From an optimization exercise on the open Yosys and OpenROAD flow, aimed at small area; shortcuts taken in it are not production practice. Function was checked by simulation only, so behaviour that the tests miss may differ from the original. Some runs may be left out. An edit can pass the tests and still lose a function that they never use. Power figures rest on the tool's default switching activity, not on a simulated workload.

## flow/config.mk

```make
export PLATFORM = sky130hd
export DESIGN_NAME = A7_vga_top
export DESIGN_NICKNAME = A7_vga_top
export VERILOG_FILES = /design/flow/design.v
export SDC_FILE = /design/flow/constraint.sdc
export NUM_CORES = 8
export LEC_CHECK = 0
export CAP_MARGIN = 20
export CORE_MARGIN = 2
export CORE_UTILIZATION = 40
export SLEW_MARGIN = 20
export SYNTH_MEMORY_MAX_BITS = 65536
```

## flow/constraint.sdc

```tcl
create_clock -name core_clock -period 11.0 [get_ports {ClkPort}]
set_input_delay 2.2000 -clock core_clock [delete_from_list [all_inputs] [get_ports {ClkPort}]]
set_output_delay 2.2000 -clock core_clock [all_outputs]
set_load 0.01 [all_outputs]
```

## flow/design.v

```verilog
`timescale 1ns / 1ps
module display_controller(
	input clk,
	input rst,
	output hSync, vSync,
	output reg bright,
	output reg[9:0] hCount, 
	output reg [9:0] vCount  
	);
	reg pulse;
	reg clk25;
	wire tick = !pulse && !clk25;
	always @(posedge clk)
		if (rst) begin
			pulse <= 0;
			clk25 <= 0;
		end else begin
			pulse <= ~pulse;
			if (!pulse)
				clk25 <= ~clk25;
		end
	always @ (posedge clk)
		if (rst)
			begin
			hCount <= 0;
			vCount <= 0;
			end
		else if (tick)
		begin
		if (hCount < 10'd799)
			begin
			hCount <= hCount + 1;
			end
		else if (vCount < 10'd524)
			begin
			hCount <= 0;
			vCount <= vCount + 1;
			end
		else
			begin
			hCount <= 0;
			vCount <= 0;
			end
		end
	assign hSync = (hCount < 96) ? 1:0;
	assign vSync = (vCount < 2) ? 1:0;
	always @(posedge clk)
		if (rst)
			bright <= 0;
		else if (tick)
		begin
		if(hCount > 10'd143 && hCount < 10'd784 && vCount > 10'd34 && vCount < 10'd516)
			bright <= 1;
		else
			bright <= 0;
		end	
endmodule
`timescale 1ns / 1ps
module cursor_controller(
    input  wire        clk,
    input  wire        rst,
    input  wire        bright,
    input  wire [9:0]  hCount,
    input  wire [9:0]  vCount,
    input  wire        btn_l,
    input  wire        btn_r,
    input  wire        btn_u,
    input  wire        btn_d,
    output reg  [11:0] rgb,        
    output wire [3:0]  sprite_row,
    output wire [3:0]  sprite_col,
    output wire        in_sprite
);
  localparam integer GRID_SIZE    = 10;
  localparam integer CELL_WIDTH   = 64;
  localparam integer CELL_HEIGHT  = 48;
  localparam integer GRID_LEFT    = 144;
  localparam integer GRID_TOP     = 35;
  localparam integer LINE_THICK   = 1;
  localparam integer SPRITE_W     = 64;
  localparam integer SPRITE_H     = 48;
  reg [2:0] btn_l_hist, btn_r_hist, btn_u_hist, btn_d_hist;
  reg btn_l_debounced, btn_r_debounced, btn_u_debounced, btn_d_debounced;
  reg btn_l_prev, btn_r_prev, btn_u_prev, btn_d_prev;
  reg [9:0] sample_cnt;    
  wire sample_tick = (sample_cnt == 0);
  always @(posedge clk) begin
    if (rst) begin
      sample_cnt <= 0;
      btn_l_hist <= 0; btn_r_hist <= 0; btn_u_hist <= 0; btn_d_hist <= 0;
      btn_l_prev <= 0; btn_r_prev <= 0; btn_u_prev <= 0; btn_d_prev <= 0;
      btn_l_debounced <= 0; btn_r_debounced <= 0;
      btn_u_debounced <= 0; btn_d_debounced <= 0;
    end else begin
    sample_cnt <= sample_cnt + 1;
    if (sample_tick) begin
      btn_l_hist <= {btn_l_hist[1:0], btn_l};
      btn_r_hist <= {btn_r_hist[1:0], btn_r};
      btn_u_hist <= {btn_u_hist[1:0], btn_u};
      btn_d_hist <= {btn_d_hist[1:0], btn_d};
      btn_l_prev <= btn_l_debounced;
      btn_r_prev <= btn_r_debounced;
      btn_u_prev <= btn_u_debounced;
      btn_d_prev <= btn_d_debounced;
      btn_l_debounced <= &btn_l_hist;
      btn_r_debounced <= &btn_r_hist;
      btn_u_debounced <= &btn_u_hist;
      btn_d_debounced <= &btn_d_hist;
    end
    end
  end
  wire btn_l_edge = btn_l_debounced & ~btn_l_prev;
  wire btn_r_edge = btn_r_debounced & ~btn_r_prev;
  wire btn_u_edge = btn_u_debounced & ~btn_u_prev;
  wire btn_d_edge = btn_d_debounced & ~btn_d_prev;
  reg [3:0] col_reg, row_reg;
  assign sprite_col = col_reg;
  assign sprite_row = row_reg;
  always @(posedge clk) begin
    if (rst) begin
      col_reg <= 0;
      row_reg <= 0;
    end else if (sample_tick) begin
      if (btn_l_edge && col_reg > 0)        col_reg <= col_reg - 1;
      else if (btn_r_edge && col_reg < GRID_SIZE-1) col_reg <= col_reg + 1;
      if (btn_u_edge && row_reg > 0)        row_reg <= row_reg - 1;
      else if (btn_d_edge && row_reg < GRID_SIZE-1) row_reg <= row_reg + 1;
    end
  end
  wire [9:0] sprite_x = GRID_LEFT + col_reg*CELL_WIDTH + LINE_THICK + ((CELL_WIDTH - 2*LINE_THICK - SPRITE_W)/2);
  wire [9:0] sprite_y = GRID_TOP  + row_reg*CELL_HEIGHT + LINE_THICK + ((CELL_HEIGHT-2*LINE_THICK - SPRITE_H)/2);
  assign in_sprite = bright
    && (hCount >= sprite_x) && (hCount < sprite_x + SPRITE_W)
    && (vCount >= sprite_y) && (vCount < sprite_y + SPRITE_H);
  always @(*) rgb = 12'h000;
endmodule
`timescale 1ns / 1ps
module sprite_rom (
  input  wire        clk,
  input  wire [11:0] addr,         
  output reg  [11:0] color
);
  localparam integer W = 64;
  localparam integer H = 48;
  reg [11:0] mem [0:W*H-1];   
  initial begin
    $readmemh("sprite.mem", mem);
  end
  always @(posedge clk) begin
    color <= (addr < W*H) ? mem[addr] : 12'h00F;
  end
endmodule
`timescale 1ns / 1ps
module game_state(
  input  wire        clk,
  input  wire        rst,           
  input  wire        reset,         
  input  wire        btn_c,         
  input  wire [3:0]  sprite_row,    
  input  wire [3:0]  sprite_col,    
  input  wire        show_answer,   
  output reg  [199:0] cell_status_flat,
  output reg  [4:0]  turns_left,
  output reg  [2:0]  ships_remaining
);
  reg [1:0] cell_status [0:9][0:9];   
  reg       ship_map    [0:9][0:9];   
  reg [2:0] ship_id     [0:9][0:9];   
  reg       ship1_sunk, ship2_sunk, ship3_sunk, ship4_sunk, ship5_sunk;
  integer   r, c;
  reg reset_d;
  wire reset_rise;
  always @(posedge clk)
    if (rst) reset_d <= 1'b0;
    else     reset_d <= reset;
  assign reset_rise = reset && !reset_d;
  reg [2:0] patternIndex;
  always @(posedge clk)
    if (rst)
      patternIndex <= 3'd0;
    else if (reset_rise)
      patternIndex <= (patternIndex + 1) % 5;
  reg btnc_d;
  wire bomb_edge;
  always @(posedge clk)
    if (rst) btnc_d <= 1'b0;
    else     btnc_d <= btn_c;
  assign bomb_edge = btn_c && !btnc_d;
  wire all_sunk =
       ship1_sunk
    && ship2_sunk
    && ship3_sunk
    && ship4_sunk
    && ship5_sunk;
  function is_valid_position;
    input [3:0] row, col;
    reg valid;
    integer i, j;
    begin
      valid = 1'b1;
      for (i = -1; i <= 1; i = i + 1) begin
        for (j = -1; j <= 1; j = j + 1) begin
          if (row+i >= 0 && row+i < 10 && col+j >= 0 && col+j < 10) begin
            if (ship_map[row+i][col+j] == 1'b1) valid = 1'b0;
          end
        end
      end
      is_valid_position = valid;
    end
  endfunction
  always @(posedge clk) begin
    if (rst || reset) begin
      turns_left      <= 5'd15;
      ships_remaining <= 3'd5;
      ship1_sunk <= 1'b0; ship2_sunk <= 1'b0;
      ship3_sunk <= 1'b0; ship4_sunk <= 1'b0;
      ship5_sunk <= 1'b0;
      for (r = 0; r < 10; r = r + 1)
        for (c = 0; c < 10; c = c + 1) begin
          ship_map[r][c] <= 1'b0;
          cell_status[r][c] <= 2'b00;
          ship_id[r][c] <= 3'd0;
        end
      case (rst ? 3'd0 : patternIndex)
        3'd0: begin
          for (c = 1; c <= 6; c = c + 1) begin
            ship_map[1][c] <= 1'b1;
            ship_id[1][c] <= 3'd1;
          end
          for (r = 3; r <= 7; r = r + 1) begin
            ship_map[r][3] <= 1'b1;
            ship_id[r][3] <= 3'd2;
          end
          for (c = 5; c <= 9; c = c + 1) begin
            ship_map[5][c] <= 1'b1;
            ship_id[5][c] <= 3'd3;
          end
          for (r = 0; r <= 2; r = r + 1) begin
            ship_map[r][8] <= 1'b1;
            ship_id[r][8] <= 3'd4;
          end
          for (r = 7; r <= 9; r = r + 1) begin
            ship_map[r][0] <= 1'b1;
            ship_id[r][0] <= 3'd5;
          end
        end
        3'd1: begin
          for (c = 0; c <= 5; c = c + 1) begin
            ship_map[0][c] <= 1'b1;
            ship_id[0][c] <= 3'd1;
          end
          for (r = 2; r <= 6; r = r + 1) begin
            ship_map[r][2] <= 1'b1;
            ship_id[r][2] <= 3'd2;
          end
          for (c = 4; c <= 8; c = c + 1) begin
            ship_map[8][c] <= 1'b1;
            ship_id[8][c] <= 3'd3;
          end
          for (r = 0; r <= 2; r = r + 1) begin
            ship_map[r][9] <= 1'b1;
            ship_id[r][9] <= 3'd4;
          end
          for (r = 7; r <= 9; r = r + 1) begin
            ship_map[r][0] <= 1'b1;
            ship_id[r][0] <= 3'd5;
          end
        end
        3'd2: begin
          for (r = 0; r <= 5; r = r + 1) begin
            ship_map[r][0] <= 1'b1;
            ship_id[r][0] <= 3'd1;
          end
          for (c = 2; c <= 6; c = c + 1) begin
            ship_map[7][c] <= 1'b1;
            ship_id[7][c] <= 3'd2;
          end
          for (r = 2; r <= 6; r = r + 1) begin
            ship_map[r][9] <= 1'b1;
            ship_id[r][9] <= 3'd3;
          end
          for (c = 7; c <= 9; c = c + 1) begin
            ship_map[0][c] <= 1'b1;
            ship_id[0][c] <= 3'd4;
          end
          for (c = 0; c <= 2; c = c + 1) begin
            ship_map[9][c] <= 1'b1;
            ship_id[9][c] <= 3'd5;
          end
        end
        3'd3: begin
          for (c = 4; c <= 9; c = c + 1) begin
            ship_map[9][c] <= 1'b1;
            ship_id[9][c] <= 3'd1;
          end
          for (r = 0; r <= 4; r = r + 1) begin
            ship_map[r][3] <= 1'b1;
            ship_id[r][3] <= 3'd2;
          end
          for (c = 0; c <= 4; c = c + 1) begin
            ship_map[6][c] <= 1'b1;
            ship_id[6][c] <= 3'd3;
          end
          for (r = 0; r <= 2; r = r + 1) begin
            ship_map[r][7] <= 1'b1;
            ship_id[r][7] <= 3'd4;
          end
          for (r = 0; r <= 2; r = r + 1) begin
            ship_map[r][0] <= 1'b1;
            ship_id[r][0] <= 3'd5;
          end
        end
        3'd4: begin
          for (r = 0; r <= 5; r = r + 1) begin
            ship_map[r][9] <= 1'b1;
            ship_id[r][9] <= 3'd1;
          end
          for (c = 2; c <= 6; c = c + 1) begin
            ship_map[0][c] <= 1'b1;
            ship_id[0][c] <= 3'd2;
          end
          for (r = 3; r <= 7; r = r + 1) begin
            ship_map[r][4] <= 1'b1;
            ship_id[r][4] <= 3'd3;
          end
          for (c = 0; c <= 2; c = c + 1) begin
            ship_map[8][c] <= 1'b1;
            ship_id[8][c] <= 3'd4;
          end
          for (c = 0; c <= 2; c = c + 1) begin
            ship_map[2][c] <= 1'b1;
            ship_id[2][c] <= 3'd5;
          end
        end
      endcase
    end else begin
      if (bomb_edge && turns_left > 0 && !all_sunk) begin
        if (cell_status[sprite_row][sprite_col] == 2'b00) begin
          if (ship_map[sprite_row][sprite_col])
            cell_status[sprite_row][sprite_col] <= 2'b10;   
          else begin
            cell_status[sprite_row][sprite_col] <= 2'b01;   
            turns_left <= turns_left - 1;
          end
        end
      end
      if (!ship1_sunk) begin
        ship1_sunk = 1'b1;  
        for (r = 0; r < 10; r = r + 1) begin
          for (c = 0; c < 10; c = c + 1) begin
            if (ship_id[r][c] == 3'd1 && cell_status[r][c] != 2'b10)
              ship1_sunk = 1'b0;  
          end
        end
        if (ship1_sunk) begin
          for (r = 0; r < 10; r = r + 1) begin
            for (c = 0; c < 10; c = c + 1) begin
              if (ship_id[r][c] == 3'd1)
                cell_status[r][c] <= 2'b11;
            end
          end
          ships_remaining <= ships_remaining - 1;
        end
      end
      if (!ship2_sunk) begin
        ship2_sunk = 1'b1;  
        for (r = 0; r < 10; r = r + 1) begin
          for (c = 0; c < 10; c = c + 1) begin
            if (ship_id[r][c] == 3'd2 && cell_status[r][c] != 2'b10)
              ship2_sunk = 1'b0;  
          end
        end
        if (ship2_sunk) begin
          for (r = 0; r < 10; r = r + 1) begin
            for (c = 0; c < 10; c = c + 1) begin
              if (ship_id[r][c] == 3'd2)
                cell_status[r][c] <= 2'b11;
            end
          end
          ships_remaining <= ships_remaining - 1;
        end
      end
      if (!ship3_sunk) begin
        ship3_sunk = 1'b1;  
        for (r = 0; r < 10; r = r + 1) begin
          for (c = 0; c < 10; c = c + 1) begin
            if (ship_id[r][c] == 3'd3 && cell_status[r][c] != 2'b10)
              ship3_sunk = 1'b0;  
          end
        end
        if (ship3_sunk) begin
          for (r = 0; r < 10; r = r + 1) begin
            for (c = 0; c < 10; c = c + 1) begin
              if (ship_id[r][c] == 3'd3)
                cell_status[r][c] <= 2'b11;
            end
          end
          ships_remaining <= ships_remaining - 1;
        end
      end
      if (!ship4_sunk) begin
        ship4_sunk = 1'b1;  
        for (r = 0; r < 10; r = r + 1) begin
          for (c = 0; c < 10; c = c + 1) begin
            if (ship_id[r][c] == 3'd4 && cell_status[r][c] != 2'b10)
              ship4_sunk = 1'b0;  
          end
        end
        if (ship4_sunk) begin
          for (r = 0; r < 10; r = r + 1) begin
            for (c = 0; c < 10; c = c + 1) begin
              if (ship_id[r][c] == 3'd4)
                cell_status[r][c] <= 2'b11;
            end
          end
          ships_remaining <= ships_remaining - 1;
        end
      end
      if (!ship5_sunk) begin
        ship5_sunk = 1'b1;  
        for (r = 0; r < 10; r = r + 1) begin
          for (c = 0; c < 10; c = c + 1) begin
            if (ship_id[r][c] == 3'd5 && cell_status[r][c] != 2'b10)
              ship5_sunk = 1'b0;  
          end
        end
        if (ship5_sunk) begin
          for (r = 0; r < 10; r = r + 1) begin
            for (c = 0; c < 10; c = c + 1) begin
              if (ship_id[r][c] == 3'd5)
                cell_status[r][c] <= 2'b11;
            end
          end
          ships_remaining <= ships_remaining - 1;
        end
      end
    end
  end
  always @(*) begin
    for (r = 0; r < 10; r = r + 1) begin
      for (c = 0; c < 10; c = c + 1) begin
        if (show_answer && !all_sunk && ship_map[r][c])
          cell_status_flat[(r*10 + c)*2 +:2] = 2'b11;
        else
          cell_status_flat[(r*10 + c)*2 +:2] = cell_status[r][c];
      end
    end
  end
endmodule
`timescale 1ns / 1ps
module renderer(
  input  wire        clk,
  input  wire        bright,
  input  wire [9:0]  hCount,
  input  wire [9:0]  vCount,
  input  wire [11:0] sprite_color,
  input  wire        in_sprite,
  input  wire [199:0] cell_status_flat,
  output reg  [11:0] rgb
);
  localparam BLACK=12'h000, WHITE=12'hFFF, BLUE=12'h00F,
             GRAY=12'h888, RED=12'hF00;
  localparam integer GRID_LEFT=144, GRID_TOP=35,
                     CELL_WIDTH=64, CELL_HEIGHT=48,
                     LINE_THICK=1;
  wire inGrid = bright &&
                (hCount>=GRID_LEFT) && (hCount<GRID_LEFT+CELL_WIDTH*10) &&
                (vCount>=GRID_TOP)  && (vCount<GRID_TOP +CELL_HEIGHT*10);
  wire [3:0] row = (vCount - GRID_TOP) / CELL_HEIGHT;
  wire [3:0] col = (hCount - GRID_LEFT) / CELL_WIDTH;
  wire isV = inGrid && (((hCount - GRID_LEFT) % CELL_WIDTH) < LINE_THICK);
  wire isH = inGrid && (((vCount - GRID_TOP) % CELL_HEIGHT) < LINE_THICK);
  wire [1:0] status = inGrid ? cell_status_flat[(row*10+col)*2 +: 2] : 2'b00;
  reg  [11:0] bg;
  always @(*) begin
    case(status)
      2'b00: bg = BLUE;    
      2'b01: bg = GRAY;    
      2'b10: bg = BLACK;   
      2'b11: bg = RED;     
      default: bg = BLUE;
    endcase
  end
  always @(*) begin
    if (!bright)
      rgb = BLACK;
    else if (in_sprite && sprite_color!=12'h00F)
      rgb = sprite_color;
    else if (isV || isH)
      rgb = WHITE;
    else
      rgb = bg;
  end
endmodule
`timescale 1ns / 1ps
module ssd_controller(
  input  wire       clk,
  input  wire       rst,
  input  wire [4:0] turns_left,
  input  wire [2:0] ships_remaining,   
  output reg [7:0]  anode,
  output reg [6:0]  ssdOut
);
  function [6:0] seg7;
    input [3:0] val;
    case(val)
      4'h0: seg7 = 7'b1000000;
      4'h1: seg7 = 7'b1111001;
      4'h2: seg7 = 7'b0100100;
      4'h3: seg7 = 7'b0110000;
      4'h4: seg7 = 7'b0011001;
      4'h5: seg7 = 7'b0010010;
      4'h6: seg7 = 7'b0000010;
      4'h7: seg7 = 7'b1111000;
      4'h8: seg7 = 7'b0000000;
      4'h9: seg7 = 7'b0010000;
      4'hA: seg7 = 7'b0001000;
      4'hB: seg7 = 7'b0000011;
      4'hC: seg7 = 7'b1000110;
      4'hD: seg7 = 7'b0100001;
      4'hE: seg7 = 7'b0000110;
      4'hF: seg7 = 7'b0001110;
      default: seg7 = 7'b1111111;
    endcase
  endfunction
  reg [15:0] refresh_cnt;
  always @(posedge clk) begin
    if (rst)
      refresh_cnt <= 0;
    else
      refresh_cnt <= refresh_cnt + 1;
  end
  wire display_select = refresh_cnt[15];
  always @(*) begin
    if (display_select) begin
      anode = 8'b11111110;   
      ssdOut = seg7(turns_left[3:0]);
    end else begin
      anode = 8'b11101111;  
      ssdOut = seg7({1'b0, ships_remaining});   
    end
  end
endmodule
`timescale 1ns / 1ps
module A7_vga_top(
  input  wire        ClkPort,
  input  wire        rst,             
  input  wire        BtnL, BtnR, BtnU, BtnD, BtnC,
  input  wire        SW0,             
  input  wire        SW1,
  output wire        hSync, vSync,
  output wire [3:0]  vgaR, vgaG, vgaB,
  output wire [7:0]  Anodes,
  output wire [6:0]  Segs,
  output wire        QuadSpiFlashCS
);
  wire        bright;
  wire [9:0]  hc, vc;
  wire [11:0] rgb_pix, sprite_color;
  wire        in_sprite;
  wire [3:0]  sprite_row, sprite_col;
  wire [199:0] cell_status_flat;
  wire [4:0]   turns_left;
  wire [2:0]   ships_remaining;        
  display_controller dc(
    .clk    (ClkPort),
    .rst    (rst),
    .hSync  (hSync),
    .vSync  (vSync),
    .bright (bright),
    .hCount (hc),
    .vCount (vc)
  );
  cursor_controller cursor_control(
    .clk        (ClkPort),
    .rst        (rst),
    .bright     (bright),
    .hCount     (hc),
    .vCount     (vc),
    .btn_l      (BtnL),
    .btn_r      (BtnR),
    .btn_u      (BtnU),
    .btn_d      (BtnD),
    .rgb        (),
    .sprite_row (sprite_row),
    .sprite_col (sprite_col),
    .in_sprite  (in_sprite)
  );
  sprite_rom rom(
    .clk   (ClkPort),
    .addr  (in_sprite 
            ? ((vc - (35 + sprite_row*48 + 1))*64 + (hc - (144 + sprite_col*64 + 1))) 
            : 12'd0),
    .color (sprite_color)
  );
  game_state gs(
    .clk               (ClkPort),
    .rst               (rst),
    .reset             (SW0), 
    .btn_c             (BtnC),
    .sprite_row        (sprite_row),
    .sprite_col        (sprite_col),
    .show_answer       (SW1),
    .cell_status_flat  (cell_status_flat),
    .turns_left        (turns_left),
    .ships_remaining   (ships_remaining)   
  );
  renderer rdr(
    .clk              (ClkPort),
    .bright           (bright),
    .hCount           (hc),
    .vCount           (vc),
    .sprite_color     (sprite_color),
    .in_sprite        (in_sprite),
    .cell_status_flat (cell_status_flat),
    .rgb              (rgb_pix)
  );
  assign vgaR = rgb_pix[11:8];
  assign vgaG = rgb_pix[7 :4];
  assign vgaB = rgb_pix[3 :0];
  ssd_controller ssd(
    .clk             (ClkPort),
    .rst             (rst),
    .turns_left      (turns_left),
    .ships_remaining (ships_remaining),   
    .anode           (Anodes),
    .ssdOut          (Segs)
  );
  assign QuadSpiFlashCS = 1'b1;
endmodule
```

## flow/sprite.mem

```
00f
00f
00f
00f
00f
00f
00f
00f
00f
00f
00f
00f
00f
00f
00f
00f
00f
00f
00f
00f
00f
00f
00f
00f
00f
00f
00f
00f
00f
00f
00f
00f
00f
00f
00f
00f
00f
00f
00f
00f
00f
00f
00f
00f
00f
00f
00f
00f
00f
00f
00f
00f
00f
00f
00f
00f
00f
00f
00f
00f
00f
00f
00f
00f
00f
00f
00f
00f
00f
00f
00f
00f
00f
00f
00f
00f
00f
00f
00f
00f
00f
00f
00f
00f
00f
00f
00f
00f
00f
00f
00f
00f
00f
00f
00f
00f
00f
00f
00f
00f
00f
00f
00f
00f
00f
00f
00f
00f
00f
00f
00f
00f
00f
00f
00f
00f
00f
00f
00f
00f
00f
00f
00f
00f
00f
00f
00f
00f
00f
00f
00f
00f
00f
00f
00f
00f
00f
00f
00f
00f
33f
44f
44f
44f
44f
44f
44f
44f
44f
44f
44f
44f
44f
44f
44f
44f
33f
00f
00f
00f
00f
00f
00f
22f
44f
44f
44f
44f
44f
44f
44f
44f
44f
44f
44f
44f
44f
44f
44f
44f
22f
00f
00f
00f
00f
00f
00f
00f
00f
00f
00f
00f
00f
00f
00f
00f
00f
00f
00f
00f
00f
00f
00f
44f
eef
fff
fff
fff
fff
fff
fff
fff
fff
fff
fff
fff
fff
fff
fff
fff
fff
66f
00f
00f
00f
00f
11f
ccf
fff
fff
fff
fff
fff
fff
fff
fff
fff
fff
fff
fff
fff
fff
fff
fff
bbf
00f
00f
00f
00f
00f
00f
00f
00f
00f
00f
00f
00f
00f
00f
00f
00f
00f
00f
00f
00f
00f
00f
55f
fff
ccf
99f
99f
99f
99f
99f
99f
99f
99f
99f
99f
99f
99f
99f
bbf
fff
88f
00f
00f
00f
00f
22f
eef
eef
99f
99f
99f
99f
99f
99f
99f
99f
99f
99f
99f
99f
99f
aaf
eef
ccf
11f
00f
00f
00f
00f
00f
00f
00f
00f
00f
00f
00f
00f
00f
00f
00f
00f
00f
00f
00f
00f
00f
55f
fff
66f
00f
00f
00f
00f
00f
00f
00f
00f
00f
00f
00f
00f
00f
33f
fff
88f
00f
00f
00f
00f
22f
eef
bbf
00f
00f
00f
00f
00f
00f
00f
00f
00f
00f
00f
00f
00f
11f
ccf
ccf
11f
00f
00f
00f
00f
00f
00f
00f
00f
00f
00f
00f
00f
00f
00f
00f
00f
00f
00f
00f
00f
00f
55f
fff
66f
00f
00f
00f
00f
00f
00f
00f
00f
00f
00f
00f
00f
00f
33f
fff
88f
00f
00f
00f
00f
22f
eef
bbf
00f
00f
00f
00f
00f
00f
00f
00f
00f
00f
00f
00f
00f
11f
ccf
ccf
11f
00f
00f
00f
00f
00f
00f
00f
00f
00f
00f
00f
00f
00f
00f
00f
00f
00f
00f
00f
00f
00f
55f
fff
66f
00f
00f
00f
00f
00f
00f
00f
00f
00f
00f
00f
00f
00f
33f
fff
88f
00f
00f
00f
00f
22f
eef
bbf
00f
00f
00f
00f
00f
00f
00f
00f
00f
00f
00f
00f
00f
11f
ccf
ccf
11f
00f
00f
00f
00f
00f
00f
00f
00f
00f
00f
00f
00f
00f
00f
00f
00f
00f
00f
00f
00f
00f
55f
fff
66f
00f
00f
00f
00f
00f
00f
00f
00f
00f
00f
00f
00f
00f
33f
fff
88f
00f
00f
00f
00f
22f
eef
bbf
00f
00f
00f
00f
00f
00f
00f
00f
00f
00f
00f
00f
00f
11f
ccf
ccf
11f
00f
00f
00f
00f
00f
00f
00f
00f
00f
00f
00f
00f
00f
00f
00f
00f
00f
00f
00f
00f
00f
55f
fff
66f
00f
00f
00f
00f
00f
00f
00f
00f
00f
00f
00f
00f
00f
44f
fff
88f
00f
00f
00f
00f
22f
eef
bbf
11f
00f
00f
00f
00f
00f
00f
00f
00f
00f
00f
00f
00f
11f
ccf
ccf
11f
00f
00f
00f
00f
00f
00f
00f
00f
00f
00f
00f
00f
00f
00f
00f
00f
00f
00f
00f
00f
00f
55f
fff
66f
00f
00f
00f
00f
11f
aaf
ccf
ccf
ccf
ccf
ccf
ccf
ccf
ccf
fff
88f
00f
00f
00f
00f
22f
eef
eef
ccf
ccf
ccf
ccf
ccf
ccf
ccf
ccf
66f
00f
00f
00f
00f
11f
ccf
ccf
11f
00f
00f
00f
00f
00f
00f
00f
00f
00f
00f
00f
00f
00f
00f
00f
00f
00f
00f
00f
00f
00f
55f
fff
66f
00f
00f
00f
00f
33f
eef
eef
ddf
ddf
ddf
ddf
ddf
ddf
ddf
ddf
66f
00f
00f
00f
00f
00f
aaf
ddf
ddf
ddf
ddf
ddf
ddf
ddf
ddf
fff
aaf
00f
00f
00f
00f
11f
ccf
ccf
11f
00f
00f
00f
00f
00f
00f
00f
00f
00f
00f
00f
00f
00f
00f
00f
00f
00f
00f
00f
00f
00f
55f
fff
66f
00f
00f
00f
00f
33f
eef
aaf
11f
11f
11f
11f
11f
11f
11f
11f
00f
00f
00f
00f
00f
00f
00f
11f
11f
11f
11f
11f
11f
11f
33f
eef
aaf
00f
00f
00f
00f
11f
ccf
ccf
11f
00f
00f
00f
00f
00f
00f
00f
00f
00f
00f
00f
00f
00f
00f
00f
00f
00f
00f
00f
00f
00f
55f
fff
66f
00f
00f
00f
00f
33f
fff
99f
00f
00f
00f
00f
00f
00f
00f
00f
00f
00f
00f
00f
00f
00f
00f
00f
00f
00f
00f
00f
00f
00f
22f
eef
aaf
00f
00f
00f
00f
11f
ccf
ccf
11f
00f
00f
00f
00f
00f
00f
00f
00f
00f
00f
00f
00f
00f
00f
00f
00f
00f
00f
00f
00f
00f
55f
fff
66f
00f
00f
00f
00f
33f
fff
99f
00f
00f
00f
00f
00f
00f
00f
00f
00f
00f
00f
00f
00f
00f
00f
00f
00f
00f
00f
00f
00f
00f
22f
eef
aaf
00f
00f
00f
00f
11f
ccf
ccf
11f
00f
00f
00f
00f
00f
00f
00f
00f
00f
00f
00f
00f
00f
00f
00f
00f
00f
00f
00f
00f
00f
55f
fff
66f
00f
00f
00f
00f
33f
fff
99f
00f
00f
00f
00f
00f
00f
00f
00f
00f
00f
00f
00f
00f
00f
00f
00f
00f
00f
00f
00f
00f
00f
22f
eef
aaf
00f
00f
00f
00f
11f
ccf
ccf
11f
00f
00f
00f
00f
00f
00f
00f
00f
00f
00f
00f
00f
00f
00f
00f
00f
00f
00f
00f
00f
00f
55f
fff
66f
00f
00f
00f
00f
33f
fff
99f
00f
00f
00f
00f
00f
00f
00f
00f
00f
00f
00f
00f
00f
00f
00f
00f
00f
00f
00f
00f
00f
00f
22f
eef
aaf
00f
00f
00f
00f
11f
ccf
ccf
11f
00f
00f
00f
00f
00f
00f
00f
00f
00f
00f
00f
00f
00f
00f
00f
00f
00f
00f
00f
00f
00f
55f
fff
66f
00f
00f
00f
00f
33f
fff
99f
00f
00f
00f
00f
00f
00f
00f
00f
00f
00f
00f
00f
00f
00f
00f
00f
00f
00f
00f
00f
00f
00f
22f
eef
aaf
00f
00f
00f
00f
11f
ccf
ccf
11f
00f
00f
00f
00f
00f
00f
00f
00f
00f
00f
00f
00f
00f
00f
00f
00f
00f
00f
00f
00f
00f
55f
fff
66f
00f
00f
00f
00f
33f
fff
99f
00f
00f
00f
00f
00f
00f
00f
00f
00f
00f
00f
00f
00f
00f
00f
00f
00f
00f
00f
00f
00f
00f
22f
eef
aaf
00f
00f
00f
00f
11f
ccf
ccf
11f
00f
00f
00f
00f
00f
00f
00f
00f
00f
00f
00f
00f
00f
00f
00f
00f
00f
00f
00f
00f
00f
55f
fff
ccf
aaf
aaf
aaf
aaf
bbf
fff
99f
00f
00f
00f
00f
00f
00f
00f
00f
00f
00f
00f
00f
00f
00f
00f
00f
00f
00f
00f
00f
00f
00f
22f
eef
eef
aaf
aaf
aaf
aaf
aaf
eef
ccf
11f
00f
00f
00f
00f
00f
00f
00f
00f
00f
00f
00f
00f
00f
00f
00f
00f
00f
00f
00f
00f
00f
44f
eef
eef
fff
fff
fff
fff
eef
eef
77f
00f
00f
00f
00f
00f
00f
00f
00f
00f
00f
00f
00f
00f
00f
00f
00f
00f
00f
00f
00f
00f
00f
11f
ccf
eef
fff
fff
fff
fff
eef
eef
aaf
00f
00f
00f
00f
00f
00f
00f
00f
00f
00f
00f
00f
00f
00f
00f
00f
00f
00f
00f
00f
00f
00f
00f
33f
33f
33f
33f
33f
33f
33f
33f
00f
00f
00f
00f
00f
00f
00f
00f
00f
00f
00f
00f
00f
00f
00f
00f
00f
00f
00f
00f
00f
00f
00f
00f
22f
33f
33f
33f
33f
33f
33f
33f
11f
00f
00f
00f
00f
00f
00f
00f
00f
00f
00f
00f
00f
00f
00f
00f
00f
00f
00f
00f
00f
00f
00f
00f
00f
00f
00f
00f
00f
00f
00f
00f
00f
00f
00f
00f
00f
00f
00f
00f
00f
00f
00f
00f
00f
00f
00f
00f
00f
00f
00f
00f
00f
00f
00f
00f
00f
00f
00f
00f
00f
00f
00f
00f
00f
00f
00f
00f
00f
00f
00f
00f
00f
00f
00f
00f
00f
00f
00f
00f
00f
00f
00f
00f
00f
00f
00f
00f
00f
00f
00f
00f
00f
00f
00f
00f
00f
00f
00f
00f
00f
00f
00f
00f
00f
00f
00f
00f
00f
00f
00f
00f
00f
00f
00f
00f
00f
00f
00f
00f
00f
00f
00f
00f
00f
00f
00f
00f
00f
00f
00f
00f
00f
00f
00f
00f
00f
00f
00f
00f
00f
00f
00f
00f
00f
00f
00f
00f
00f
00f
00f
00f
00f
00f
00f
00f
00f
00f
00f
00f
00f
00f
00f
00f
00f
00f
00f
00f
00f
00f
00f
00f
00f
00f
00f
00f
00f
00f
00f
00f
00f
00f
00f
00f
00f
00f
00f
00f
00f
00f
00f
00f
00f
00f
00f
00f
00f
00f
00f
00f
00f
00f
00f
00f
00f
00f
00f
00f
00f
00f
00f
00f
00f
00f
00f
00f
00f
00f
00f
00f
00f
00f
00f
00f
00f
00f
00f
00f
00f
00f
00f
00f
00f
00f
00f
00f
00f
00f
00f
00f
00f
00f
00f
00f
00f
00f
00f
00f
00f
00f
00f
00f
00f
00f
00f
00f
00f
00f
00f
00f
00f
00f
00f
00f
00f
00f
00f
00f
00f
00f
00f
00f
00f
00f
00f
00f
00f
00f
00f
00f
44f
55f
55f
55f
55f
55f
55f
55f
11f
00f
00f
00f
00f
00f
00f
00f
00f
00f
00f
00f
00f
00f
00f
00f
00f
00f
00f
00f
00f
00f
00f
00f
33f
55f
55f
55f
55f
55f
55f
55f
33f
00f
00f
00f
00f
00f
00f
00f
00f
00f
00f
00f
00f
00f
00f
00f
00f
00f
00f
00f
00f
00f
00f
55f
eef
fff
fff
fff
fff
fff
fff
fff
77f
00f
00f
00f
00f
00f
00f
00f
00f
00f
00f
00f
00f
00f
00f
00f
00f
00f
00f
00f
00f
00f
00f
22f
ccf
fff
fff
fff
fff
fff
fff
fff
bbf
00f
00f
00f
00f
00f
00f
00f
00f
00f
00f
00f
00f
00f
00f
00f
00f
00f
00f
00f
00f
00f
00f
55f
fff
bbf
77f
77f
77f
77f
99f
fff
99f
00f
00f
00f
00f
00f
00f
00f
00f
00f
00f
00f
00f
00f
00f
00f
00f
00f
00f
00f
00f
00f
00f
22f
eef
ccf
77f
77f
77f
77f
88f
eef
ccf
11f
00f
00f
00f
00f
00f
00f
00f
00f
00f
00f
00f
00f
00f
00f
00f
00f
00f
00f
00f
00f
00f
55f
fff
66f
00f
00f
00f
00f
33f
fff
99f
00f
00f
00f
00f
00f
00f
00f
00f
00f
00f
00f
00f
00f
00f
00f
00f
00f
00f
00f
00f
00f
00f
22f
eef
aaf
00f
00f
00f
00f
00f
ccf
ccf
11f
00f
00f
00f
00f
00f
00f
00f
00f
00f
00f
00f
00f
00f
00f
00f
00f
00f
00f
00f
00f
00f
55f
fff
66f
00f
00f
00f
00f
33f
fff
99f
00f
00f
00f
00f
00f
00f
00f
00f
00f
00f
00f
00f
00f
00f
00f
00f
00f
00f
00f
00f
00f
00f
22f
eef
aaf
00f
00f
00f
00f
11f
ccf
ccf
11f
00f
00f
00f
00f
00f
00f
00f
00f
00f
00f
00f
00f
00f
00f
00f
00f
00f
00f
00f
00f
00f
55f
fff
66f
00f
00f
00f
00f
33f
fff
99f
00f
00f
00f
00f
00f
00f
00f
00f
00f
00f
00f
00f
00f
00f
00f
00f
00f
00f
00f
00f
00f
00f
22f
eef
aaf
00f
00f
00f
00f
11f
ccf
ccf
11f
00f
00f
00f
00f
00f
00f
00f
00f
00f
00f
00f
00f
00f
00f
00f
00f
00f
00f
00f
00f
00f
55f
fff
66f
00f
00f
00f
00f
33f
fff
99f
00f
00f
00f
00f
00f
00f
00f
00f
00f
00f
00f
00f
00f
00f
00f
00f
00f
00f
00f
00f
00f
00f
22f
eef
aaf
00f
00f
00f
00f
11f
ccf
ccf
11f
00f
00f
00f
00f
00f
00f
00f
00f
00f
00f
00f
00f
00f
00f
00f
00f
00f
00f
00f
00f
00f
55f
fff
66f
00f
00f
00f
00f
33f
fff
99f
00f
00f
00f
00f
00f
00f
00f
00f
00f
00f
00f
00f
00f
00f
00f
00f
00f
00f
00f
00f
00f
00f
22f
eef
aaf
00f
00f
00f
00f
11f
ccf
ccf
11f
00f
00f
00f
00f
00f
00f
00f
00f
00f
00f
00f
00f
00f
00f
00f
00f
00f
00f
00f
00f
00f
55f
fff
66f
00f
00f
00f
00f
33f
fff
99f
00f
00f
00f
00f
00f
00f
00f
00f
00f
00f
00f
00f
00f
00f
00f
00f
00f
00f
00f
00f
00f
00f
22f
eef
aaf
00f
00f
00f
00f
11f
ccf
ccf
11f
00f
00f
00f
00f
00f
00f
00f
00f
00f
00f
00f
00f
00f
00f
00f
00f
00f
00f
00f
00f
00f
55f
fff
66f
00f
00f
00f
00f
33f
eef
aaf
33f
33f
33f
33f
33f
33f
33f
33f
00f
00f
00f
00f
00f
00f
11f
33f
33f
33f
33f
33f
33f
33f
55f
eef
aaf
00f
00f
00f
00f
11f
ccf
ccf
11f
00f
00f
00f
00f
00f
00f
00f
00f
00f
00f
00f
00f
00f
00f
00f
00f
00f
00f
00f
00f
00f
55f
fff
66f
00f
00f
00f
00f
33f
eef
fff
eef
eef
eef
eef
eef
eef
eef
eef
66f
00f
00f
00f
00f
11f
ccf
eef
eef
eef
eef
eef
eef
eef
eef
fff
aaf
00f
00f
00f
00f
11f
ccf
ccf
11f
00f
00f
00f
00f
00f
00f
00f
00f
00f
00f
00f
00f
00f
00f
00f
00f
00f
00f
00f
00f
00f
55f
fff
66f
00f
00f
00f
00f
11f
88f
aaf
aaf
aaf
aaf
aaf
aaf
aaf
ccf
fff
88f
00f
00f
00f
00f
22f
eef
eef
aaf
aaf
aaf
aaf
aaf
aaf
aaf
aaf
55f
00f
00f
00f
00f
11f
ccf
ccf
11f
00f
00f
00f
00f
00f
00f
00f
00f
00f
00f
00f
00f
00f
00f
00f
00f
00f
00f
00f
00f
00f
55f
fff
66f
00f
00f
00f
00f
00f
00f
00f
00f
00f
00f
00f
00f
00f
44f
fff
88f
00f
00f
00f
00f
22f
eef
bbf
00f
00f
00f
00f
00f
00f
00f
00f
00f
00f
00f
00f
00f
11f
ccf
ccf
11f
00f
00f
00f
00f
00f
00f
00f
00f
00f
00f
00f
00f
00f
00f
00f
00f
00f
00f
00f
00f
00f
55f
fff
66f
00f
00f
00f
00f
00f
00f
00f
00f
00f
00f
00f
00f
00f
33f
fff
88f
00f
00f
00f
00f
22f
eef
bbf
00f
00f
00f
00f
00f
00f
00f
00f
00f
00f
00f
00f
00f
11f
ccf
ccf
11f
00f
00f
00f
00f
00f
00f
00f
00f
00f
00f
00f
00f
00f
00f
00f
00f
00f
00f
00f
00f
00f
55f
fff
66f
00f
00f
00f
00f
00f
00f
00f
00f
00f
00f
00f
00f
00f
33f
fff
88f
00f
00f
00f
00f
22f
eef
bbf
00f
00f
00f
00f
00f
00f
00f
00f
00f
00f
00f
00f
00f
11f
ccf
ccf
11f
00f
00f
00f
00f
00f
00f
00f
00f
00f
00f
00f
00f
00f
00f
00f
00f
00f
00f
00f
00f
00f
55f
fff
66f
00f
00f
00f
00f
00f
00f
00f
00f
00f
00f
00f
00f
00f
33f
fff
88f
00f
00f
00f
00f
22f
eef
bbf
00f
00f
00f
00f
00f
00f
00f
00f
00f
00f
00f
00f
00f
11f
ccf
ccf
11f
00f
00f
00f
00f
00f
00f
00f
00f
00f
00f
00f
00f
00f
00f
00f
00f
00f
00f
00f
00f
00f
55f
fff
66f
00f
00f
00f
00f
00f
00f
00f
00f
00f
00f
00f
00f
00f
44f
fff
88f
00f
00f
00f
00f
22f
eef
bbf
00f
00f
00f
00f
00f
00f
00f
00f
00f
00f
00f
00f
00f
11f
ccf
ccf
11f
00f
00f
00f
00f
00f
00f
00f
00f
00f
00f
00f
00f
00f
00f
00f
00f
00f
00f
00f
00f
00f
55f
fff
ccf
bbf
bbf
bbf
bbf
bbf
bbf
bbf
bbf
bbf
bbf
bbf
bbf
bbf
ccf
fff
88f
00f
00f
00f
00f
22f
eef
eef
bbf
bbf
bbf
bbf
bbf
bbf
bbf
bbf
bbf
bbf
bbf
bbf
bbf
bbf
eef
ccf
11f
00f
00f
00f
00f
00f
00f
00f
00f
00f
00f
00f
00f
00f
00f
00f
00f
00f
00f
00f
00f
00f
33f
ddf
eef
eef
eef
eef
eef
eef
eef
eef
eef
eef
eef
eef
eef
eef
eef
eef
66f
00f
00f
00f
00f
11f
bbf
eef
eef
eef
eef
eef
eef
eef
eef
eef
eef
eef
eef
eef
eef
eef
eef
aaf
00f
00f
00f
00f
00f
00f
00f
00f
00f
00f
00f
00f
00f
00f
00f
00f
00f
00f
00f
00f
00f
00f
00f
22f
22f
22f
22f
22f
22f
22f
22f
22f
22f
22f
22f
22f
22f
22f
22f
22f
00f
00f
00f
00f
00f
00f
11f
22f
22f
22f
22f
22f
22f
22f
22f
22f
22f
22f
22f
22f
22f
22f
22f
11f
00f
00f
00f
00f
00f
00f
00f
00f
00f
00f
00f
00f
00f
00f
00f
00f
00f
00f
00f
00f
00f
00f
00f
00f
00f
00f
00f
00f
00f
00f
00f
00f
00f
00f
00f
00f
00f
00f
00f
00f
00f
00f
00f
00f
00f
00f
00f
00f
00f
00f
00f
00f
00f
00f
00f
00f
00f
00f
00f
00f
00f
00f
00f
00f
00f
00f
00f
00f
00f
00f
00f
00f
00f
00f
00f
00f
00f
00f
00f
00f
00f
00f
00f
00f
00f
00f
00f
00f
00f
00f
00f
00f
00f
00f
00f
00f
00f
00f
00f
00f
00f
00f
00f
00f
00f
00f
00f
00f
00f
00f
00f
00f
00f
00f
00f
00f
00f
00f
00f
00f
00f
00f
00f
00f
00f
00f
00f
00f
00f
00f
00f
00f
00f
00f
00f
00f
00f
00f
00f
```

## flow/run.sh

```bash
#!/bin/bash
# synth_recipe.tcl (not shown) runs the flow's synth.tcl, then flattens the netlist and writes it again
# the make line also repeats each setting of config.mk as NAME=value (left out here)
make -C /OpenROAD-flow-scripts/flow DESIGN_CONFIG=/design/flow/config.mk WORK_HOME=/design/flow/orfs CLKGATE_MAP_FILE= SYNTH_SCRIPT=/design/flow/synth_recipe.tcl finish
```

==> impl_results.md, run 1 <==
* Outcome: complete, no violations
* Share of the synthesized netlist area taken by xor and xnor gates at 3.463%
* Effective utilization at floorplan at 40.30%
* Grt met2 use at 43.97%
* # port buffers at 31
* Int Power at 2.828 mW
* Area of the multi-input gates at 16980 µm²
* Main combinational cell family by area after synthesis: compound AO/OA/AOI/OAI gates
* Clock latency on the worst-skew pair at 610 ps
* Library cells used by synthesis at 106
* Sequential share of power at 45.0%
* Clock-cell share of area at 5.054%
* Well Taps at 959
* Final-report max-slew violation count at 0
* Final worst-path setup slack at 556.9 ps
* Overall power of the completed layout at 3.950 mW
* Yosys warns at 9
* Clock tree from TritonCTS: done
* Portion of netlist area occupied by mux cells at 3.390%
* Maximum clock frequency at 95.76 MHz
* Sequential cell count of the final layout at 404
* Hold path startpoint: ssd.refresh_cnt[0]
* Number of post-CTS setup repair buffers at 0
* Clock input transition at the sequential cells of the worst setup and hold paths at 50 ps
* Biggest area consumer among synthesized cells: edfxtp_1
* Most frequent cells in the layout: nor2_1, nand2_1, o21ai_0
* Max reg flops at 256
* Portion of the layout cell area used by non-clock buffers at 2.523%
* Cell depth of the worst hold path at 1
-- run 1: repair_timing --
item / 4_1_cts / 5_1_grt
gates resized for setup: 0 / 2
endpoints found under the hold margin: 0 / 0
setup endpoints to repair: 0 / 5
-- run 1: kinds of logic (layout without fill, tap and decap cells) --
family                     count (synthesis)  in the layout
adders and majority gates                110            110
DFF                                      404            404
muxes                                     77             77
xor gates and xnor gates                 110            110
buffers and inverters                    382            300
and+or+nand+nor                         1350           1350
AOI/OAI and AO/OA                       1072           1072
other                                      2             34
-- run 1: worst max-delay path by stage --
stage / from / end / cells past startpoint
floorplan: dc.vCount[2] / vgaB[1] / 28
global placement: dc.vCount[2] / vgaR[1] / 23
detailed placement: dc.vCount[2] / vgaR[2] / 21
CTS: dc.vCount[2] / vgaR[2] / 21
global route: dc.vCount[2] / vgaR[0] / 21
finish: dc.vCount[2] / vgaR[2] / 21
-- run 1: worst max-delay path, delay by kind of cell, from the launching register on --
kind | cells | cell delay [ps]
compound gates | 8 | 2260
xor+xnor | 2 | 1300
fa+ha+maj | 3 | 1020
buf+inv | 2 | 700
flops | 1 | 370
simple gates | 6 | 1990
### Metal layers overlaid, run 1

(1.5 px per µm)
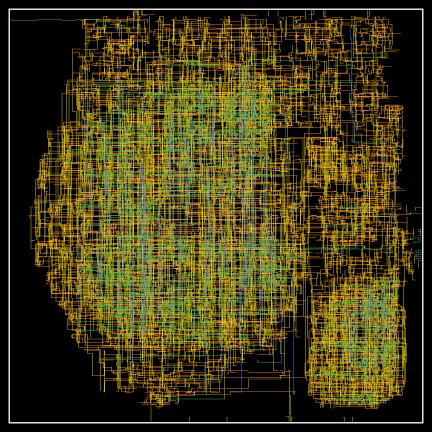
Orange stands for metal 1, wire length 45.6 mm. Yellow stands for metal 2, wire length 48.4 mm. Green stands for metal 3, wire length 11900 µm. Blue stands for metal 4, wire length 7740 µm.
Routed WL: 113700 µm
vias: 28.50k
average wire per cell in the routed design: 25.75 µm
gr usage total: 29.45%

### Flops by top-level scope, run 1

(1.5 px per µm) Other sequential cells in the stronger gray, the rest of the logic in the fainter gray.
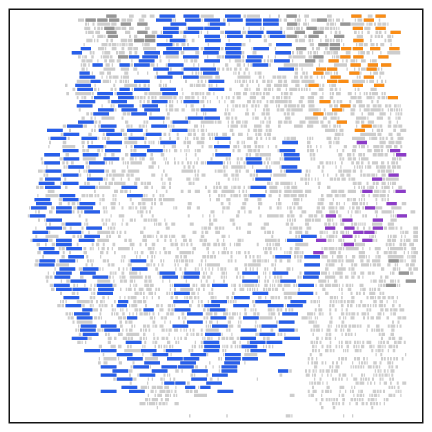
Blue stands for gs, sequential cells 309. Orange stands for cursor_control, sequential cells 38, where north-east. Purple stands for dc, sequential cells 23, where east.
Another 34 sequential cells are not colored.

### Cell placement, run 1

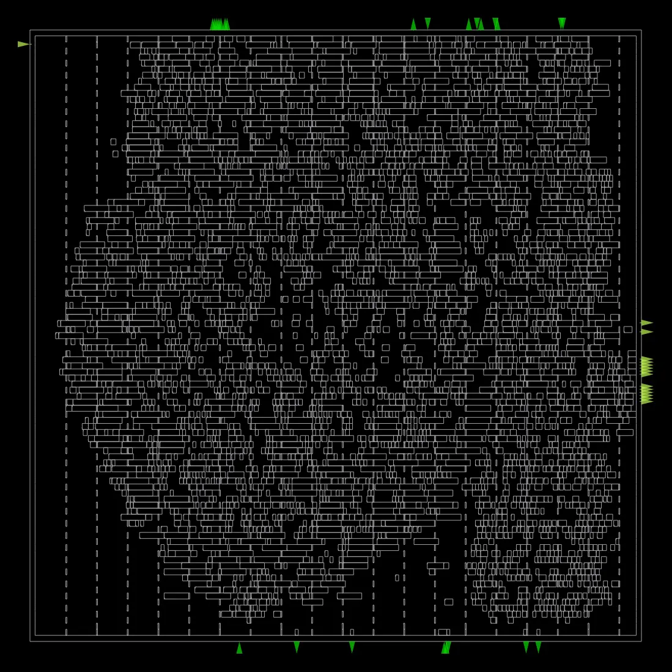
Layout Cells excl Fill: 4416
Core Box Area: 72710 µm²

### Clock routing, run 1

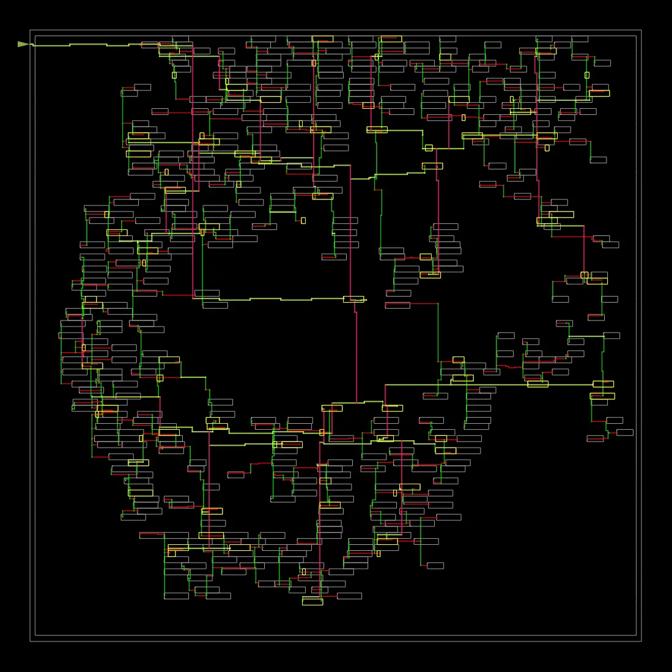

--- run 2: outline of the changes from run 1 ---
flow/design.v: 630 -> 1167 lines; modules unchanged: 0
  display_controller: edited, 56 -> 42 lines
  cursor_controller: edited, 78 -> 45 lines
  sprite_rom: edited, 15 -> 804 lines
  game_state: edited, 296 -> 149 lines
  renderer: edited, 44 -> 27 lines
  ssd_controller: edited, 48 -> 29 lines
  A7_vga_top: edited, 86 -> 64 lines
==> module renderer as of run 2 <==
module renderer(
  input  wire        bright,
  input  wire        in_grid,
  input  wire        on_line,       
  input  wire        in_sprite,
  input  wire [3:0]  sprite_shade,  
  input  wire [1:0]  status,
  output reg  [11:0] rgb
);
  always @(*) begin
    if (!bright)
      rgb = 12'h000;
    else if (in_sprite && sprite_shade != 4'd0)
      rgb = {sprite_shade, sprite_shade, 4'hF};
    else if (on_line)
      rgb = 12'hFFF;
    else if (!in_grid)
      rgb = 12'h00F;
    else
      case (status)
        2'b00: rgb = 12'h00F;    
        2'b01: rgb = 12'h888;    
        2'b10: rgb = 12'h000;    
        default: rgb = 12'hF00;  
      endcase
  end
endmodule
==> module ssd_controller as of run 2 <==
module ssd_controller(
  input  wire       sel,               
  input  wire [3:0] turns_left,
  input  wire [2:0] ships_remaining,
  output wire [7:0] anode,
  output reg  [6:0] ssdOut
);
  wire [3:0] val = sel ? turns_left : {1'b0, ships_remaining};
  assign anode = sel ? 8'b11111110 : 8'b11101111;
  always @(*)
    case (val)
      4'h0: ssdOut = 7'b1000000;
      4'h1: ssdOut = 7'b1111001;
      4'h2: ssdOut = 7'b0100100;
      4'h3: ssdOut = 7'b0110000;
      4'h4: ssdOut = 7'b0011001;
      4'h5: ssdOut = 7'b0010010;
      4'h6: ssdOut = 7'b0000010;
      4'h7: ssdOut = 7'b1111000;
      4'h8: ssdOut = 7'b0000000;
      4'h9: ssdOut = 7'b0010000;
      4'hA: ssdOut = 7'b0001000;
      4'hB: ssdOut = 7'b0000011;
      4'hC: ssdOut = 7'b1000110;
      4'hD: ssdOut = 7'b0100001;
      4'hE: ssdOut = 7'b0000110;
      default: ssdOut = 7'b0001110;
    endcase
endmodule
==> module game_state as of run 2 <==
module game_state(
  input  wire       clk,
  input  wire       rst,           
  input  wire       reset,         
  input  wire       btn_c,         
  input  wire       sample_tick,   
  input  wire [3:0] sprite_row,    
  input  wire [3:0] sprite_col,    
  input  wire [3:0] next_row,      
  input  wire [3:0] next_col,
  input  wire       show_answer,   
  input  wire [3:0] disp_row,      
  input  wire [3:0] disp_col,
  output wire [1:0] disp_status,   
  output reg  [3:0] turns_left,
  output wire [2:0] ships_remaining
);
  reg  [99:0] bombed;
  reg  [4:0]  sunk;
  reg  [2:0]  pat;             
  reg  [2:0]  patternIndex;
  reg         reset_d, btnc_d;
  reg         cur_bombed, beam_bombed;
  wire [4:0]  allhit;
  wire        clr = rst | reset;
  function [4:0] shipvec;   
    input [2:0] p; input [3:0] r; input [3:0] c;
    begin
      shipvec[0] = (p == 3'd0 && r == 4'd1 && c >= 4'd1 && c <= 4'd6)
        || (p == 3'd1 && r == 4'd0 && c >= 4'd0 && c <= 4'd5)
        || (p == 3'd2 && r >= 4'd0 && r <= 4'd5 && c == 4'd0)
        || (p == 3'd3 && r == 4'd9 && c >= 4'd4 && c <= 4'd9)
        || (p == 3'd4 && r >= 4'd0 && r <= 4'd5 && c == 4'd9);
      shipvec[1] = (p == 3'd0 && r >= 4'd3 && r <= 4'd7 && c == 4'd3)
        || (p == 3'd1 && r >= 4'd2 && r <= 4'd6 && c == 4'd2)
        || (p == 3'd2 && r == 4'd7 && c >= 4'd2 && c <= 4'd6)
        || (p == 3'd3 && r >= 4'd0 && r <= 4'd4 && c == 4'd3)
        || (p == 3'd4 && r == 4'd0 && c >= 4'd2 && c <= 4'd6);
      shipvec[2] = (p == 3'd0 && r == 4'd5 && c >= 4'd5 && c <= 4'd9)
        || (p == 3'd1 && r == 4'd8 && c >= 4'd4 && c <= 4'd8)
        || (p == 3'd2 && r >= 4'd2 && r <= 4'd6 && c == 4'd9)
        || (p == 3'd3 && r == 4'd6 && c >= 4'd0 && c <= 4'd4)
        || (p == 3'd4 && r >= 4'd3 && r <= 4'd7 && c == 4'd4);
      shipvec[3] = (p == 3'd0 && r >= 4'd0 && r <= 4'd2 && c == 4'd8)
        || (p == 3'd1 && r >= 4'd0 && r <= 4'd2 && c == 4'd9)
        || (p == 3'd2 && r == 4'd0 && c >= 4'd7 && c <= 4'd9)
        || (p == 3'd3 && r >= 4'd0 && r <= 4'd2 && c == 4'd7)
        || (p == 3'd4 && r == 4'd8 && c >= 4'd0 && c <= 4'd2);
      shipvec[4] = (p == 3'd0 && r >= 4'd7 && r <= 4'd9 && c == 4'd0)
        || (p == 3'd1 && r >= 4'd7 && r <= 4'd9 && c == 4'd0)
        || (p == 3'd2 && r == 4'd9 && c >= 4'd0 && c <= 4'd2)
        || (p == 3'd3 && r >= 4'd0 && r <= 4'd2 && c == 4'd0)
        || (p == 3'd4 && r == 4'd2 && c >= 4'd0 && c <= 4'd2);
    end
  endfunction
  always @(posedge clk)
    if (rst) reset_d <= 1'b0;
    else     reset_d <= reset;
  wire reset_rise = reset && !reset_d;
  always @(posedge clk)
    if (rst)
      patternIndex <= 3'd0;
    else if (reset_rise)
      patternIndex <= (patternIndex == 3'd4) ? 3'd0 : patternIndex + 3'd1;
  always @(posedge clk)
    if (rst) btnc_d <= 1'b0;
    else     btnc_d <= btn_c;
  wire bomb_edge = btn_c && !btnc_d;
  wire all_sunk = &sunk;
  wire [3:0] rd_row = sample_tick ? next_row : disp_row;
  wire [3:0] rd_col = sample_tick ? next_col : disp_col;
  wire [9:0] rrs, rcs, wrs, wcs;
  genvar gi;
  generate for (gi = 0; gi < 10; gi = gi + 1) begin : dec
    assign rrs[gi] = (rd_row == gi);
    assign rcs[gi] = (rd_col == gi);
    assign wrs[gi] = (sprite_row == gi);
    assign wcs[gi] = (sprite_col == gi);
  end endgenerate
  wire [9:0] rowbits;
  generate for (gi = 0; gi < 10; gi = gi + 1) begin : rd
    assign rowbits[gi] = |(bombed[gi*10 +: 10] & rcs);
  end endgenerate
  wire rd_bit = |(rowbits & rrs);
  wire cur_ship = |shipvec(pat, sprite_row, sprite_col);
  wire fire = bomb_edge && (turns_left != 4'd0) && !all_sunk && !cur_bombed;
  wire cur_stays = (next_row == sprite_row) && (next_col == sprite_col);
  wire cur_on_beam = (disp_row == sprite_row) && (disp_col == sprite_col);
  always @(posedge clk) begin
    if (clr) begin
      cur_bombed  <= 1'b0;
      beam_bombed <= 1'b0;
    end else begin
      if (sample_tick) cur_bombed <= rd_bit | (fire & cur_stays);
      else             cur_bombed <= cur_bombed | fire;
      beam_bombed <= rd_bit | (fire & cur_on_beam);
    end
  end
  generate for (gi = 0; gi < 100; gi = gi + 1) begin : bcell
    always @(posedge clk)
      bombed[gi] <= !clr && (bombed[gi] || (fire && wrs[gi / 10] && wcs[gi % 10]));
  end endgenerate
  always @(posedge clk) begin
    if (clr) begin
      turns_left <= 4'd15;
      sunk       <= 5'd0;
      pat        <= rst ? 3'd0 : patternIndex;
    end else begin
      if (fire && !cur_ship)
        turns_left <= turns_left - 4'd1;
      sunk <= sunk | allhit;
    end
  end
  assign allhit[0] = (pat == 3'd0 && bombed[11] && bombed[12] && bombed[13] && bombed[14] && bombed[15] && bombed[16])
      || (pat == 3'd1 && bombed[0] && bombed[1] && bombed[2] && bombed[3] && bombed[4] && bombed[5])
      || (pat == 3'd2 && bombed[0] && bombed[10] && bombed[20] && bombed[30] && bombed[40] && bombed[50])
      || (pat == 3'd3 && bombed[94] && bombed[95] && bombed[96] && bombed[97] && bombed[98] && bombed[99])
      || (pat == 3'd4 && bombed[9] && bombed[19] && bombed[29] && bombed[39] && bombed[49] && bombed[59]);
  assign allhit[1] = (pat == 3'd0 && bombed[33] && bombed[43] && bombed[53] && bombed[63] && bombed[73])
      || (pat == 3'd1 && bombed[22] && bombed[32] && bombed[42] && bombed[52] && bombed[62])
      || (pat == 3'd2 && bombed[72] && bombed[73] && bombed[74] && bombed[75] && bombed[76])
      || (pat == 3'd3 && bombed[3] && bombed[13] && bombed[23] && bombed[33] && bombed[43])
      || (pat == 3'd4 && bombed[2] && bombed[3] && bombed[4] && bombed[5] && bombed[6]);
  assign allhit[2] = (pat == 3'd0 && bombed[55] && bombed[56] && bombed[57] && bombed[58] && bombed[59])
      || (pat == 3'd1 && bombed[84] && bombed[85] && bombed[86] && bombed[87] && bombed[88])
      || (pat == 3'd2 && bombed[29] && bombed[39] && bombed[49] && bombed[59] && bombed[69])
      || (pat == 3'd3 && bombed[60] && bombed[61] && bombed[62] && bombed[63] && bombed[64])
      || (pat == 3'd4 && bombed[34] && bombed[44] && bombed[54] && bombed[64] && bombed[74]);
  assign allhit[3] = (pat == 3'd0 && bombed[8] && bombed[18] && bombed[28])
      || (pat == 3'd1 && bombed[9] && bombed[19] && bombed[29])
      || (pat == 3'd2 && bombed[7] && bombed[8] && bombed[9])
      || (pat == 3'd3 && bombed[7] && bombed[17] && bombed[27])
      || (pat == 3'd4 && bombed[80] && bombed[81] && bombed[82]);
  assign allhit[4] = (pat == 3'd0 && bombed[70] && bombed[80] && bombed[90])
      || (pat == 3'd1 && bombed[70] && bombed[80] && bombed[90])
      || (pat == 3'd2 && bombed[90] && bombed[91] && bombed[92])
      || (pat == 3'd3 && bombed[0] && bombed[10] && bombed[20])
      || (pat == 3'd4 && bombed[20] && bombed[21] && bombed[22]);
  assign ships_remaining = 3'd5 - (sunk[0] + sunk[1] + sunk[2] + sunk[3] + sunk[4]);
  wire [4:0] d_vec = shipvec(pat, disp_row, disp_col);
  wire d_ship = |d_vec;
  wire d_bombed = sample_tick ? beam_bombed : rd_bit;
  wire d_sunk = |(d_vec & sunk);
  assign disp_status =
      (show_answer && !all_sunk && d_ship) ? 2'b11 :
      !d_bombed ? 2'b00 :
      !d_ship   ? 2'b01 :
      d_sunk    ? 2'b11 : 2'b10;
endmodule
==> module display_controller as of run 2 <==
module display_controller(
  input  wire       clk,
  input  wire       rst,
  output reg [15:0] cnt,       
  output reg [9:0]  hp,
  output reg [3:0]  vcell,
  output reg [5:0]  vpix,
  output wire       hSync,
  output wire       vSync,
  output wire       bright
);
  wire tick = (cnt[1:0] == 2'b00);    
  always @(posedge clk)
    if (rst) cnt <= 16'd0;
    else     cnt <= cnt + 16'd1;
  wire h_end = (hp == 10'd655);                       
  wire v_end = (vcell == 4'd10) && (vpix == 6'd9);    
  always @(posedge clk)
    if (rst) begin
      hp    <= 10'd880;        
      vcell <= 4'd15;          
      vpix  <= 6'd13;
    end else if (tick) begin
      if (!h_end)
        hp <= hp + 10'd1;
      else begin
        hp <= 10'd880;
        if (v_end) begin
          vcell <= 4'd15;
          vpix  <= 6'd13;
        end else if (vpix == 6'd47) begin
          vcell <= vcell + 4'd1;
          vpix  <= 6'd0;
        end else
          vpix <= vpix + 6'd1;
      end
    end
  assign hSync = (hp >= 10'd880) && (hp < 10'd976);
  assign vSync = (vcell == 4'd15) && (vpix < 6'd15);
  assign bright = (hp != 10'd0) && (hp <= 10'd640) &&
                  ((vcell < 4'd10) || (vcell == 4'd10 && vpix == 6'd0));
endmodule
==> module cursor_controller as of run 2 <==
module cursor_controller(
  input  wire       clk,
  input  wire       rst,
  input  wire       sample_tick,
  input  wire       btn_l,
  input  wire       btn_r,
  input  wire       btn_u,
  input  wire       btn_d,
  output reg  [3:0] col,
  output reg  [3:0] row,
  output wire [3:0] next_col,    
  output wire [3:0] next_row
);
  reg [2:0] l_hist, r_hist, u_hist, d_hist;
  reg l_deb, r_deb, u_deb, d_deb;
  reg l_prev, r_prev, u_prev, d_prev;
  always @(posedge clk) begin
    if (rst) begin
      l_hist <= 0; r_hist <= 0; u_hist <= 0; d_hist <= 0;
      l_prev <= 0; r_prev <= 0; u_prev <= 0; d_prev <= 0;
      l_deb <= 0; r_deb <= 0; u_deb <= 0; d_deb <= 0;
    end else if (sample_tick) begin
      l_hist <= {l_hist[1:0], btn_l};
      r_hist <= {r_hist[1:0], btn_r};
      u_hist <= {u_hist[1:0], btn_u};
      d_hist <= {d_hist[1:0], btn_d};
      l_prev <= l_deb; r_prev <= r_deb; u_prev <= u_deb; d_prev <= d_deb;
      l_deb <= &l_hist; r_deb <= &r_hist; u_deb <= &u_hist; d_deb <= &d_hist;
    end
  end
  wire l_edge = l_deb & ~l_prev;
  wire r_edge = r_deb & ~r_prev;
  wire u_edge = u_deb & ~u_prev;
  wire d_edge = d_deb & ~d_prev;
  wire [3:0] mv_col = (l_edge && col != 4'd0) ? col - 4'd1 :
                      (r_edge && col != 4'd9) ? col + 4'd1 : col;
  wire [3:0] mv_row = (u_edge && row != 4'd0) ? row - 4'd1 :
                      (d_edge && row != 4'd9) ? row + 4'd1 : row;
  assign next_col = rst ? 4'd0 : sample_tick ? mv_col : col;
  assign next_row = rst ? 4'd0 : sample_tick ? mv_row : row;
  always @(posedge clk) begin
    col <= next_col;
    row <= next_row;
  end
endmodule
==> module A7_vga_top as of run 2 <==
module A7_vga_top(
  input  wire        ClkPort,
  input  wire        rst,             
  input  wire        BtnL, BtnR, BtnU, BtnD, BtnC,
  input  wire        SW0,             
  input  wire        SW1,
  output wire        hSync, vSync,
  output wire [3:0]  vgaR, vgaG, vgaB,
  output wire [7:0]  Anodes,
  output wire [6:0]  Segs,
  output wire        QuadSpiFlashCS
);
  wire [15:0] cnt;
  wire [9:0]  hp;
  wire [3:0]  vcell;
  wire [5:0]  vpix;
  wire        bright;
  display_controller dc(
    .clk(ClkPort), .rst(rst), .cnt(cnt), .hp(hp), .vcell(vcell), .vpix(vpix),
    .hSync(hSync), .vSync(vSync), .bright(bright)
  );
  wire [3:0] cur_row, cur_col, nxt_row, nxt_col;
  wire       sample_tick = (cnt[9:0] == 10'd0);
  cursor_controller cursor_control(
    .clk(ClkPort), .rst(rst), .sample_tick(sample_tick),
    .btn_l(BtnL), .btn_r(BtnR), .btn_u(BtnU), .btn_d(BtnD),
    .col(cur_col), .row(cur_row), .next_col(nxt_col), .next_row(nxt_row)
  );
  wire [3:0] gcol = hp[9:6];
  wire       in_grid = bright && (hp < 10'd640) && (vcell < 4'd10);
  wire       on_line = in_grid && ((hp[5:0] == 6'd0) || (vpix == 6'd0));
  wire       in_sprite = bright && (gcol == cur_col) && (vcell == cur_row);
  wire [3:0] shade;
  reg  [3:0] shade_q;
  sprite_rom rom(.dy(vpix), .dx(hp[5:0]), .shade(shade));
  always @(posedge ClkPort)
    if (rst) shade_q <= 4'd0;
    else     shade_q <= in_sprite ? shade : 4'd0;
  wire [1:0] status;
  wire [3:0] turns_left;
  wire [2:0] ships_remaining;
  game_state gs(
    .clk(ClkPort), .rst(rst), .reset(SW0), .btn_c(BtnC),
    .sample_tick(sample_tick),
    .sprite_row(cur_row), .sprite_col(cur_col),
    .next_row(nxt_row), .next_col(nxt_col), .show_answer(SW1),
    .disp_row(vcell), .disp_col(gcol), .disp_status(status),
    .turns_left(turns_left), .ships_remaining(ships_remaining)
  );
  wire [11:0] rgb_pix;
  renderer rdr(
    .bright(bright), .in_grid(in_grid), .on_line(on_line),
    .in_sprite(in_sprite), .sprite_shade(shade_q), .status(status),
    .rgb(rgb_pix)
  );
  assign vgaR = rgb_pix[11:8];
  assign vgaG = rgb_pix[7:4];
  assign vgaB = rgb_pix[3:0];
  ssd_controller ssd(
    .sel(cnt[15]), .turns_left(turns_left), .ships_remaining(ships_remaining),
    .anode(Anodes), .ssdOut(Segs)
  );
  assign QuadSpiFlashCS = 1'b1;
endmodule
--- a/flow/config.mk
+++ b/flow/config.mk
@@ -6,4 +6,5 @@
 export NUM_CORES = 8
 export LEC_CHECK = 0
+export ABC_AREA = 1
 export CAP_MARGIN = 20
 export CORE_MARGIN = 2
removed: flow/sprite.mem
### Clock routing, run 2

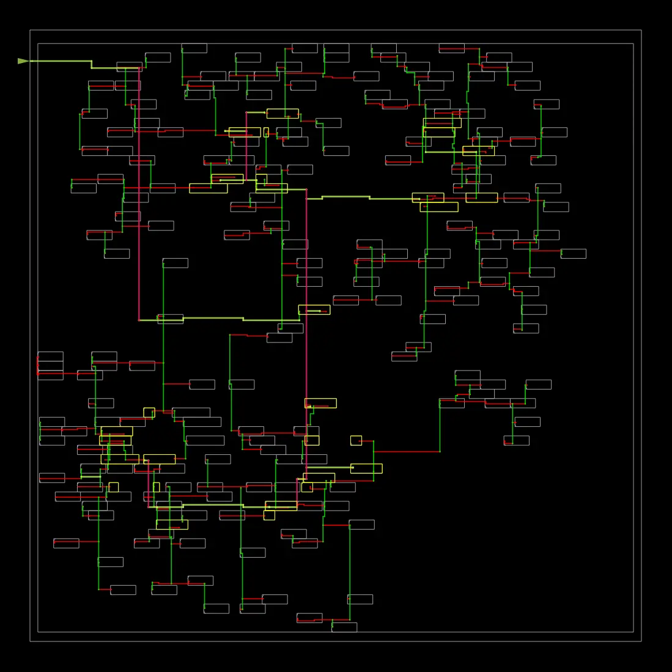
clock distribution power: 0.669 mW
clk_buf instances: 18

### Flops by top-level scope, run 2

(3 px per µm) Other sequential cells in the stronger gray, the rest of the logic in the fainter gray.
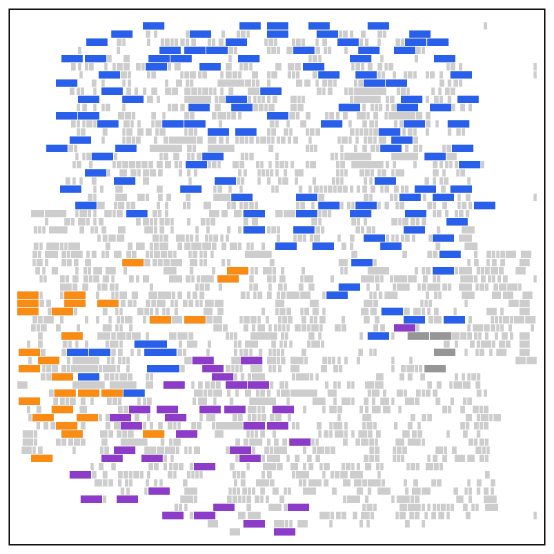
Purple stands for dc, sequential cells 36. Blue stands for gs, sequential cells 119. Orange stands for cursor_control, sequential cells 28.
Another 4 sequential cells are not colored.

### Metal layers overlaid, run 2

(3 px per µm)
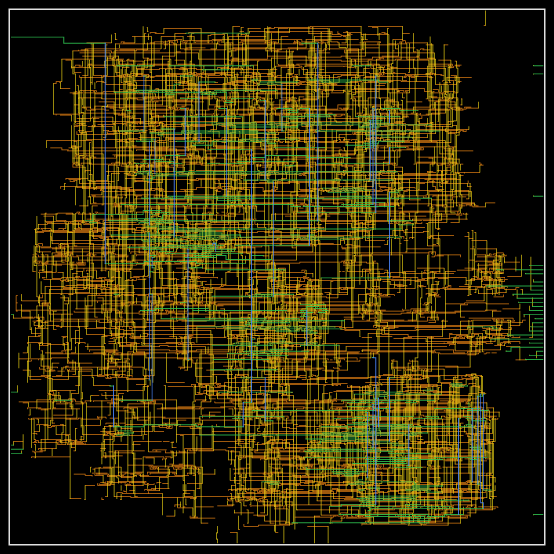
vias: 12.71k
Routed WL: 42100 µm
average wire per cell in the routed design: 18.60 µm
gr usage total: 26.64%

### Cell placement, run 2

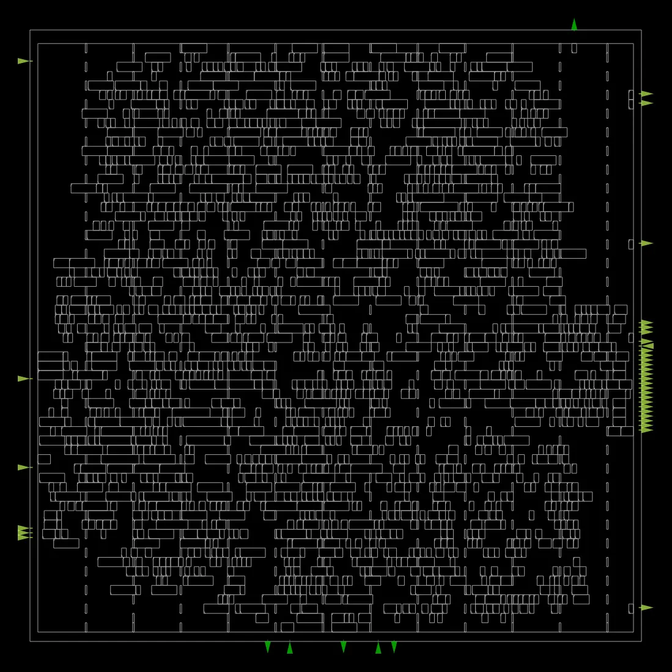
final core area utilization: 44.67%
standard-cell rows: 63
Well Taps: 390

==> impl_results.md, run 2 <==
* Outcome: complete, no violations
* Cell depth of the worst hold path at 2
* Largest register by flop count: gs.bombed
* Library cells used by synthesis at 67
* Final worst path period need at 8590 ps
* # port buffers at 31
* Area of the multi-input gates at 6822 µm²
* Clk_skew at 9.688 ps
* Capture point of the critical path: vgaG[3]
* Clock root buffer: clkbuf_16
* Yosys warns at 6
* Number of search-and-repair iterations in the first detailed-routing pass at 8
* Largest contributor to cell area by class: multi-input combinational cells
* Number of gates resized after cts at 0
* Critical Path Most Common Cell: nand2_1
* Sequential share of power at 44.4%
* Clock latency on the worst-skew pair at 440 ps
* Largest registers: gs.bombed x100, dc.cnt x16, dc.hp x10
* Path depth of the worst reg2reg path at 23
* Portion of the layout cell area used by non-clock buffers at 3.525%
* Inverter count of the layout excluding clock inverters at 294
* Largest cells by area after synthesis: dfxtp_1, nand2_1, inv_1, a21oi_1, nor2_1
* Layout cell share with drive strength beyond 1 at 5.553%
* Int Power at 1.125 mW
* Number of post-CTS setup repair buffers at 0
* Number of levels the H-tree was split into at 4
* Clock input transition at the sequential cells of the worst setup and hold paths at 70 ps
* Mean number of vias per cell at 5.618
* Maximum clock frequency at 116.4 MHz
* Sequential cell count of the final layout at 187
* Clock tree from TritonCTS: done
* Arrival time at the worst endpoint at 6390 ps
* Worst setup path class: in2out
* Max reg flops at 100
* Pin count of the biggest net entering global routing at 65
* Seq/Total Area, Yosys at 31.15%
* P&R area growth vs syn at 9.573%
* CTS Hold Buffers Added at 0
* Standard cell area after detailed placement at 12650 µm²
* Effective utilization at floorplan at 40.77%
* Unrepaired setup endpoints after global routing: false
* Crit path from: rst
* Fraction of area in registers at 28.43%
* Biggest area consumer among synthesized cells: dfxtp_1
* Core Box Area at 29720 µm²
* Logic gate share of total power at 13.5%
* Type of origin of the critical path: primary input
* Clock-cell share of area at 4.647%
* Hold path startpoint: gs.bombed[36]
* Post-Layout Inst Area at 13280 µm²
* Final-report max-slew violation count at 0
* IR Drop Worst-Case VDD at 0.1300 mV
* Most frequent cells in the layout: nand2_1, inv_1, a21oi_1
-- run 2: changes by cell type in the layout (fill, tap and decap cells not counted), moves of 72 or more --
cell and delta:
edfxtp_1 -288, nor2_1 -230, o21ai_0 -189, inv_1 +171, nor3_1 -98, dfxtp_1 +72
-- run 2: through the flow --
step / std cells / worst slack (ps) / power (mW)
3_3_place_gp: 2233 / 2609 / 0.9327
5_1_grt: 2263 / 2020 / 1.643
4_1_cts: 2263 / 2464 / 1.594
3_5_place_dp: 2233 / 2471 / 0.9332
2_1_floorplan: 1877 / 4398 / 0.8733
6_report: 2263 / 2410 / 1.592
-- run 2: kinds of logic after synthesis --
family                     count (synthesis)  synth area share (%)
AOI/OAI and AO/OA                        389                 18.10
xor gates and xnor gates                  14                 1.012
adders and majority gates                 49                 5.122
buffers and inverters                    380                 12.82
DFF                                      187                 31.15
other                                      1               0.03095
and+or+nand+nor                          851                 31.77
-- run 2: layer usage --
metal	track usage (%)	routed length (µm)
met1	38.42	19650
met2	38.19	17170
met3	6.948	4176
met4	8.948	1099
met5	0	0
-- run 2: worst max-delay path: cells and delay by family --
| kind | cells | cell delay, ps |
|---|---|---|
| buffers and inverters | 7 | 2270 |
| AND/OR/NAND/NOR | 18 | 1860 |
### Layout detail, run 2

Window x 35 to 55, y 35 to 55 µm. Cells in gray, sequential cells in the stronger gray; small squares are vias.
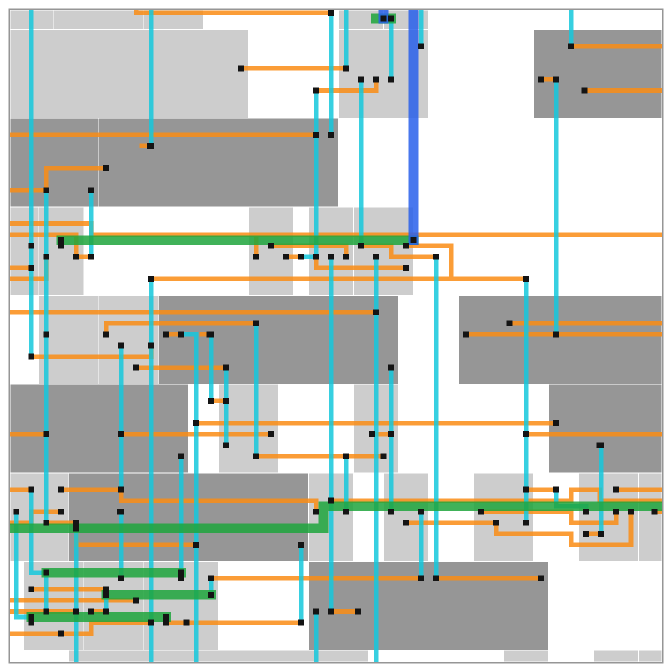

==> run 2 -> run 3 <==
--- a/flow/design.v
+++ b/flow/design.v
@@ -2,30 +2,30 @@
 module display_controller(
   input  wire       clk,
   input  wire       rst,
-  output reg [15:0] cnt,       
-  output reg [9:0]  hp,
+  output reg [15:0] cnt,
+  output reg [5:0]  hblk,
   output reg [3:0]  vcell,
   output reg [5:0]  vpix,
   output wire       hSync,
   output wire       vSync,
   output wire       bright
 );
-  wire tick = (cnt[1:0] == 2'b00);    
   always @(posedge clk)
-    if (rst) cnt <= 16'd0;
+    if (rst) cnt <= 16'd3;
     else     cnt <= cnt + 16'd1;
-  wire h_end = (hp == 10'd655);                       
-  wire v_end = (vcell == 4'd10) && (vpix == 6'd9);    
+  wire blk_end = (cnt[5:0] == 6'd63);                    
+  wire h_end = (hblk == 6'd40);                           
+  wire v_end = (vcell == 4'd10) && (vpix == 6'd9);        
   always @(posedge clk)
     if (rst) begin
-      hp    <= 10'd880;        
+      hblk  <= 6'd55;          
       vcell <= 4'd15;          
       vpix  <= 6'd13;
-    end else if (tick) begin
+    end else if (blk_end) begin
       if (!h_end)
-        hp <= hp + 10'd1;
+        hblk <= hblk + 6'd1;
       else begin
-        hp <= 10'd880;
+        hblk <= 6'd55;
         if (v_end) begin
           vcell <= 4'd15;
           vpix  <= 6'd13;
@@ -36,9 +36,11 @@
           vpix <= vpix + 6'd1;
       end
     end
-  assign hSync = (hp >= 10'd880) && (hp < 10'd976);
+  assign hSync = (hblk >= 6'd55) && (hblk <= 6'd60);
   assign vSync = (vcell == 4'd15) && (vpix < 6'd15);
-  assign bright = (hp != 10'd0) && (hp <= 10'd640) &&
+  wire h_bright = ((hblk < 6'd40) && !(hblk == 6'd0 && cnt[5:2] == 4'd0)) ||
+                  (hblk == 6'd40 && cnt[5:2] == 4'd0);
+  assign bright = h_bright &&
                   ((vcell < 4'd10) || (vcell == 4'd10 && vpix == 6'd0));
 endmodule
 `timescale 1ns / 1ps
@@ -1114,28 +1116,30 @@
   output wire        QuadSpiFlashCS
 );
   wire [15:0] cnt;
-  wire [9:0]  hp;
+  wire [5:0]  hblk;
   wire [3:0]  vcell;
   wire [5:0]  vpix;
   wire        bright;
   display_controller dc(
-    .clk(ClkPort), .rst(rst), .cnt(cnt), .hp(hp), .vcell(vcell), .vpix(vpix),
+    .clk(ClkPort), .rst(rst), .cnt(cnt), .hblk(hblk), .vcell(vcell), .vpix(vpix),
     .hSync(hSync), .vSync(vSync), .bright(bright)
   );
   wire [3:0] cur_row, cur_col, nxt_row, nxt_col;
-  wire       sample_tick = (cnt[9:0] == 10'd0);
+  wire       sample_tick = (cnt[9:0] == 10'd3);
+  wire       ssd_sel = cnt[15] ^ ((cnt[14:2] == 13'd0) && (cnt[1:0] != 2'd3));
   cursor_controller cursor_control(
     .clk(ClkPort), .rst(rst), .sample_tick(sample_tick),
     .btn_l(BtnL), .btn_r(BtnR), .btn_u(BtnU), .btn_d(BtnD),
     .col(cur_col), .row(cur_row), .next_col(nxt_col), .next_row(nxt_row)
   );
-  wire [3:0] gcol = hp[9:6];
-  wire       in_grid = bright && (hp < 10'd640) && (vcell < 4'd10);
-  wire       on_line = in_grid && ((hp[5:0] == 6'd0) || (vpix == 6'd0));
+  wire [3:0] gcol = hblk[5:2];
+  wire [5:0] gx = {hblk[1:0], cnt[5:2]};       
+  wire       in_grid = bright && (hblk < 6'd40) && (vcell < 4'd10);
+  wire       on_line = in_grid && ((gx == 6'd0) || (vpix == 6'd0));
   wire       in_sprite = bright && (gcol == cur_col) && (vcell == cur_row);
   wire [3:0] shade;
   reg  [3:0] shade_q;
-  sprite_rom rom(.dy(vpix), .dx(hp[5:0]), .shade(shade));
+  sprite_rom rom(.dy(vpix), .dx(gx), .shade(shade));
   always @(posedge ClkPort)
     if (rst) shade_q <= 4'd0;
     else     shade_q <= in_sprite ? shade : 4'd0;
@@ -1160,7 +1164,7 @@
   assign vgaG = rgb_pix[7:4];
   assign vgaB = rgb_pix[3:0];
   ssd_controller ssd(
-    .sel(cnt[15]), .turns_left(turns_left), .ships_remaining(ships_remaining),
+    .sel(ssd_sel), .turns_left(turns_left), .ships_remaining(ships_remaining),
     .anode(Anodes), .ssdOut(Segs)
   );
   assign QuadSpiFlashCS = 1'b1;
==> flow/flow/run.sh (new file) <==
#!/bin/bash
# Own flow: the standard synthesis; then the netlist's combinational
# logic re-synthesised for area by ABC (registers, their cells and names
# untouched); then the standard layout from that netlist, with buf_1
# port buffers and clkbuf_8 clock buffers and no CTS dummy loads.
set -euo pipefail
W=$PWD
R=$W/orfs/results/$FLOW_PLATFORM/A7_vga_top/base
YOSYS=$FLOW_HOME/../tools/install/yosys/bin/yosys
LIB=$FLOW_HOME/platforms/$FLOW_PLATFORM/lib/sky130_fd_sc_hd__tt_025C_1v80.lib
bash standard.sh "$R/1_2_yosys.v" > synth.log 2>&1
cp "$R/1_2_yosys.v" std_synth.v
python3 flow/mkcomb.py "$LIB" comb.v dont_use.txt > mkcomb.log 2>&1
printf 'set_driving_cell sky130_fd_sc_hd__buf_1\nset_load 5\n' > abc.constr
REOPT_LIB="$LIB" REOPT_COMB=comb.v REOPT_IN=std_synth.v REOPT_OUT=reopt.v REOPT_TOP="$FLOW_TOP" \
REOPT_DONT_USE=dont_use.txt REOPT_SCRIPT=flow/resyn.abc REOPT_CONSTR=abc.constr REOPT_STAT=reopt_stat.txt \
  "$YOSYS" -c flow/reopt.tcl > reopt.log 2>&1
cp reopt.v "$R/1_2_yosys.v"
export BUFFER_PORTS_ARGS="-buffer_cell sky130_fd_sc_hd__buf_1"
export CTS_ARGS="-sink_clustering_enable -repair_clock_nets -dont_use_dummy_load -buf_list sky130_fd_sc_hd__clkbuf_8"
bash standard.sh > layout.log 2>&1
==> flow/flow/mkcomb.py (new file) <==
# Verilog models of a liberty file's combinational cells, so that Yosys can
# flatten a mapped netlist's logic back into gates for re-synthesis.
# usage: mkcomb.py LIB OUT_V OUT_DONTUSE
import re, sys
txt = open(sys.argv[1]).read()
ms = list(re.finditer(r'\n\s*cell\s*\(\s*"?(\w+)"?\s*\)\s*\{', txt))
out, dont = [], []
for i, m in enumerate(ms):
    name = m.group(1)
    if re.search(r'lpflow|probe', name):
        dont.append(name)
    seg = txt[m.end(): ms[i + 1].start() if i + 1 < len(ms) else len(txt)]
    if re.search(r'\b(ff|latch|statetable)\s*\(', seg):
        continue
    pins = []
    for pm in re.finditer(r'\n\s*pin\s*\(\s*"?(\w+)"?\s*\)\s*\{', seg):
        body = seg[pm.end(): pm.end() + 4000]
        d = re.search(r'direction\s*:\s*"?(\w+)"?', body)
        f = re.search(r'\bfunction\s*:\s*"([^"]*)"', body)
        pins.append((pm.group(1), d.group(1) if d else None, f.group(1) if f else None))
    outs = [p for p in pins if p[1] == 'output']
    ins = [p for p in pins if p[1] == 'input']
    if not outs or any(f is None for _, _, f in outs) or re.search(r'three_state', seg):
        continue
    lines = ["module %s(%s);" % (name, ", ".join(p[0] for p in ins + outs))]
    lines += ["  input %s;" % p[0] for p in ins]
    for p in outs:
        f = p[2].replace('!', '~').replace('+', '|').replace('*', '&')
        lines += ["  output %s;" % p[0], "  assign %s = %s;" % (p[0], f)]
    lines.append("endmodule")
    out.append("\n".join(lines))
open(sys.argv[2], 'w').write("\n\n".join(out) + "\n")
open(sys.argv[3], 'w').write(" ".join(dont) + "\n")
==> flow/flow/reopt.tcl (new file) <==
# Re-synthesise the combinational logic of the standard synthesis's netlist
# with a stronger ABC script. Registers (and their names) are kept as they are.
yosys -import
set lib $::env(REOPT_LIB)
read_liberty -lib $lib
read_verilog -overwrite $::env(REOPT_COMB)
read_verilog $::env(REOPT_IN)
hierarchy -top $::env(REOPT_TOP)
flatten
techmap
opt -fast -purge
read_liberty -lib -overwrite $lib
set dont_use {}
foreach c [split [string trim [read [open $::env(REOPT_DONT_USE)]]]] { lappend dont_use -dont_use $c }
abc -script $::env(REOPT_SCRIPT) -liberty $lib {*}$dont_use -constr $::env(REOPT_CONSTR)
opt_clean -purge
hilomap -singleton -hicell sky130_fd_sc_hd__conb_1 HI -locell sky130_fd_sc_hd__conb_1 LO
insbuf -buf sky130_fd_sc_hd__buf_4 A X
splitnets
opt_clean -purge
check -assert -mapped
tee -o $::env(REOPT_STAT) stat -liberty $lib
write_verilog -noattr -nohex -nodec $::env(REOPT_OUT)
==> flow/flow/resyn.abc (new file) <==
strash
&get -n
&deepsyn -T 300
&dch -f
&nf -p -a -R 1000 -F 8 -A 8 -C 32
&put
topo
stime -c
==> flow/standard.sh (new file) <==
#!/bin/bash
# synth_recipe.tcl (not shown) runs the flow's synth.tcl, then flattens the netlist and writes it again
# the make line also repeats each setting of config.mk as NAME=value (left out here)
make -C /OpenROAD-flow-scripts/flow DESIGN_CONFIG=/design/flow/config.mk WORK_HOME=/design/flow/orfs CLKGATE_MAP_FILE= SYNTH_SCRIPT=/design/flow/synth_recipe.tcl "${@:-finish}"
--- a/flow/config.mk
+++ b/flow/config.mk
@@ -8,6 +8,6 @@
 export ABC_AREA = 1
 export CAP_MARGIN = 20
 export CORE_MARGIN = 2
-export CORE_UTILIZATION = 40
+export CORE_UTILIZATION = 65
 export SLEW_MARGIN = 20
 export SYNTH_MEMORY_MAX_BITS = 65536
removed: flow/run.sh
### Layout detail, run 3

Window x 22 to 42, y 22 to 42 µm. Cells in gray, sequential cells in the stronger gray; small squares are vias.
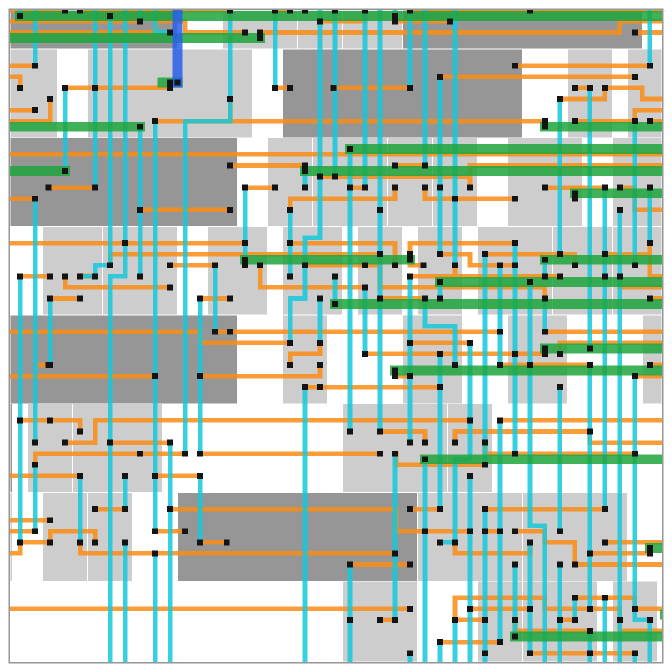
Orange stands for metal 1. Cyan stands for metal 2. Green stands for metal 3. Blue stands for metal 4.
Netlist names of flops here include dc.vpix (3), cursor_control.col (1). 37 logic cells have their middle in the window. Sequential cells in the window: 4. Most frequent: nor2_1 (7), nand2_1 (6), o21ai_0 (6).

### Cell placement, run 3

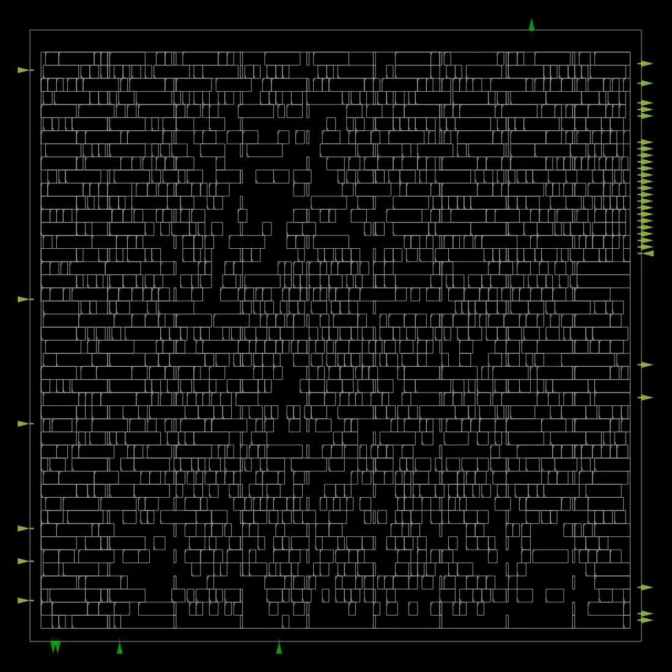
fraction of area in registers: 35.60%
Well Taps: 184
sequential cell count of the final layout: 183
Layout Cells excl Fill: 1522

### Met3 routing, run 3

(4 px per µm)
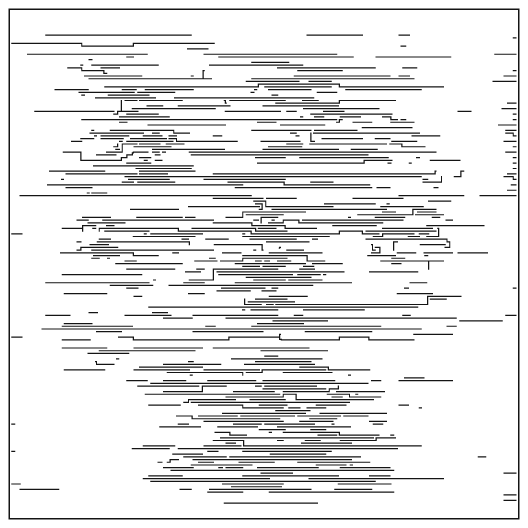
The longest straight run is 94.8 µm. The wires run mostly horizontal. The layer holds 17% of the routed length.
vias: 11.04k
met3 Usage GRT: 16.04%
Routed WL: 35150 µm

### Flops by top-level scope, run 3

(4 px per µm) Other sequential cells in the stronger gray, the rest of the logic in the fainter gray.
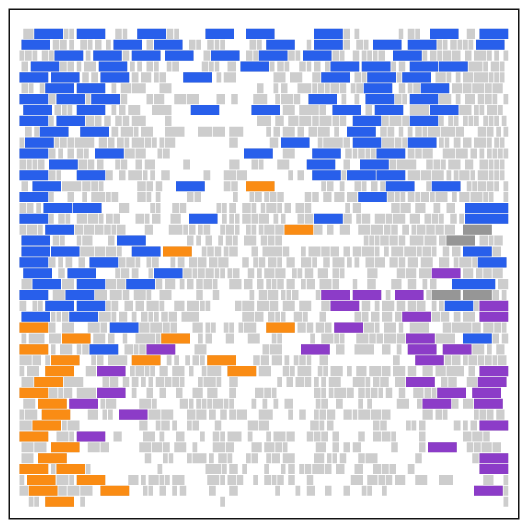
final core area utilization: 70.84%
area of the die: 16130 µm²

==> impl_results.md, run 3 <==
* Outcome: complete, no violations
* Yosys warns at 6
* Int Power at 0.8475 mW
* Standard cell area after detailed placement at 10130 µm²
* Final worst-path setup slack at 2414 ps
* Met3 wire len at 5913 µm
* Maximum clock frequency at 116.5 MHz
* Sequential share of power at 58.2%
* Top layer reached by signal wires: met5
* P&R area growth vs syn at 5.483%
* Post-route met1 wirelength at 13600 µm
* Worst Setup Slack post-DPL at 2915 ps
* Effective utilization at floorplan at 67.16%
* Clk_skew at 26.11 ps
* Area of the multi-input gates at 5896 µm²
* Post-Layout Inst Area at 10370 µm²
* Most frequent cells in the layout: nor2_1, dfxtp_1, nand2_1
* Path depth of the worst reg2reg path at 16
* Layout cell share with drive strength beyond 1 at 2.990%
* Overall power of the completed layout at 1.166 mW
* # port buffers at 31
* Clock latency on the worst-skew pair at 470 ps
* Core Box Area at 14640 µm²
* Number of placed cells counting well taps at 1504
* Clock tree from TritonCTS: done
* Pin count of the biggest net entering global routing at 67
* Largest registers: gs.bombed x100, dc.cnt x16
* Largest register by flop count: gs.bombed
* Average wire per cell in the routed design at 23.09 µm
* Number of search-and-repair iterations in the first detailed-routing pass at 9
* Logic gate share of total power at 12.0%
* Final-report max-slew violation count at 0
* Final worst path period need at 8586 ps
* Type of origin of the critical path: register
* Worst setup path class: reg2out
* Max reg flops at 100
* Cell depth of the worst hold path at 2
* CTS Hold Buffers Added at 0
* Hold path startpoint: cursor_control.u_deb
* Detail Route met2 WL at 14200 µm
* Standard-cell rows at 44
* Number of post-CTS setup repair buffers at 0
* Mean number of vias per cell at 7.253
run 3: layout make-up:
| type | instances | share of cell area [%] |
|---|---|---|
| tap | 184 | 2.219 |
| timing repair buffer | 47 | 2.292 |
| multi-input combinational | 1069 | 56.83 |
| sequential | 183 | 35.60 |
| inverter | 22 | 0.7960 |
| clock buffer | 17 | 2.255 |
run 3: worst max-delay path by stage:
stage / endpoint / cells past startpoint / start / slack, ps
after floorplan: vgaG[3] / 21 / dc.cnt[2] / 3330
after CTS: vgaG[3] / 18 / cursor_control.col[0] / 2710
after global placement: vgaG[3] / 15 / rst / 2990
after global routing: vgaG[3] / 18 / cursor_control.col[0] / 2000
after detailed placement: vgaG[3] / 15 / rst / 2910
final: vgaG[3] / 18 / cursor_control.col[0] / 2410
run 3: power by group through the flow:
stage	Clock [mW]	Combinational, mW	Sequential, mW
after CTS	0.344	0.133	0.678
after global placement	0	0.130	0.693
after global routing	0.370	0.148	0.680
final	0.347	0.139	0.679
after floorplan	0	0.0972	0.693
after detailed placement	0	0.132	0.694
run 3: metal layers:
metal,track usage (%),vias up
li1,-,4898
met1,61.06,5055
met2,61.04,931
met3,16.04,153
met4,15.32,2
met5,1.858,-
### Metal layers overlaid, run 3

(4 px per µm)
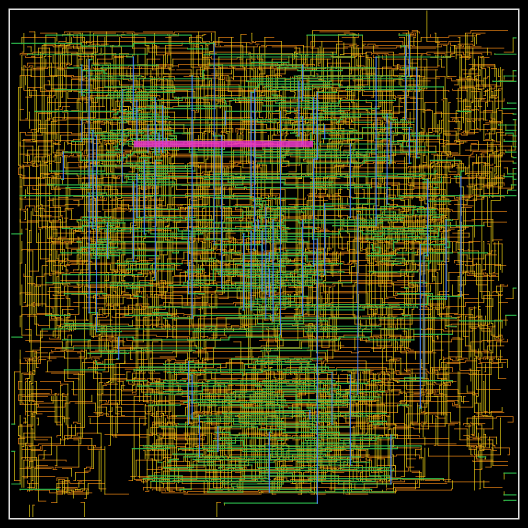

==> run 4: too many edits to list; what changed since run 3 <==
flow/design.v: 1171 -> 1383 lines; modules unchanged: 5
  sprite_rom: edited, 804 -> 652 lines
  game_state: edited, 149 -> 121 lines
  ship_vec: new, 206 lines
  ship_present: new, 186 lines
==> module ship_present as of run 4 <==
module ship_present(input wire [2:0] p, input wire [3:0] r, input wire [3:0] c,
                    output wire present);
  wire n_new_n13;
  wire n_new_n14;
  wire n_new_n15;
  wire n_new_n16;
  wire n_new_n17;
  wire n_new_n18;
  wire n_new_n19;
  wire n_new_n20;
  wire n_new_n21;
  wire n_new_n22;
  wire n_new_n23;
  wire n_new_n24;
  wire n_new_n25;
  wire n_new_n26;
  wire n_new_n27;
  wire n_new_n28;
  wire n_new_n29;
  wire n_new_n30;
  wire n_new_n31;
  wire n_new_n32;
  wire n_new_n33;
  wire n_new_n34;
  wire n_new_n35;
  wire n_new_n36;
  wire n_new_n37;
  wire n_new_n38;
  wire n_new_n39;
  wire n_new_n40;
  wire n_new_n41;
  wire n_new_n42;
  wire n_new_n43;
  wire n_new_n44;
  wire n_new_n45;
  wire n_new_n46;
  wire n_new_n47;
  wire n_new_n48;
  wire n_new_n49;
  wire n_new_n50;
  wire n_new_n51;
  wire n_new_n52;
  wire n_new_n53;
  wire n_new_n54;
  wire n_new_n55;
  wire n_new_n56;
  wire n_new_n57;
  wire n_new_n58;
  wire n_new_n59;
  wire n_new_n60;
  wire n_new_n61;
  wire n_new_n62;
  wire n_new_n63;
  wire n_new_n64;
  wire n_new_n65;
  wire n_new_n66;
  wire n_new_n67;
  wire n_new_n68;
  wire n_new_n69;
  wire n_new_n70;
  wire n_new_n71;
  wire n_new_n72;
  wire n_new_n73;
  wire n_new_n74;
  wire n_new_n75;
  wire n_new_n76;
  wire n_new_n77;
  wire n_new_n78;
  wire n_new_n79;
  wire n_new_n80;
  wire n_new_n81;
  wire n_new_n82;
  wire n_new_n83;
  wire n_new_n84;
  wire n_new_n85;
  wire n_new_n86;
  wire n_new_n87;
  wire n_new_n88;
  wire n_new_n89;
  wire n_new_n90;
  wire n_new_n91;
  wire n_new_n92;
  wire n_new_n93;
  wire n_new_n94;
  wire n_new_n95;
  wire n_new_n96;
  wire n_new_n97;
  wire n_new_n98;
  wire n_new_n99;
  wire n_new_n100;
  wire n_new_n101;
  wire n_new_n102;
  wire n_new_n103;
  assign n_new_n13 = (~c[2] & ~c[1]);
  assign n_new_n14 = (c[3] & n_new_n13);
  assign n_new_n15 = (~c[2] & ~n_new_n14);
  assign n_new_n16 = (~c[1] & ~c[0]);
  assign n_new_n17 = (n_new_n15 & n_new_n16);
  assign n_new_n18 = (c[1] & c[0]);
  assign n_new_n19 = (p[0] & n_new_n18);
  assign n_new_n20 = (p[1] & ~n_new_n19);
  assign n_new_n21 = (~n_new_n17 & n_new_n20);
  assign n_new_n22 = (~p[2] & ~p[0]);
  assign n_new_n23 = (c[0] & n_new_n22);
  assign n_new_n24 = (~c[0] & ~n_new_n22);
  assign n_new_n25 = (n_new_n14 & ~n_new_n24);
  assign n_new_n26 = (~n_new_n23 & n_new_n25);
  assign n_new_n27 = (~p[1] & ~n_new_n26);
  assign n_new_n28 = (~p[0] & ~c[0]);
  assign n_new_n29 = (c[1] & ~n_new_n28);
  assign n_new_n30 = (c[2] & n_new_n29);
  assign n_new_n31 = (p[2] & ~p[0]);
  assign n_new_n32 = (n_new_n15 & ~n_new_n31);
  assign n_new_n33 = (~n_new_n28 & n_new_n32);
  assign n_new_n34 = (n_new_n13 & ~n_new_n33);
  assign n_new_n35 = (~n_new_n30 & ~n_new_n34);
  assign n_new_n36 = (r[0] & n_new_n22);
  assign n_new_n37 = (~r[0] & ~n_new_n22);
  assign n_new_n38 = (~n_new_n36 & ~n_new_n37);
  assign n_new_n39 = (n_new_n35 & ~n_new_n38);
  assign n_new_n40 = (n_new_n27 & ~n_new_n39);
  assign n_new_n41 = (~n_new_n21 & ~n_new_n40);
  assign n_new_n42 = (~r[0] & ~n_new_n27);
  assign n_new_n43 = (n_new_n15 & ~n_new_n18);
  assign n_new_n44 = (~p[0] & ~n_new_n43);
  assign n_new_n45 = (~p[1] & ~n_new_n37);
  assign n_new_n46 = (p[0] & n_new_n15);
  assign n_new_n47 = (~n_new_n45 & ~n_new_n46);
  assign n_new_n48 = (~n_new_n44 & n_new_n47);
  assign n_new_n49 = (n_new_n42 & ~n_new_n48);
  assign n_new_n50 = (~n_new_n35 & n_new_n49);
  assign n_new_n51 = (~r[3] & ~n_new_n50);
  assign n_new_n52 = (~n_new_n41 & n_new_n51);
  assign n_new_n53 = (~r[2] & ~r[1]);
  assign n_new_n54 = (~n_new_n42 & n_new_n48);
  assign n_new_n55 = (~p[1] & n_new_n16);
  assign n_new_n56 = (n_new_n32 & n_new_n55);
  assign n_new_n57 = (r[3] & ~n_new_n56);
  assign n_new_n58 = (~n_new_n54 & n_new_n57);
  assign n_new_n59 = (n_new_n53 & ~n_new_n58);
  assign n_new_n60 = (~n_new_n52 & n_new_n59);
  assign n_new_n61 = (~n_new_n29 & n_new_n32);
  assign n_new_n62 = (~r[2] & ~r[0]);
  assign n_new_n63 = (~n_new_n32 & ~n_new_n62);
  assign n_new_n64 = (~r[1] & ~c[0]);
  assign n_new_n65 = (r[2] & r[0]);
  assign n_new_n66 = (p[0] & n_new_n65);
  assign n_new_n67 = (~n_new_n64 & n_new_n66);
  assign n_new_n68 = (~n_new_n63 & ~n_new_n67);
  assign n_new_n69 = (~n_new_n61 & n_new_n68);
  assign n_new_n70 = (c[2] & n_new_n16);
  assign n_new_n71 = (p[2] & n_new_n70);
  assign n_new_n72 = (~n_new_n15 & ~n_new_n70);
  assign n_new_n73 = (~r[1] & n_new_n36);
  assign n_new_n74 = (n_new_n72 & n_new_n73);
  assign n_new_n75 = (~n_new_n71 & ~n_new_n74);
  assign n_new_n76 = (~n_new_n69 & n_new_n75);
  assign n_new_n77 = (~p[0] & ~n_new_n62);
  assign n_new_n78 = (~n_new_n43 & ~n_new_n77);
  assign n_new_n79 = (n_new_n27 & n_new_n78);
  assign n_new_n80 = (~n_new_n21 & ~n_new_n79);
  assign n_new_n81 = (~n_new_n76 & n_new_n80);
  assign n_new_n82 = (r[2] & r[1]);
  assign n_new_n83 = (n_new_n17 & ~n_new_n82);
  assign n_new_n84 = (p[1] & ~r[0]);
  assign n_new_n85 = (n_new_n82 & ~n_new_n84);
  assign n_new_n86 = (c[0] & n_new_n14);
  assign n_new_n87 = (~n_new_n85 & ~n_new_n86);
  assign n_new_n88 = (~n_new_n83 & n_new_n87);
  assign n_new_n89 = (n_new_n13 & n_new_n85);
  assign n_new_n90 = (~p[0] & ~n_new_n30);
  assign n_new_n91 = (~n_new_n89 & n_new_n90);
  assign n_new_n92 = (~n_new_n27 & n_new_n91);
  assign n_new_n93 = (~n_new_n88 & n_new_n92);
  assign n_new_n94 = (~n_new_n81 & ~n_new_n93);
  assign n_new_n95 = (~n_new_n53 & ~n_new_n94);
  assign n_new_n96 = (n_new_n56 & n_new_n65);
  assign n_new_n97 = (~r[2] & n_new_n21);
  assign n_new_n98 = (p[0] & n_new_n84);
  assign n_new_n99 = (~n_new_n97 & n_new_n98);
  assign n_new_n100 = (~n_new_n96 & ~n_new_n99);
  assign n_new_n101 = (r[1] & ~n_new_n72);
  assign n_new_n102 = (~n_new_n100 & n_new_n101);
  assign n_new_n103 = (~n_new_n95 & ~n_new_n102);
  assign present = ~((~n_new_n60 & n_new_n103));
endmodule
==> flow/flow/run.sh (replaced) <==
#!/bin/bash
# Own flow: the standard synthesis; then the netlist's combinational
# logic re-synthesised for area by ABC with several scripts in parallel
# (registers, their cells and names untouched), keeping the smallest; then
# the standard layout from that netlist, with buf_1 port buffers,
# clkbuf_8 clock buffers and no CTS dummy loads.
set -euo pipefail
W=$PWD
R=$W/orfs/results/$FLOW_PLATFORM/A7_vga_top/base
YOSYS=$FLOW_HOME/../tools/install/yosys/bin/yosys
LIB=$FLOW_HOME/platforms/$FLOW_PLATFORM/lib/sky130_fd_sc_hd__tt_025C_1v80.lib
bash standard.sh "$R/1_2_yosys.v" > synth.log 2>&1
cp "$R/1_2_yosys.v" std_synth.v
python3 flow/mkcomb.py "$LIB" comb.v dont_use.txt > mkcomb.log 2>&1
printf 'set_driving_cell sky130_fd_sc_hd__buf_1\nset_load 5\n' > abc.constr
for s in flow/abc/*.abc; do
  n=$(basename "$s" .abc)
  REOPT_LIB="$LIB" REOPT_COMB=comb.v REOPT_IN=std_synth.v REOPT_OUT="reopt_$n.v" REOPT_TOP="$FLOW_TOP" \
  REOPT_DONT_USE=dont_use.txt REOPT_SCRIPT="$s" REOPT_CONSTR=abc.constr REOPT_STAT="reopt_stat_$n.txt" \
    "$YOSYS" -c flow/reopt.tcl > "reopt_$n.log" 2>&1 &
done
wait
best=""; best_area=""
for s in flow/abc/*.abc; do
  n=$(basename "$s" .abc)
  a=$(grep -h "Chip area" "reopt_stat_$n.txt" 2>/dev/null | awk '{print $NF}' | tail -1)
  echo "$n ${a:-failed}" >> reopt_choice.txt
  if [[ -n "$a" && -s "reopt_$n.v" ]] && { [[ -z "$best" ]] || awk -v a="$a" -v b="$best_area" 'BEGIN{exit !(a < b)}'; }; then
    best=$n; best_area=$a
  fi
done
echo "chosen $best $best_area" >> reopt_choice.txt
cp "reopt_$best.v" "$R/1_2_yosys.v"
export BUFFER_PORTS_ARGS="-buffer_cell sky130_fd_sc_hd__buf_1"
export CTS_ARGS="-sink_clustering_enable -repair_clock_nets -dont_use_dummy_load -buf_list sky130_fd_sc_hd__clkbuf_8"
bash standard.sh > layout.log 2>&1
==> flow/flow/abc/s1.abc (new file) <==
strash
&get -n
&deepsyn -T 300 -S 1
&dch -f
&nf -p -a -R 1000 -F 8 -A 8 -C 32
&put
==> flow/flow/abc/s2.abc (new file) <==
strash
&get -n
&deepsyn -T 300 -S 2
&dch -f
&nf -p -a -R 1000 -F 8 -A 8 -C 32
&put
==> flow/flow/abc/s3.abc (new file) <==
strash
&get -n
&deepsyn -T 300 -S 3
&put
dch -f
map -a
==> flow/flow/abc/s4.abc (new file) <==
strash
&get -n
&deepsyn -T 300 -S 4
&put
dch -f
map -a
==> flow/flow/abc/s5.abc (new file) <==
strash
dc2
&get -n
&dch -f
&nf -p -a -R 1000 -F 8 -A 8 -C 32
&put
==> flow/flow/abc/s6.abc (new file) <==
strash
dch -f
map -a
==> flow/flow/abc/s7.abc (new file) <==
strash
&get -n
&dch -f
&nf -p -a -R 1000 -F 8 -A 8 -C 32
&put
--- a/flow/flow/reopt.tcl
+++ b/flow/flow/reopt.tcl
@@ -9,4 +9,5 @@
 flatten
 techmap
+yosys rename -hide w:*
 opt -fast -purge
 read_liberty -lib -overwrite $lib
@@ -16,5 +17,5 @@
 opt_clean -purge
 hilomap -singleton -hicell sky130_fd_sc_hd__conb_1 HI -locell sky130_fd_sc_hd__conb_1 LO
-insbuf -buf sky130_fd_sc_hd__buf_4 A X
+insbuf -buf sky130_fd_sc_hd__buf_1 A X
 splitnets
 opt_clean -purge
removed: flow/flow/resyn.abc
### Metal layers overlaid, run 4

(4 px per µm)
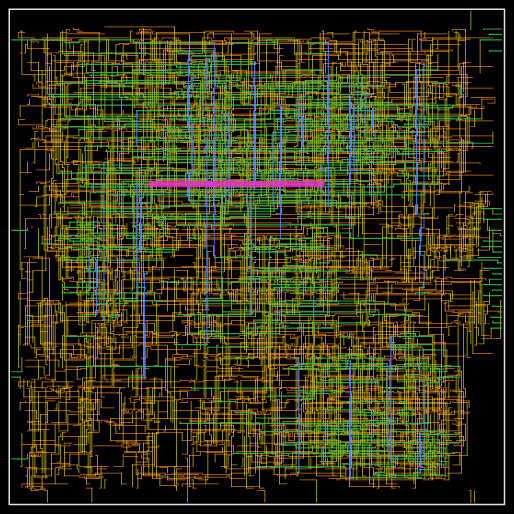
Green stands for metal 3, wire length 4810 µm. Yellow stands for metal 2, wire length 11900 µm. Blue stands for metal 4, wire length 1120 µm. Magenta stands for metal 5, wire length 42.3 µm. Orange stands for metal 1, wire length 12100 µm.
Routed WL: 30020 µm
average wire per cell in the routed design: 21.94 µm

### Clock routing, run 4

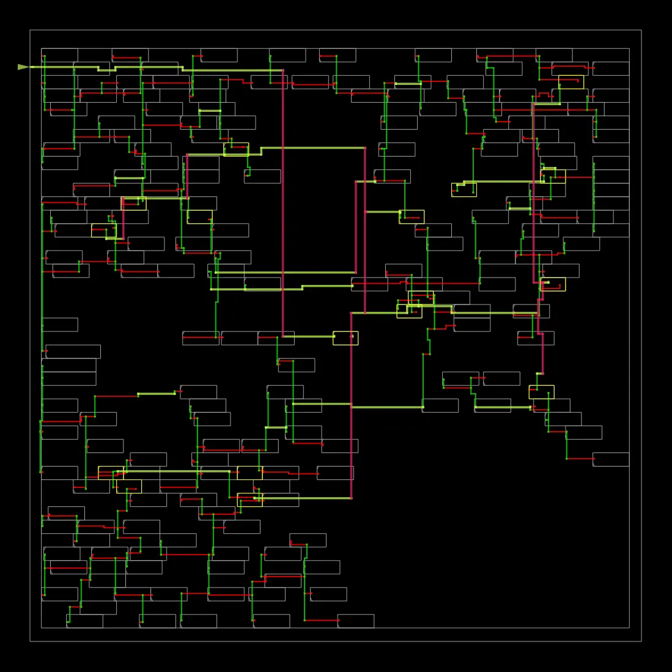
clk_skew: 43.63 ps
number of buffers created by CTS: 17
CTS sink count: 183
clk_buf instances: 17

==> impl_results.md, run 4 <==
* Path depth of the worst reg2reg path at 19
* Hold path startpoint: cursor_control.u_deb
* Pin count of the biggest net entering global routing at 75
* Overall power of the completed layout at 1.148 mW
* Number of gates resized after cts at 0
* Outcome: complete, no violations
* Area of the multi-input gates at 5509 µm²
* Number of post-CTS setup repair buffers at 0
* CTS Hold Buffers Added at 0
* Maximum clock frequency at 99.19 MHz
* Arrival time at the worst endpoint at 7880 ps
* Worst setup path class: reg2out
* Vias at 9902
* Standard cell area after detailed placement at 9704 µm²
* Final core area utilization at 71.67%
* Effective utilization at floorplan at 66.77%
* Largest registers: gs.bombed x100, dc.cnt x16
* Core Box Area at 13880 µm²
* # port buffers at 31
* Number of placed cells counting well taps at 1351
* Clock root buffer: clkbuf_8
* Unrepaired setup endpoints after global routing: false
* Worst Setup Slack post-DPL at 1880 ps
* Yosys warns at 6
* Clock tree from TritonCTS: done
* Max reg flops at 100
* Standard-cell rows at 43
* Largest register by flop count: gs.bombed
* Final worst path period need at 10080 ps
* Type of origin of the critical path: register
* Post-Layout Inst Area at 9948 µm²
* Gr usage total at 39.92%
* Final-report max-slew violation count at 0
* Number of levels the H-tree was split into at 4
* P&R area growth vs syn at 7.330%
### Layout detail, run 4

Window x 21 to 41, y 21 to 41 µm. Cells in gray, sequential cells in the stronger gray; small squares are vias.
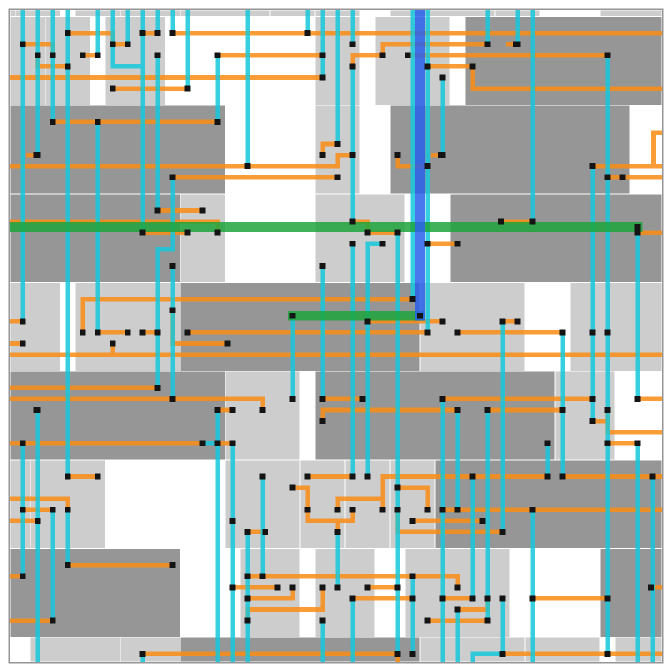
Blue stands for metal 4. Orange stands for metal 1. Green stands for metal 3. Cyan stands for metal 2.
Netlist names of flops here include dc.cnt (4). 31 logic cells have their middle in the window. Sequential cells in the window: 10. Most frequent: dfxtp_1 (10), nor2_1 (5).

### Met3 routing, run 4

(4 px per µm)
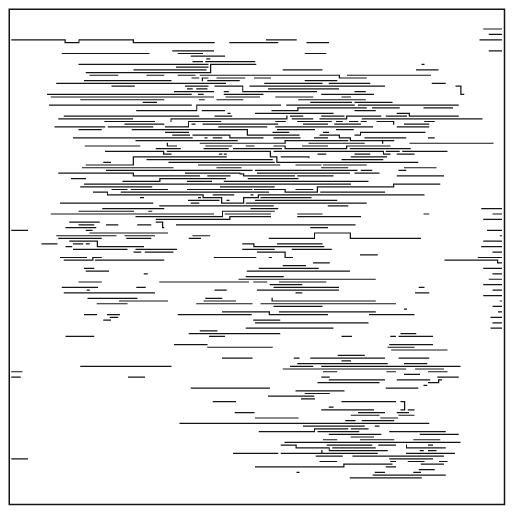
268 nets have wire on it. The longest straight run is 66.5 µm. The layer carries 4810 µm of wire. The wires run mostly horizontal.

[run 4: metal layers]
layer	routed length, µm	vias up	global-route usage [%]
li1	-	4442	-
met4	1118	2	13.99
met3	4811	121	15.27
met1	12100	4548	57.32
met2	11940	789	53.95
met5	42	-	2.431
[run 4: area by class of cell]
| type | count | area share (%) |
|---|---|---|
| Inverter | 23 | 0.8678 |
| Multi-Input combinational cell | 923 | 55.38 |
| Clock buffer | 17 | 2.352 |
| Tap cell | 180 | 2.264 |
| Timing Repair Buffer | 42 | 2.012 |
| Sequential cell | 183 | 37.13 |
[run 4: worst max-delay path, cell delays in order (launching register included)]
cell and delay (ps):
dfxtp_1 550, or2_0 360, nor3_1 410, nand2_1 90, nor2_1 260, nand3_1 600
or2_0 510, a221o_1 330, xor2_1 160, o31ai_1 550, nand2_1 170, or2_0 250
nor2_1 690, a222oi_1 280, nand4_1 190, mux4_2 260, mux2i_1 70, o21ai_0 420
a2bb2oi_1 130, a21oi_1 350, nand2_1 120, o21ai_0 270, nor2b_1 200, buf_1 170
[run 4: power by group]
| group | internal, mW | switching, mW |
|---|---|---|
| Clock | 0.137 | 0.210 |
| Sequential | 0.670 | 0.0140 |
| Combinational | 0.0352 | 0.0808 |
### Cell placement, run 4

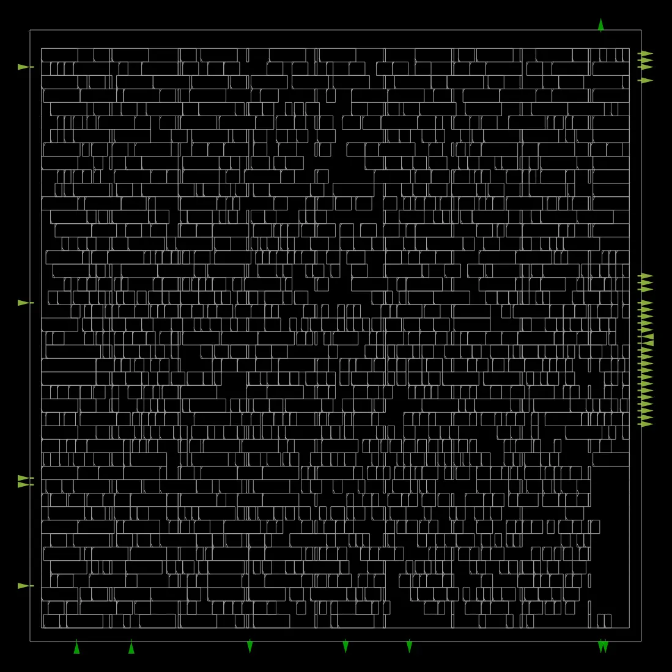

==> run 4 -> run 5 <==
--- a/flow/design.v
+++ b/flow/design.v
@@ -57,27 +57,34 @@
   output wire [3:0] next_col,    
   output wire [3:0] next_row
 );
-  reg [2:0] l_hist, r_hist, u_hist, d_hist;
-  reg l_deb, r_deb, u_deb, d_deb;
-  reg l_prev, r_prev, u_prev, d_prev;
+  reg       l_h, r_h, u_h, d_h;
+  reg [2:0] l_y, r_y, u_y, d_y;
+  function [2:0] y_next;
+    input h; input [2:0] y;
+    reg h1, h2, deb;
+    begin
+      h1 = y[1] | y[2];
+      h2 = y[0] | y[2];
+      deb = h & h1 & h2;
+      y_next = {deb, h, deb ? !y[2] : h1};
+    end
+  endfunction
   always @(posedge clk) begin
     if (rst) begin
-      l_hist <= 0; r_hist <= 0; u_hist <= 0; d_hist <= 0;
-      l_prev <= 0; r_prev <= 0; u_prev <= 0; d_prev <= 0;
-      l_deb <= 0; r_deb <= 0; u_deb <= 0; d_deb <= 0;
+      l_h <= 0; r_h <= 0; u_h <= 0; d_h <= 0;
+      l_y <= 0; r_y <= 0; u_y <= 0; d_y <= 0;
     end else if (sample_tick) begin
-      l_hist <= {l_hist[1:0], btn_l};
-      r_hist <= {r_hist[1:0], btn_r};
-      u_hist <= {u_hist[1:0], btn_u};
-      d_hist <= {d_hist[1:0], btn_d};
-      l_prev <= l_deb; r_prev <= r_deb; u_prev <= u_deb; d_prev <= d_deb;
-      l_deb <= &l_hist; r_deb <= &r_hist; u_deb <= &u_hist; d_deb <= &d_hist;
+      l_h <= btn_l; r_h <= btn_r; u_h <= btn_u; d_h <= btn_d;
+      l_y <= y_next(l_h, l_y);
+      r_y <= y_next(r_h, r_y);
+      u_y <= y_next(u_h, u_y);
+      d_y <= y_next(d_h, d_y);
     end
   end
-  wire l_edge = l_deb & ~l_prev;
-  wire r_edge = r_deb & ~r_prev;
-  wire u_edge = u_deb & ~u_prev;
-  wire d_edge = d_deb & ~d_prev;
+  wire l_edge = l_y[2] & l_y[0];
+  wire r_edge = r_y[2] & r_y[0];
+  wire u_edge = u_y[2] & u_y[0];
+  wire d_edge = d_y[2] & d_y[0];
   wire [3:0] mv_col = (l_edge && col != 4'd0) ? col - 4'd1 :
                       (r_edge && col != 4'd9) ? col + 4'd1 : col;
   wire [3:0] mv_row = (u_edge && row != 4'd0) ? row - 4'd1 :
==> flow/flow/abc/s3.abc (replaced) <==
strash
&get -n
&deepsyn -T 300 -S 3
&dch -f
&nf -p -a -R 1000 -F 8 -A 8 -C 32
&put
==> flow/flow/abc/s4.abc (replaced) <==
strash
&get -n
&deepsyn -T 300 -S 4
&dch -f
&nf -p -a -R 1000 -F 8 -A 8 -C 32
&put
==> flow/flow/abc/s5.abc (replaced) <==
strash
&get -n
&deepsyn -T 300 -S 5
&dch -f
&nf -p -a -R 1000 -F 8 -A 8 -C 32
&put
==> flow/flow/abc/s6.abc (replaced) <==
strash
&get -n
&deepsyn -T 300 -S 6
&dch -f
&nf -p -a -R 1000 -F 8 -A 8 -C 32
&put
==> flow/flow/abc/s7.abc (replaced) <==
strash
&get -n
&deepsyn -T 300 -S 7
&dch -f
&nf -p -a -R 1000 -F 8 -A 8 -C 32
&put
==> flow/flow/abc/s8.abc (new file) <==
strash
&get -n
&deepsyn -T 300 -S 8
&dch -f
&nf -p -a -R 1000 -F 8 -A 8 -C 32
&put
### Cell placement, run 5

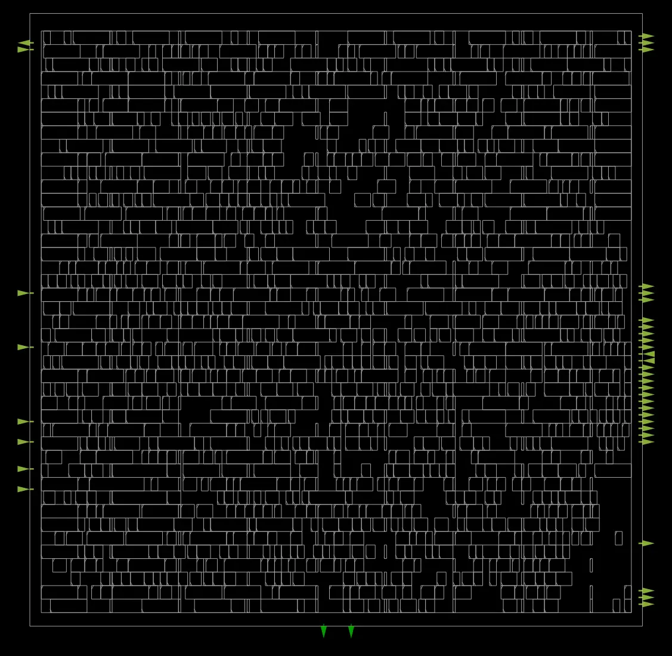
standard-cell rows: 43
Layout Cells excl Fill: 1440
final core area utilization: 71.79%
sequential cell count of the final layout: 179

### Layout detail, run 5

Window x 21 to 41, y 21 to 41 µm. Cells in gray, sequential cells in the stronger gray; small squares are vias.
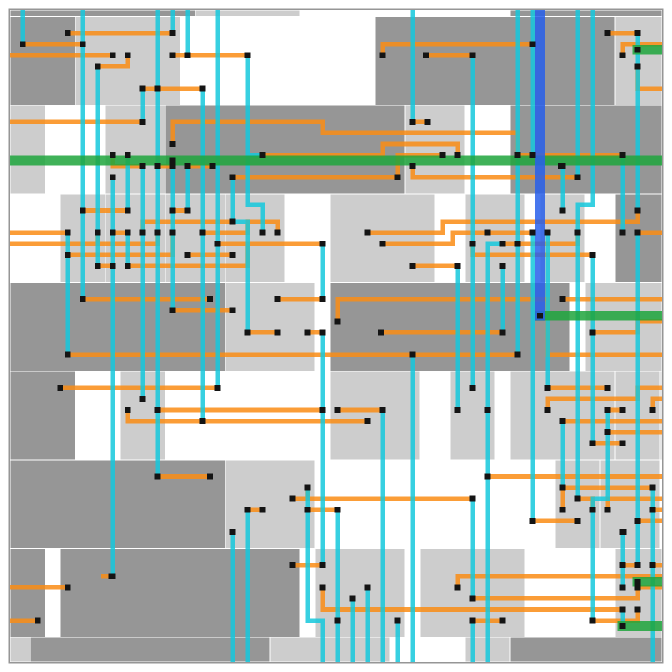

### Flops by top-level scope, run 5

(4 px per µm) Other sequential cells in the stronger gray, the rest of the logic in the fainter gray.
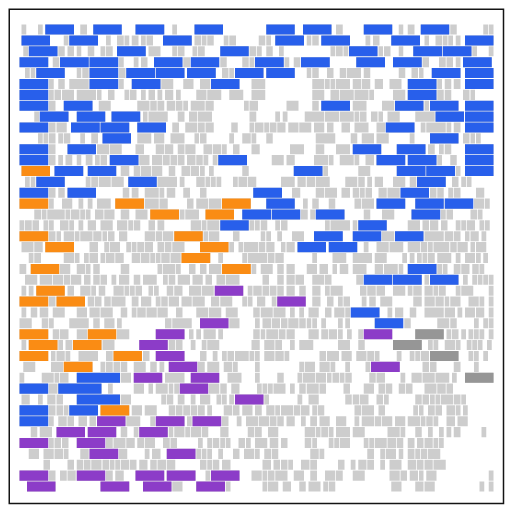
area of the die: 15180 µm²

### Met3 routing, run 5

(4 px per µm)
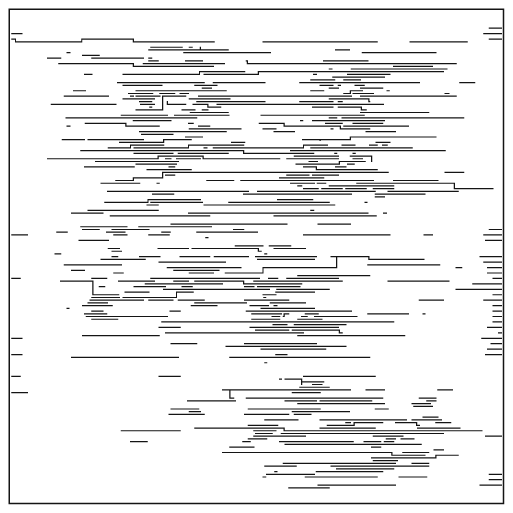
The layer holds 15% of the routed length. The layer carries 4520 µm of wire. 261 nets have wire on it.
Routed WL: 30260 µm
met3 Usage GRT: 13.05%
vias: 10.18k

==> impl_results.md, run 5 <==
* Largest register by flop count: gs.bombed
* Standard cell area after detailed placement at 9728 µm²
* Final worst-path setup slack at 1590 ps
* Number of post-CTS setup repair buffers at 0
* Cell family contributing the most delay on the critical path: simple AND/OR/NAND/NOR gates
* CP Max Fanout at 16
* Effective utilization at floorplan at 66.55%
* Type of origin of the critical path: register
* Post-Layout Inst Area at 9965 µm²
* P&R area growth vs syn at 7.869%
* Clock latency on the worst-skew pair at 470 ps
* Overall power of the completed layout at 1.139 mW
* Horiz. Die Dim at 123.2 µm
* Core Box Area at 13880 µm²
* Clock tree from TritonCTS: done
* Outcome: complete, no violations
* Average wire per cell in the routed design at 21.01 µm
* Critical Path Most Common Cell: nor2_1
* Number of search-and-repair iterations in the first detailed-routing pass at 13
* Worst setup path class: reg2out
* Clock root buffer: clkbuf_8
* Max reg flops at 100
* Crit-path cells: nor2_1 > nand2_1 > or4_1 > nor2_1 > nand3_1 > a21oi_1 > nor2_1 > a211oi_1 > mux2i_1 > nor2b_1 > nor2b_1 > a222oi_1 > a31oi_1 > a221oi_1 > nor3b_1 > nor4_1 > nand2_1 > o21ai_0 > a41oi_1 > a31oi_1 > o31ai_1 > o21ai_0 > nor2_1 > buf_1
* Number of buffers created by CTS at 17
* Layout cell share with drive strength beyond 1 at 3.413%
* RePlAce Congestion at 1.036
* IR Drop Worst-Case VDD at 0.1553 mV
* # port buffers at 31
* Number of gates resized after cts at 0
* Clk_skew at 33.61 ps
* Number of placed cells counting well taps at 1423
* CTS sink count at 179
* Maximum clock frequency at 106.3 MHz
* Yosys warns at 6
* Pin count of the biggest net entering global routing at 53
* Unrepaired setup endpoints after global routing: false
* CP Buf/Inv Count at 1
* CTS Hold Buffers Added at 0
* Arrival time at the worst endpoint at 7210 ps
* Largest registers: gs.bombed x100, dc.cnt x16
* Syn Std Cell Area at 9238 µm²
* Standard cell with the maximum stage delay on the critical path: nor2b_1
* Most frequent cells in the layout: nor2_1, dfxtp_1, a21oi_1
* Number of levels the H-tree was split into at 4
* Worst Setup Slack post-DPL at 2109 ps
* Mean number of vias per cell at 7.072
* Gr usage total at 40.14%
* Final worst path period need at 9410 ps
==> run 5: cell type report <==
type / instances / area, µm² / share of cell area (%)
Clock buffer: 17 / 234.0 / 2.348
Inverter: 19 / 71.32 / 0.7157
Multi-Input combinational cell: 995 / 5563 / 55.83
Sequential cell: 179 / 3613 / 36.26
Tap cell: 180 / 225.2 / 2.260
Timing Repair Buffer: 50 / 257.7 / 2.587
==> run 5: final timing paths <==
kind                            cells past startpoint            endpoint                from  slack (ps)
worst max-delay path                               24             vgaR[2]           dc.cnt[3]        1590
worst min-delay path                                1  gs.patternIndex[2]  gs.patternIndex[2]         460
worst min register to register                      1  gs.patternIndex[2]  gs.patternIndex[2]         460
worst max register to register                     18       gs.cur_bombed           dc.cnt[3]        4900
==> run 5: metal layers <==
metal	part of all wire, %	up-vias	routed length [µm]	global-route usage, %
met5	0	-	0	0
met3	15	99	4522	13.05
met1	42	4681	12660	57.91
met4	2.6	0	772	10.51
li1	-	4638	-	-
met2	41	765	12300	57.66
==> run 5: where the power goes <==
| part | internal, mW | switching (mW) |
|---|---|---|
| Clock | 0.137 | 0.205 |
| Combinational | 0.0372 | 0.0893 |
| Sequential | 0.658 | 0.0131 |
### Metal layers overlaid, run 5

(4 px per µm)
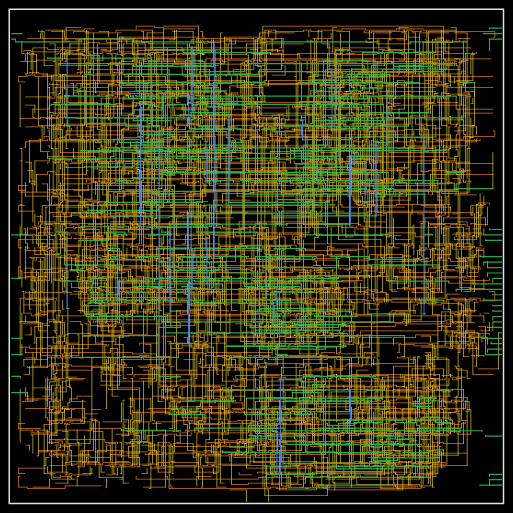

==> run 5 -> run 6 <==
--- a/flow/design.v
+++ b/flow/design.v
@@ -794,10 +794,10 @@
   wire [9:0] rrs, rcs, wrs, wcs;
   genvar gi;
   generate for (gi = 0; gi < 10; gi = gi + 1) begin : dec
-    assign rrs[gi] = (rd_row == gi);
-    assign rcs[gi] = (rd_col == gi);
-    assign wrs[gi] = (sprite_row == gi);
-    assign wcs[gi] = (sprite_col == gi);
+    assign rrs[gi] = (gi < 8) ? (rd_row == gi) : (rd_row[3] && rd_row[0] == gi % 2);
+    assign rcs[gi] = (gi < 8) ? (rd_col == gi) : (rd_col[3] && rd_col[0] == gi % 2);
+    assign wrs[gi] = (gi < 8) ? (sprite_row == gi) : (sprite_row[3] && sprite_row[0] == gi % 2);
+    assign wcs[gi] = (gi < 8) ? (sprite_col == gi) : (sprite_col[3] && sprite_col[0] == gi % 2);
   end endgenerate
   wire [9:0] rowbits;
   generate for (gi = 0; gi < 10; gi = gi + 1) begin : rd
@@ -1353,9 +1353,9 @@
   );
   wire [3:0] gcol = hblk[5:2];
   wire [5:0] gx = {hblk[1:0], cnt[5:2]};       
-  wire       in_grid = bright && (hblk < 6'd40) && (vcell < 4'd10);
+  wire       in_grid = bright && (hblk != 6'd40) && (vcell != 4'd10);
   wire       on_line = in_grid && ((gx == 6'd0) || (vpix == 6'd0));
-  wire       in_sprite = bright && (gcol == cur_col) && (vcell == cur_row);
+  wire       in_sprite = (gcol == cur_col) && (vcell == cur_row);
   wire [3:0] shade;
   reg  [3:0] shade_q;
   sprite_rom rom(.dy(vpix), .dx(gx), .shade(shade));
### Metal layers overlaid, run 6

(4 px per µm)
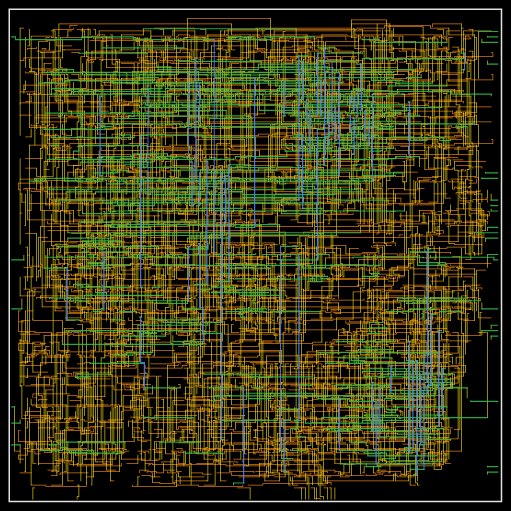
Routed WL: 31190 µm
gr usage total: 40.92%
average wire per cell in the routed design: 21.61 µm
vias: 10.28k

### Clock routing, run 6

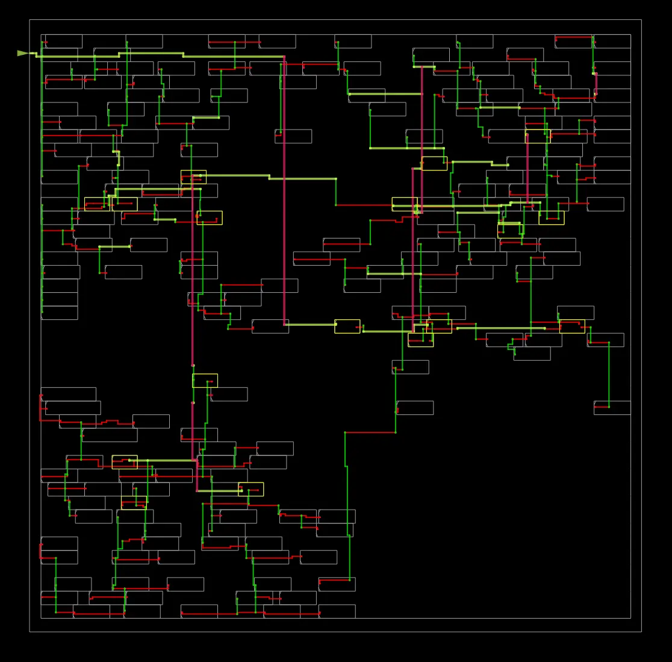
clock latency on the worst-skew pair: 480 ps
clk_skew: 41.34 ps
CTS sink count: 179

==> impl_results.md, run 6 <==
* Outcome: complete, no violations
* Worst setup path class: reg2out
* Layout cell share with drive strength beyond 1 at 3.088%
* IR Drop Worst-Case VDD at 0.1579 mV
* Max reg flops at 100
* Clock tree from TritonCTS: done
* Number of levels the H-tree was split into at 4
* Maximum clock frequency at 104.6 MHz
* Number of buffers created by CTS at 17
* Standard cell area after detailed placement at 9592 µm²
* Standard cell with the maximum stage delay on the critical path: a2111oi_0
* Largest register by flop count: gs.bombed
* Horiz. Die Dim at 122.7 µm
* Final core area utilization at 71.23%
* Layout Cells excl Fill at 1443
* Type of origin of the critical path: register
* Final worst-path setup slack at 1442 ps
* # port buffers at 31
* Number of gates resized after cts at 0
* Final worst path period need at 9558 ps
* Largest registers: gs.bombed x100, dc.cnt x16
* Pin count of the biggest net entering global routing at 111
* Clock input transition at the sequential cells of the worst setup and hold paths at 90 ps
* Clock root buffer: clkbuf_8
* Yosys warns at 6
* Cell family contributing the most delay on the critical path: simple AND/OR/NAND/NOR gates
* Standard-cell rows at 43
* Number of placed cells counting well taps at 1425
* Number of search-and-repair iterations in the first detailed-routing pass at 13
* CTS Hold Buffers Added at 0
* Mean number of vias per cell at 7.124
* Area of the die at 15050 µm²
* Most frequent cells in the layout: nor2_1, a21oi_1, dfxtp_1
* Unrepaired setup endpoints after global routing: false
* P&R area growth vs syn at 7.600%
* Syn Std Cell Area at 9154 µm²
* Number of setup violations in the final report at 0
* Mean cell area of the mapped netlist at 7.584 µm²
* Core Box Area at 13830 µm²
* Overall power of the completed layout at 1.163 mW
* Worst Setup Slack post-DPL at 2382 ps
* Setup slack on the worst flop-to-flop path at 4920 ps
* Delay of the slowest cell on the worst path at 900 ps
* Final Cycle Share at 86.89%
* Final-report max-slew violation count at 0
* Arrival time at the worst endpoint at 7360 ps
* Crit-path cells: nor4_1 > nand2_1 > nor2_1 > nand3_1 > a2111oi_0 > and3_1 > nor3_1 > mux2i_1 > nor2b_1 > nand2_1 > nor2_1 > a22o_1 > a221oi_1 > a31oi_1 > a221oi_1 > nand3_1 > nand2_1 > a21oi_1 > a21oi_1 > a21oi_1 > a21boi_0 > nor4_1 > nor2b_1 > buf_1
* RePlAce Congestion at 1.065
### Layout detail, run 6

Window x 21 to 41, y 21 to 41 µm. Cells in gray, sequential cells in the stronger gray; small squares are vias.
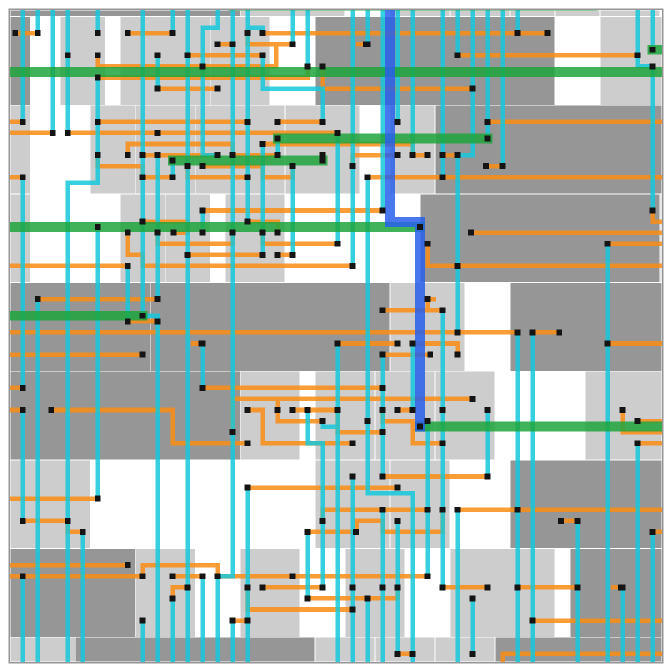
Orange stands for metal 1. Blue stands for metal 4. Cyan stands for metal 2. Green stands for metal 3.
Sequential cells in the window: 9. 33 logic cells have their middle in the window. Most frequent: dfxtp_1 (9), a21oi_1 (6). Netlist names of flops here include dc.cnt (3), cursor_control.r_y (2), cursor_control.row (2).

### Flops by top-level scope, run 6

(4 px per µm) Other sequential cells in the stronger gray, the rest of the logic in the fainter gray.
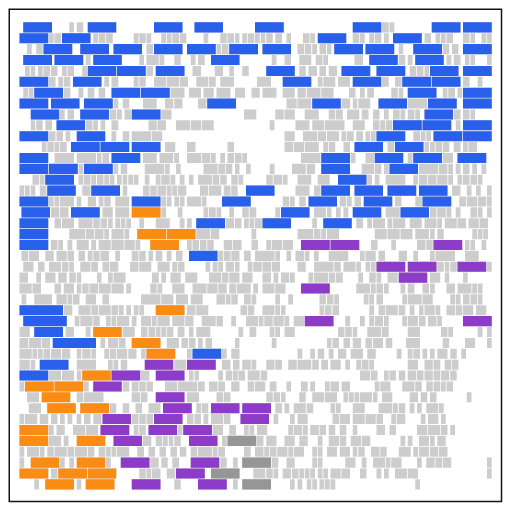
Purple stands for dc, sequential cells 32. Blue stands for gs, sequential cells 119. Orange stands for cursor_control, sequential cells 24.
Another 4 sequential cells are not colored.

-- run 6: area by class of cell --
cell class	count	area [µm²]	share of cell area, %
multi-input cells	998	5472	55.55
flip-flops and latches	179	3613	36.69
clock buffers	17	234.0	2.376
well taps	180	225.2	2.287
repair buffers	42	203.9	2.071
inverters	27	101.3	1.029
-- run 6: where the power goes --
part	total, mW	switching [mW]	leakage [nW]	internal, mW
clock network	0.343	0.206	0.122	0.137
registers	0.669	0.0120	1.45	0.657
logic	0.151	0.108	1.70	0.0428
total	1.16	0.326	3.28	0.836
-- run 6: final timing paths --
path         depth (start not counted)                 end               start
max                                 24             vgaG[3]           dc.cnt[2]
min                                  1  gs.patternIndex[2]  gs.patternIndex[2]
max reg2reg                         20       gs.cur_bombed           dc.cnt[2]
min reg2reg                          1  gs.patternIndex[2]  gs.patternIndex[2]
-- run 6: metal layers --
layer | wire [µm] | GRT usage [%] | part of all wire [%]
met4 | 1205 | 14.37 | 3.9
met1 | 12570 | 57.75 | 40
met3 | 4494 | 11.57 | 14
met5 | 0 | 0 | 0
met2 | 12920 | 59.67 | 41

==> afterwards: timing with drivers on the ports <==
The results above use ideal ports. As a check the final layouts listed here were re-extracted and re-timed, cells and wires unchanged.
Step 1 assumes that a clkbuf_16 drives the clock port and a buf_2 every other input.
Step 2, shift: input delay + t, output delay - t, t = (earliest + latest rising clock arrival at the registers) / 2. This alone moves slack from input paths to output paths.
Slacks: no drivers / after step 1 / after step 2; pairs: no drivers / after step 1.
| run | shift t [ns] | setup slack, ns | hold WS [ns] | worst setup path at the end | worst slew at a driven data input, ns |
|---|---|---|---|---|---|
| run 1 | 0.669 | 0.557 / 0.489 / 1.158 | 0.437 / 0.437 / 0.437 | register to output | 0.08 |
| run 2 | 0.485 | 2.410 / 2.387 / 2.387 | 0.455 / 0.455 / 0.455 | input to output | 0.04 |
| run 3 | 0.499 | 2.414 / 2.372 / 2.652 | 0.463 / 0.463 / 0.463 | input to output | 0.04 |
| run 4 | 0.504 | 0.919 / 0.878 / 1.382 | 0.467 / 0.467 / 0.467 | register to output | 0.04 |
| run 5 | 0.497 | 1.590 / 1.549 / 1.762 | 0.464 / 0.464 / 0.464 | input to output | 0.03 |
| run 6 | 0.496 | 1.442 / 1.402 / 1.898 | 0.452 / 0.452 / 0.452 | register to output | 0.04 |
After both steps setup and hold are still met in every run listed. The setup slack of run 2, which loses most, moves by -0.023 ns with the drivers and by -0.023 ns with both steps.
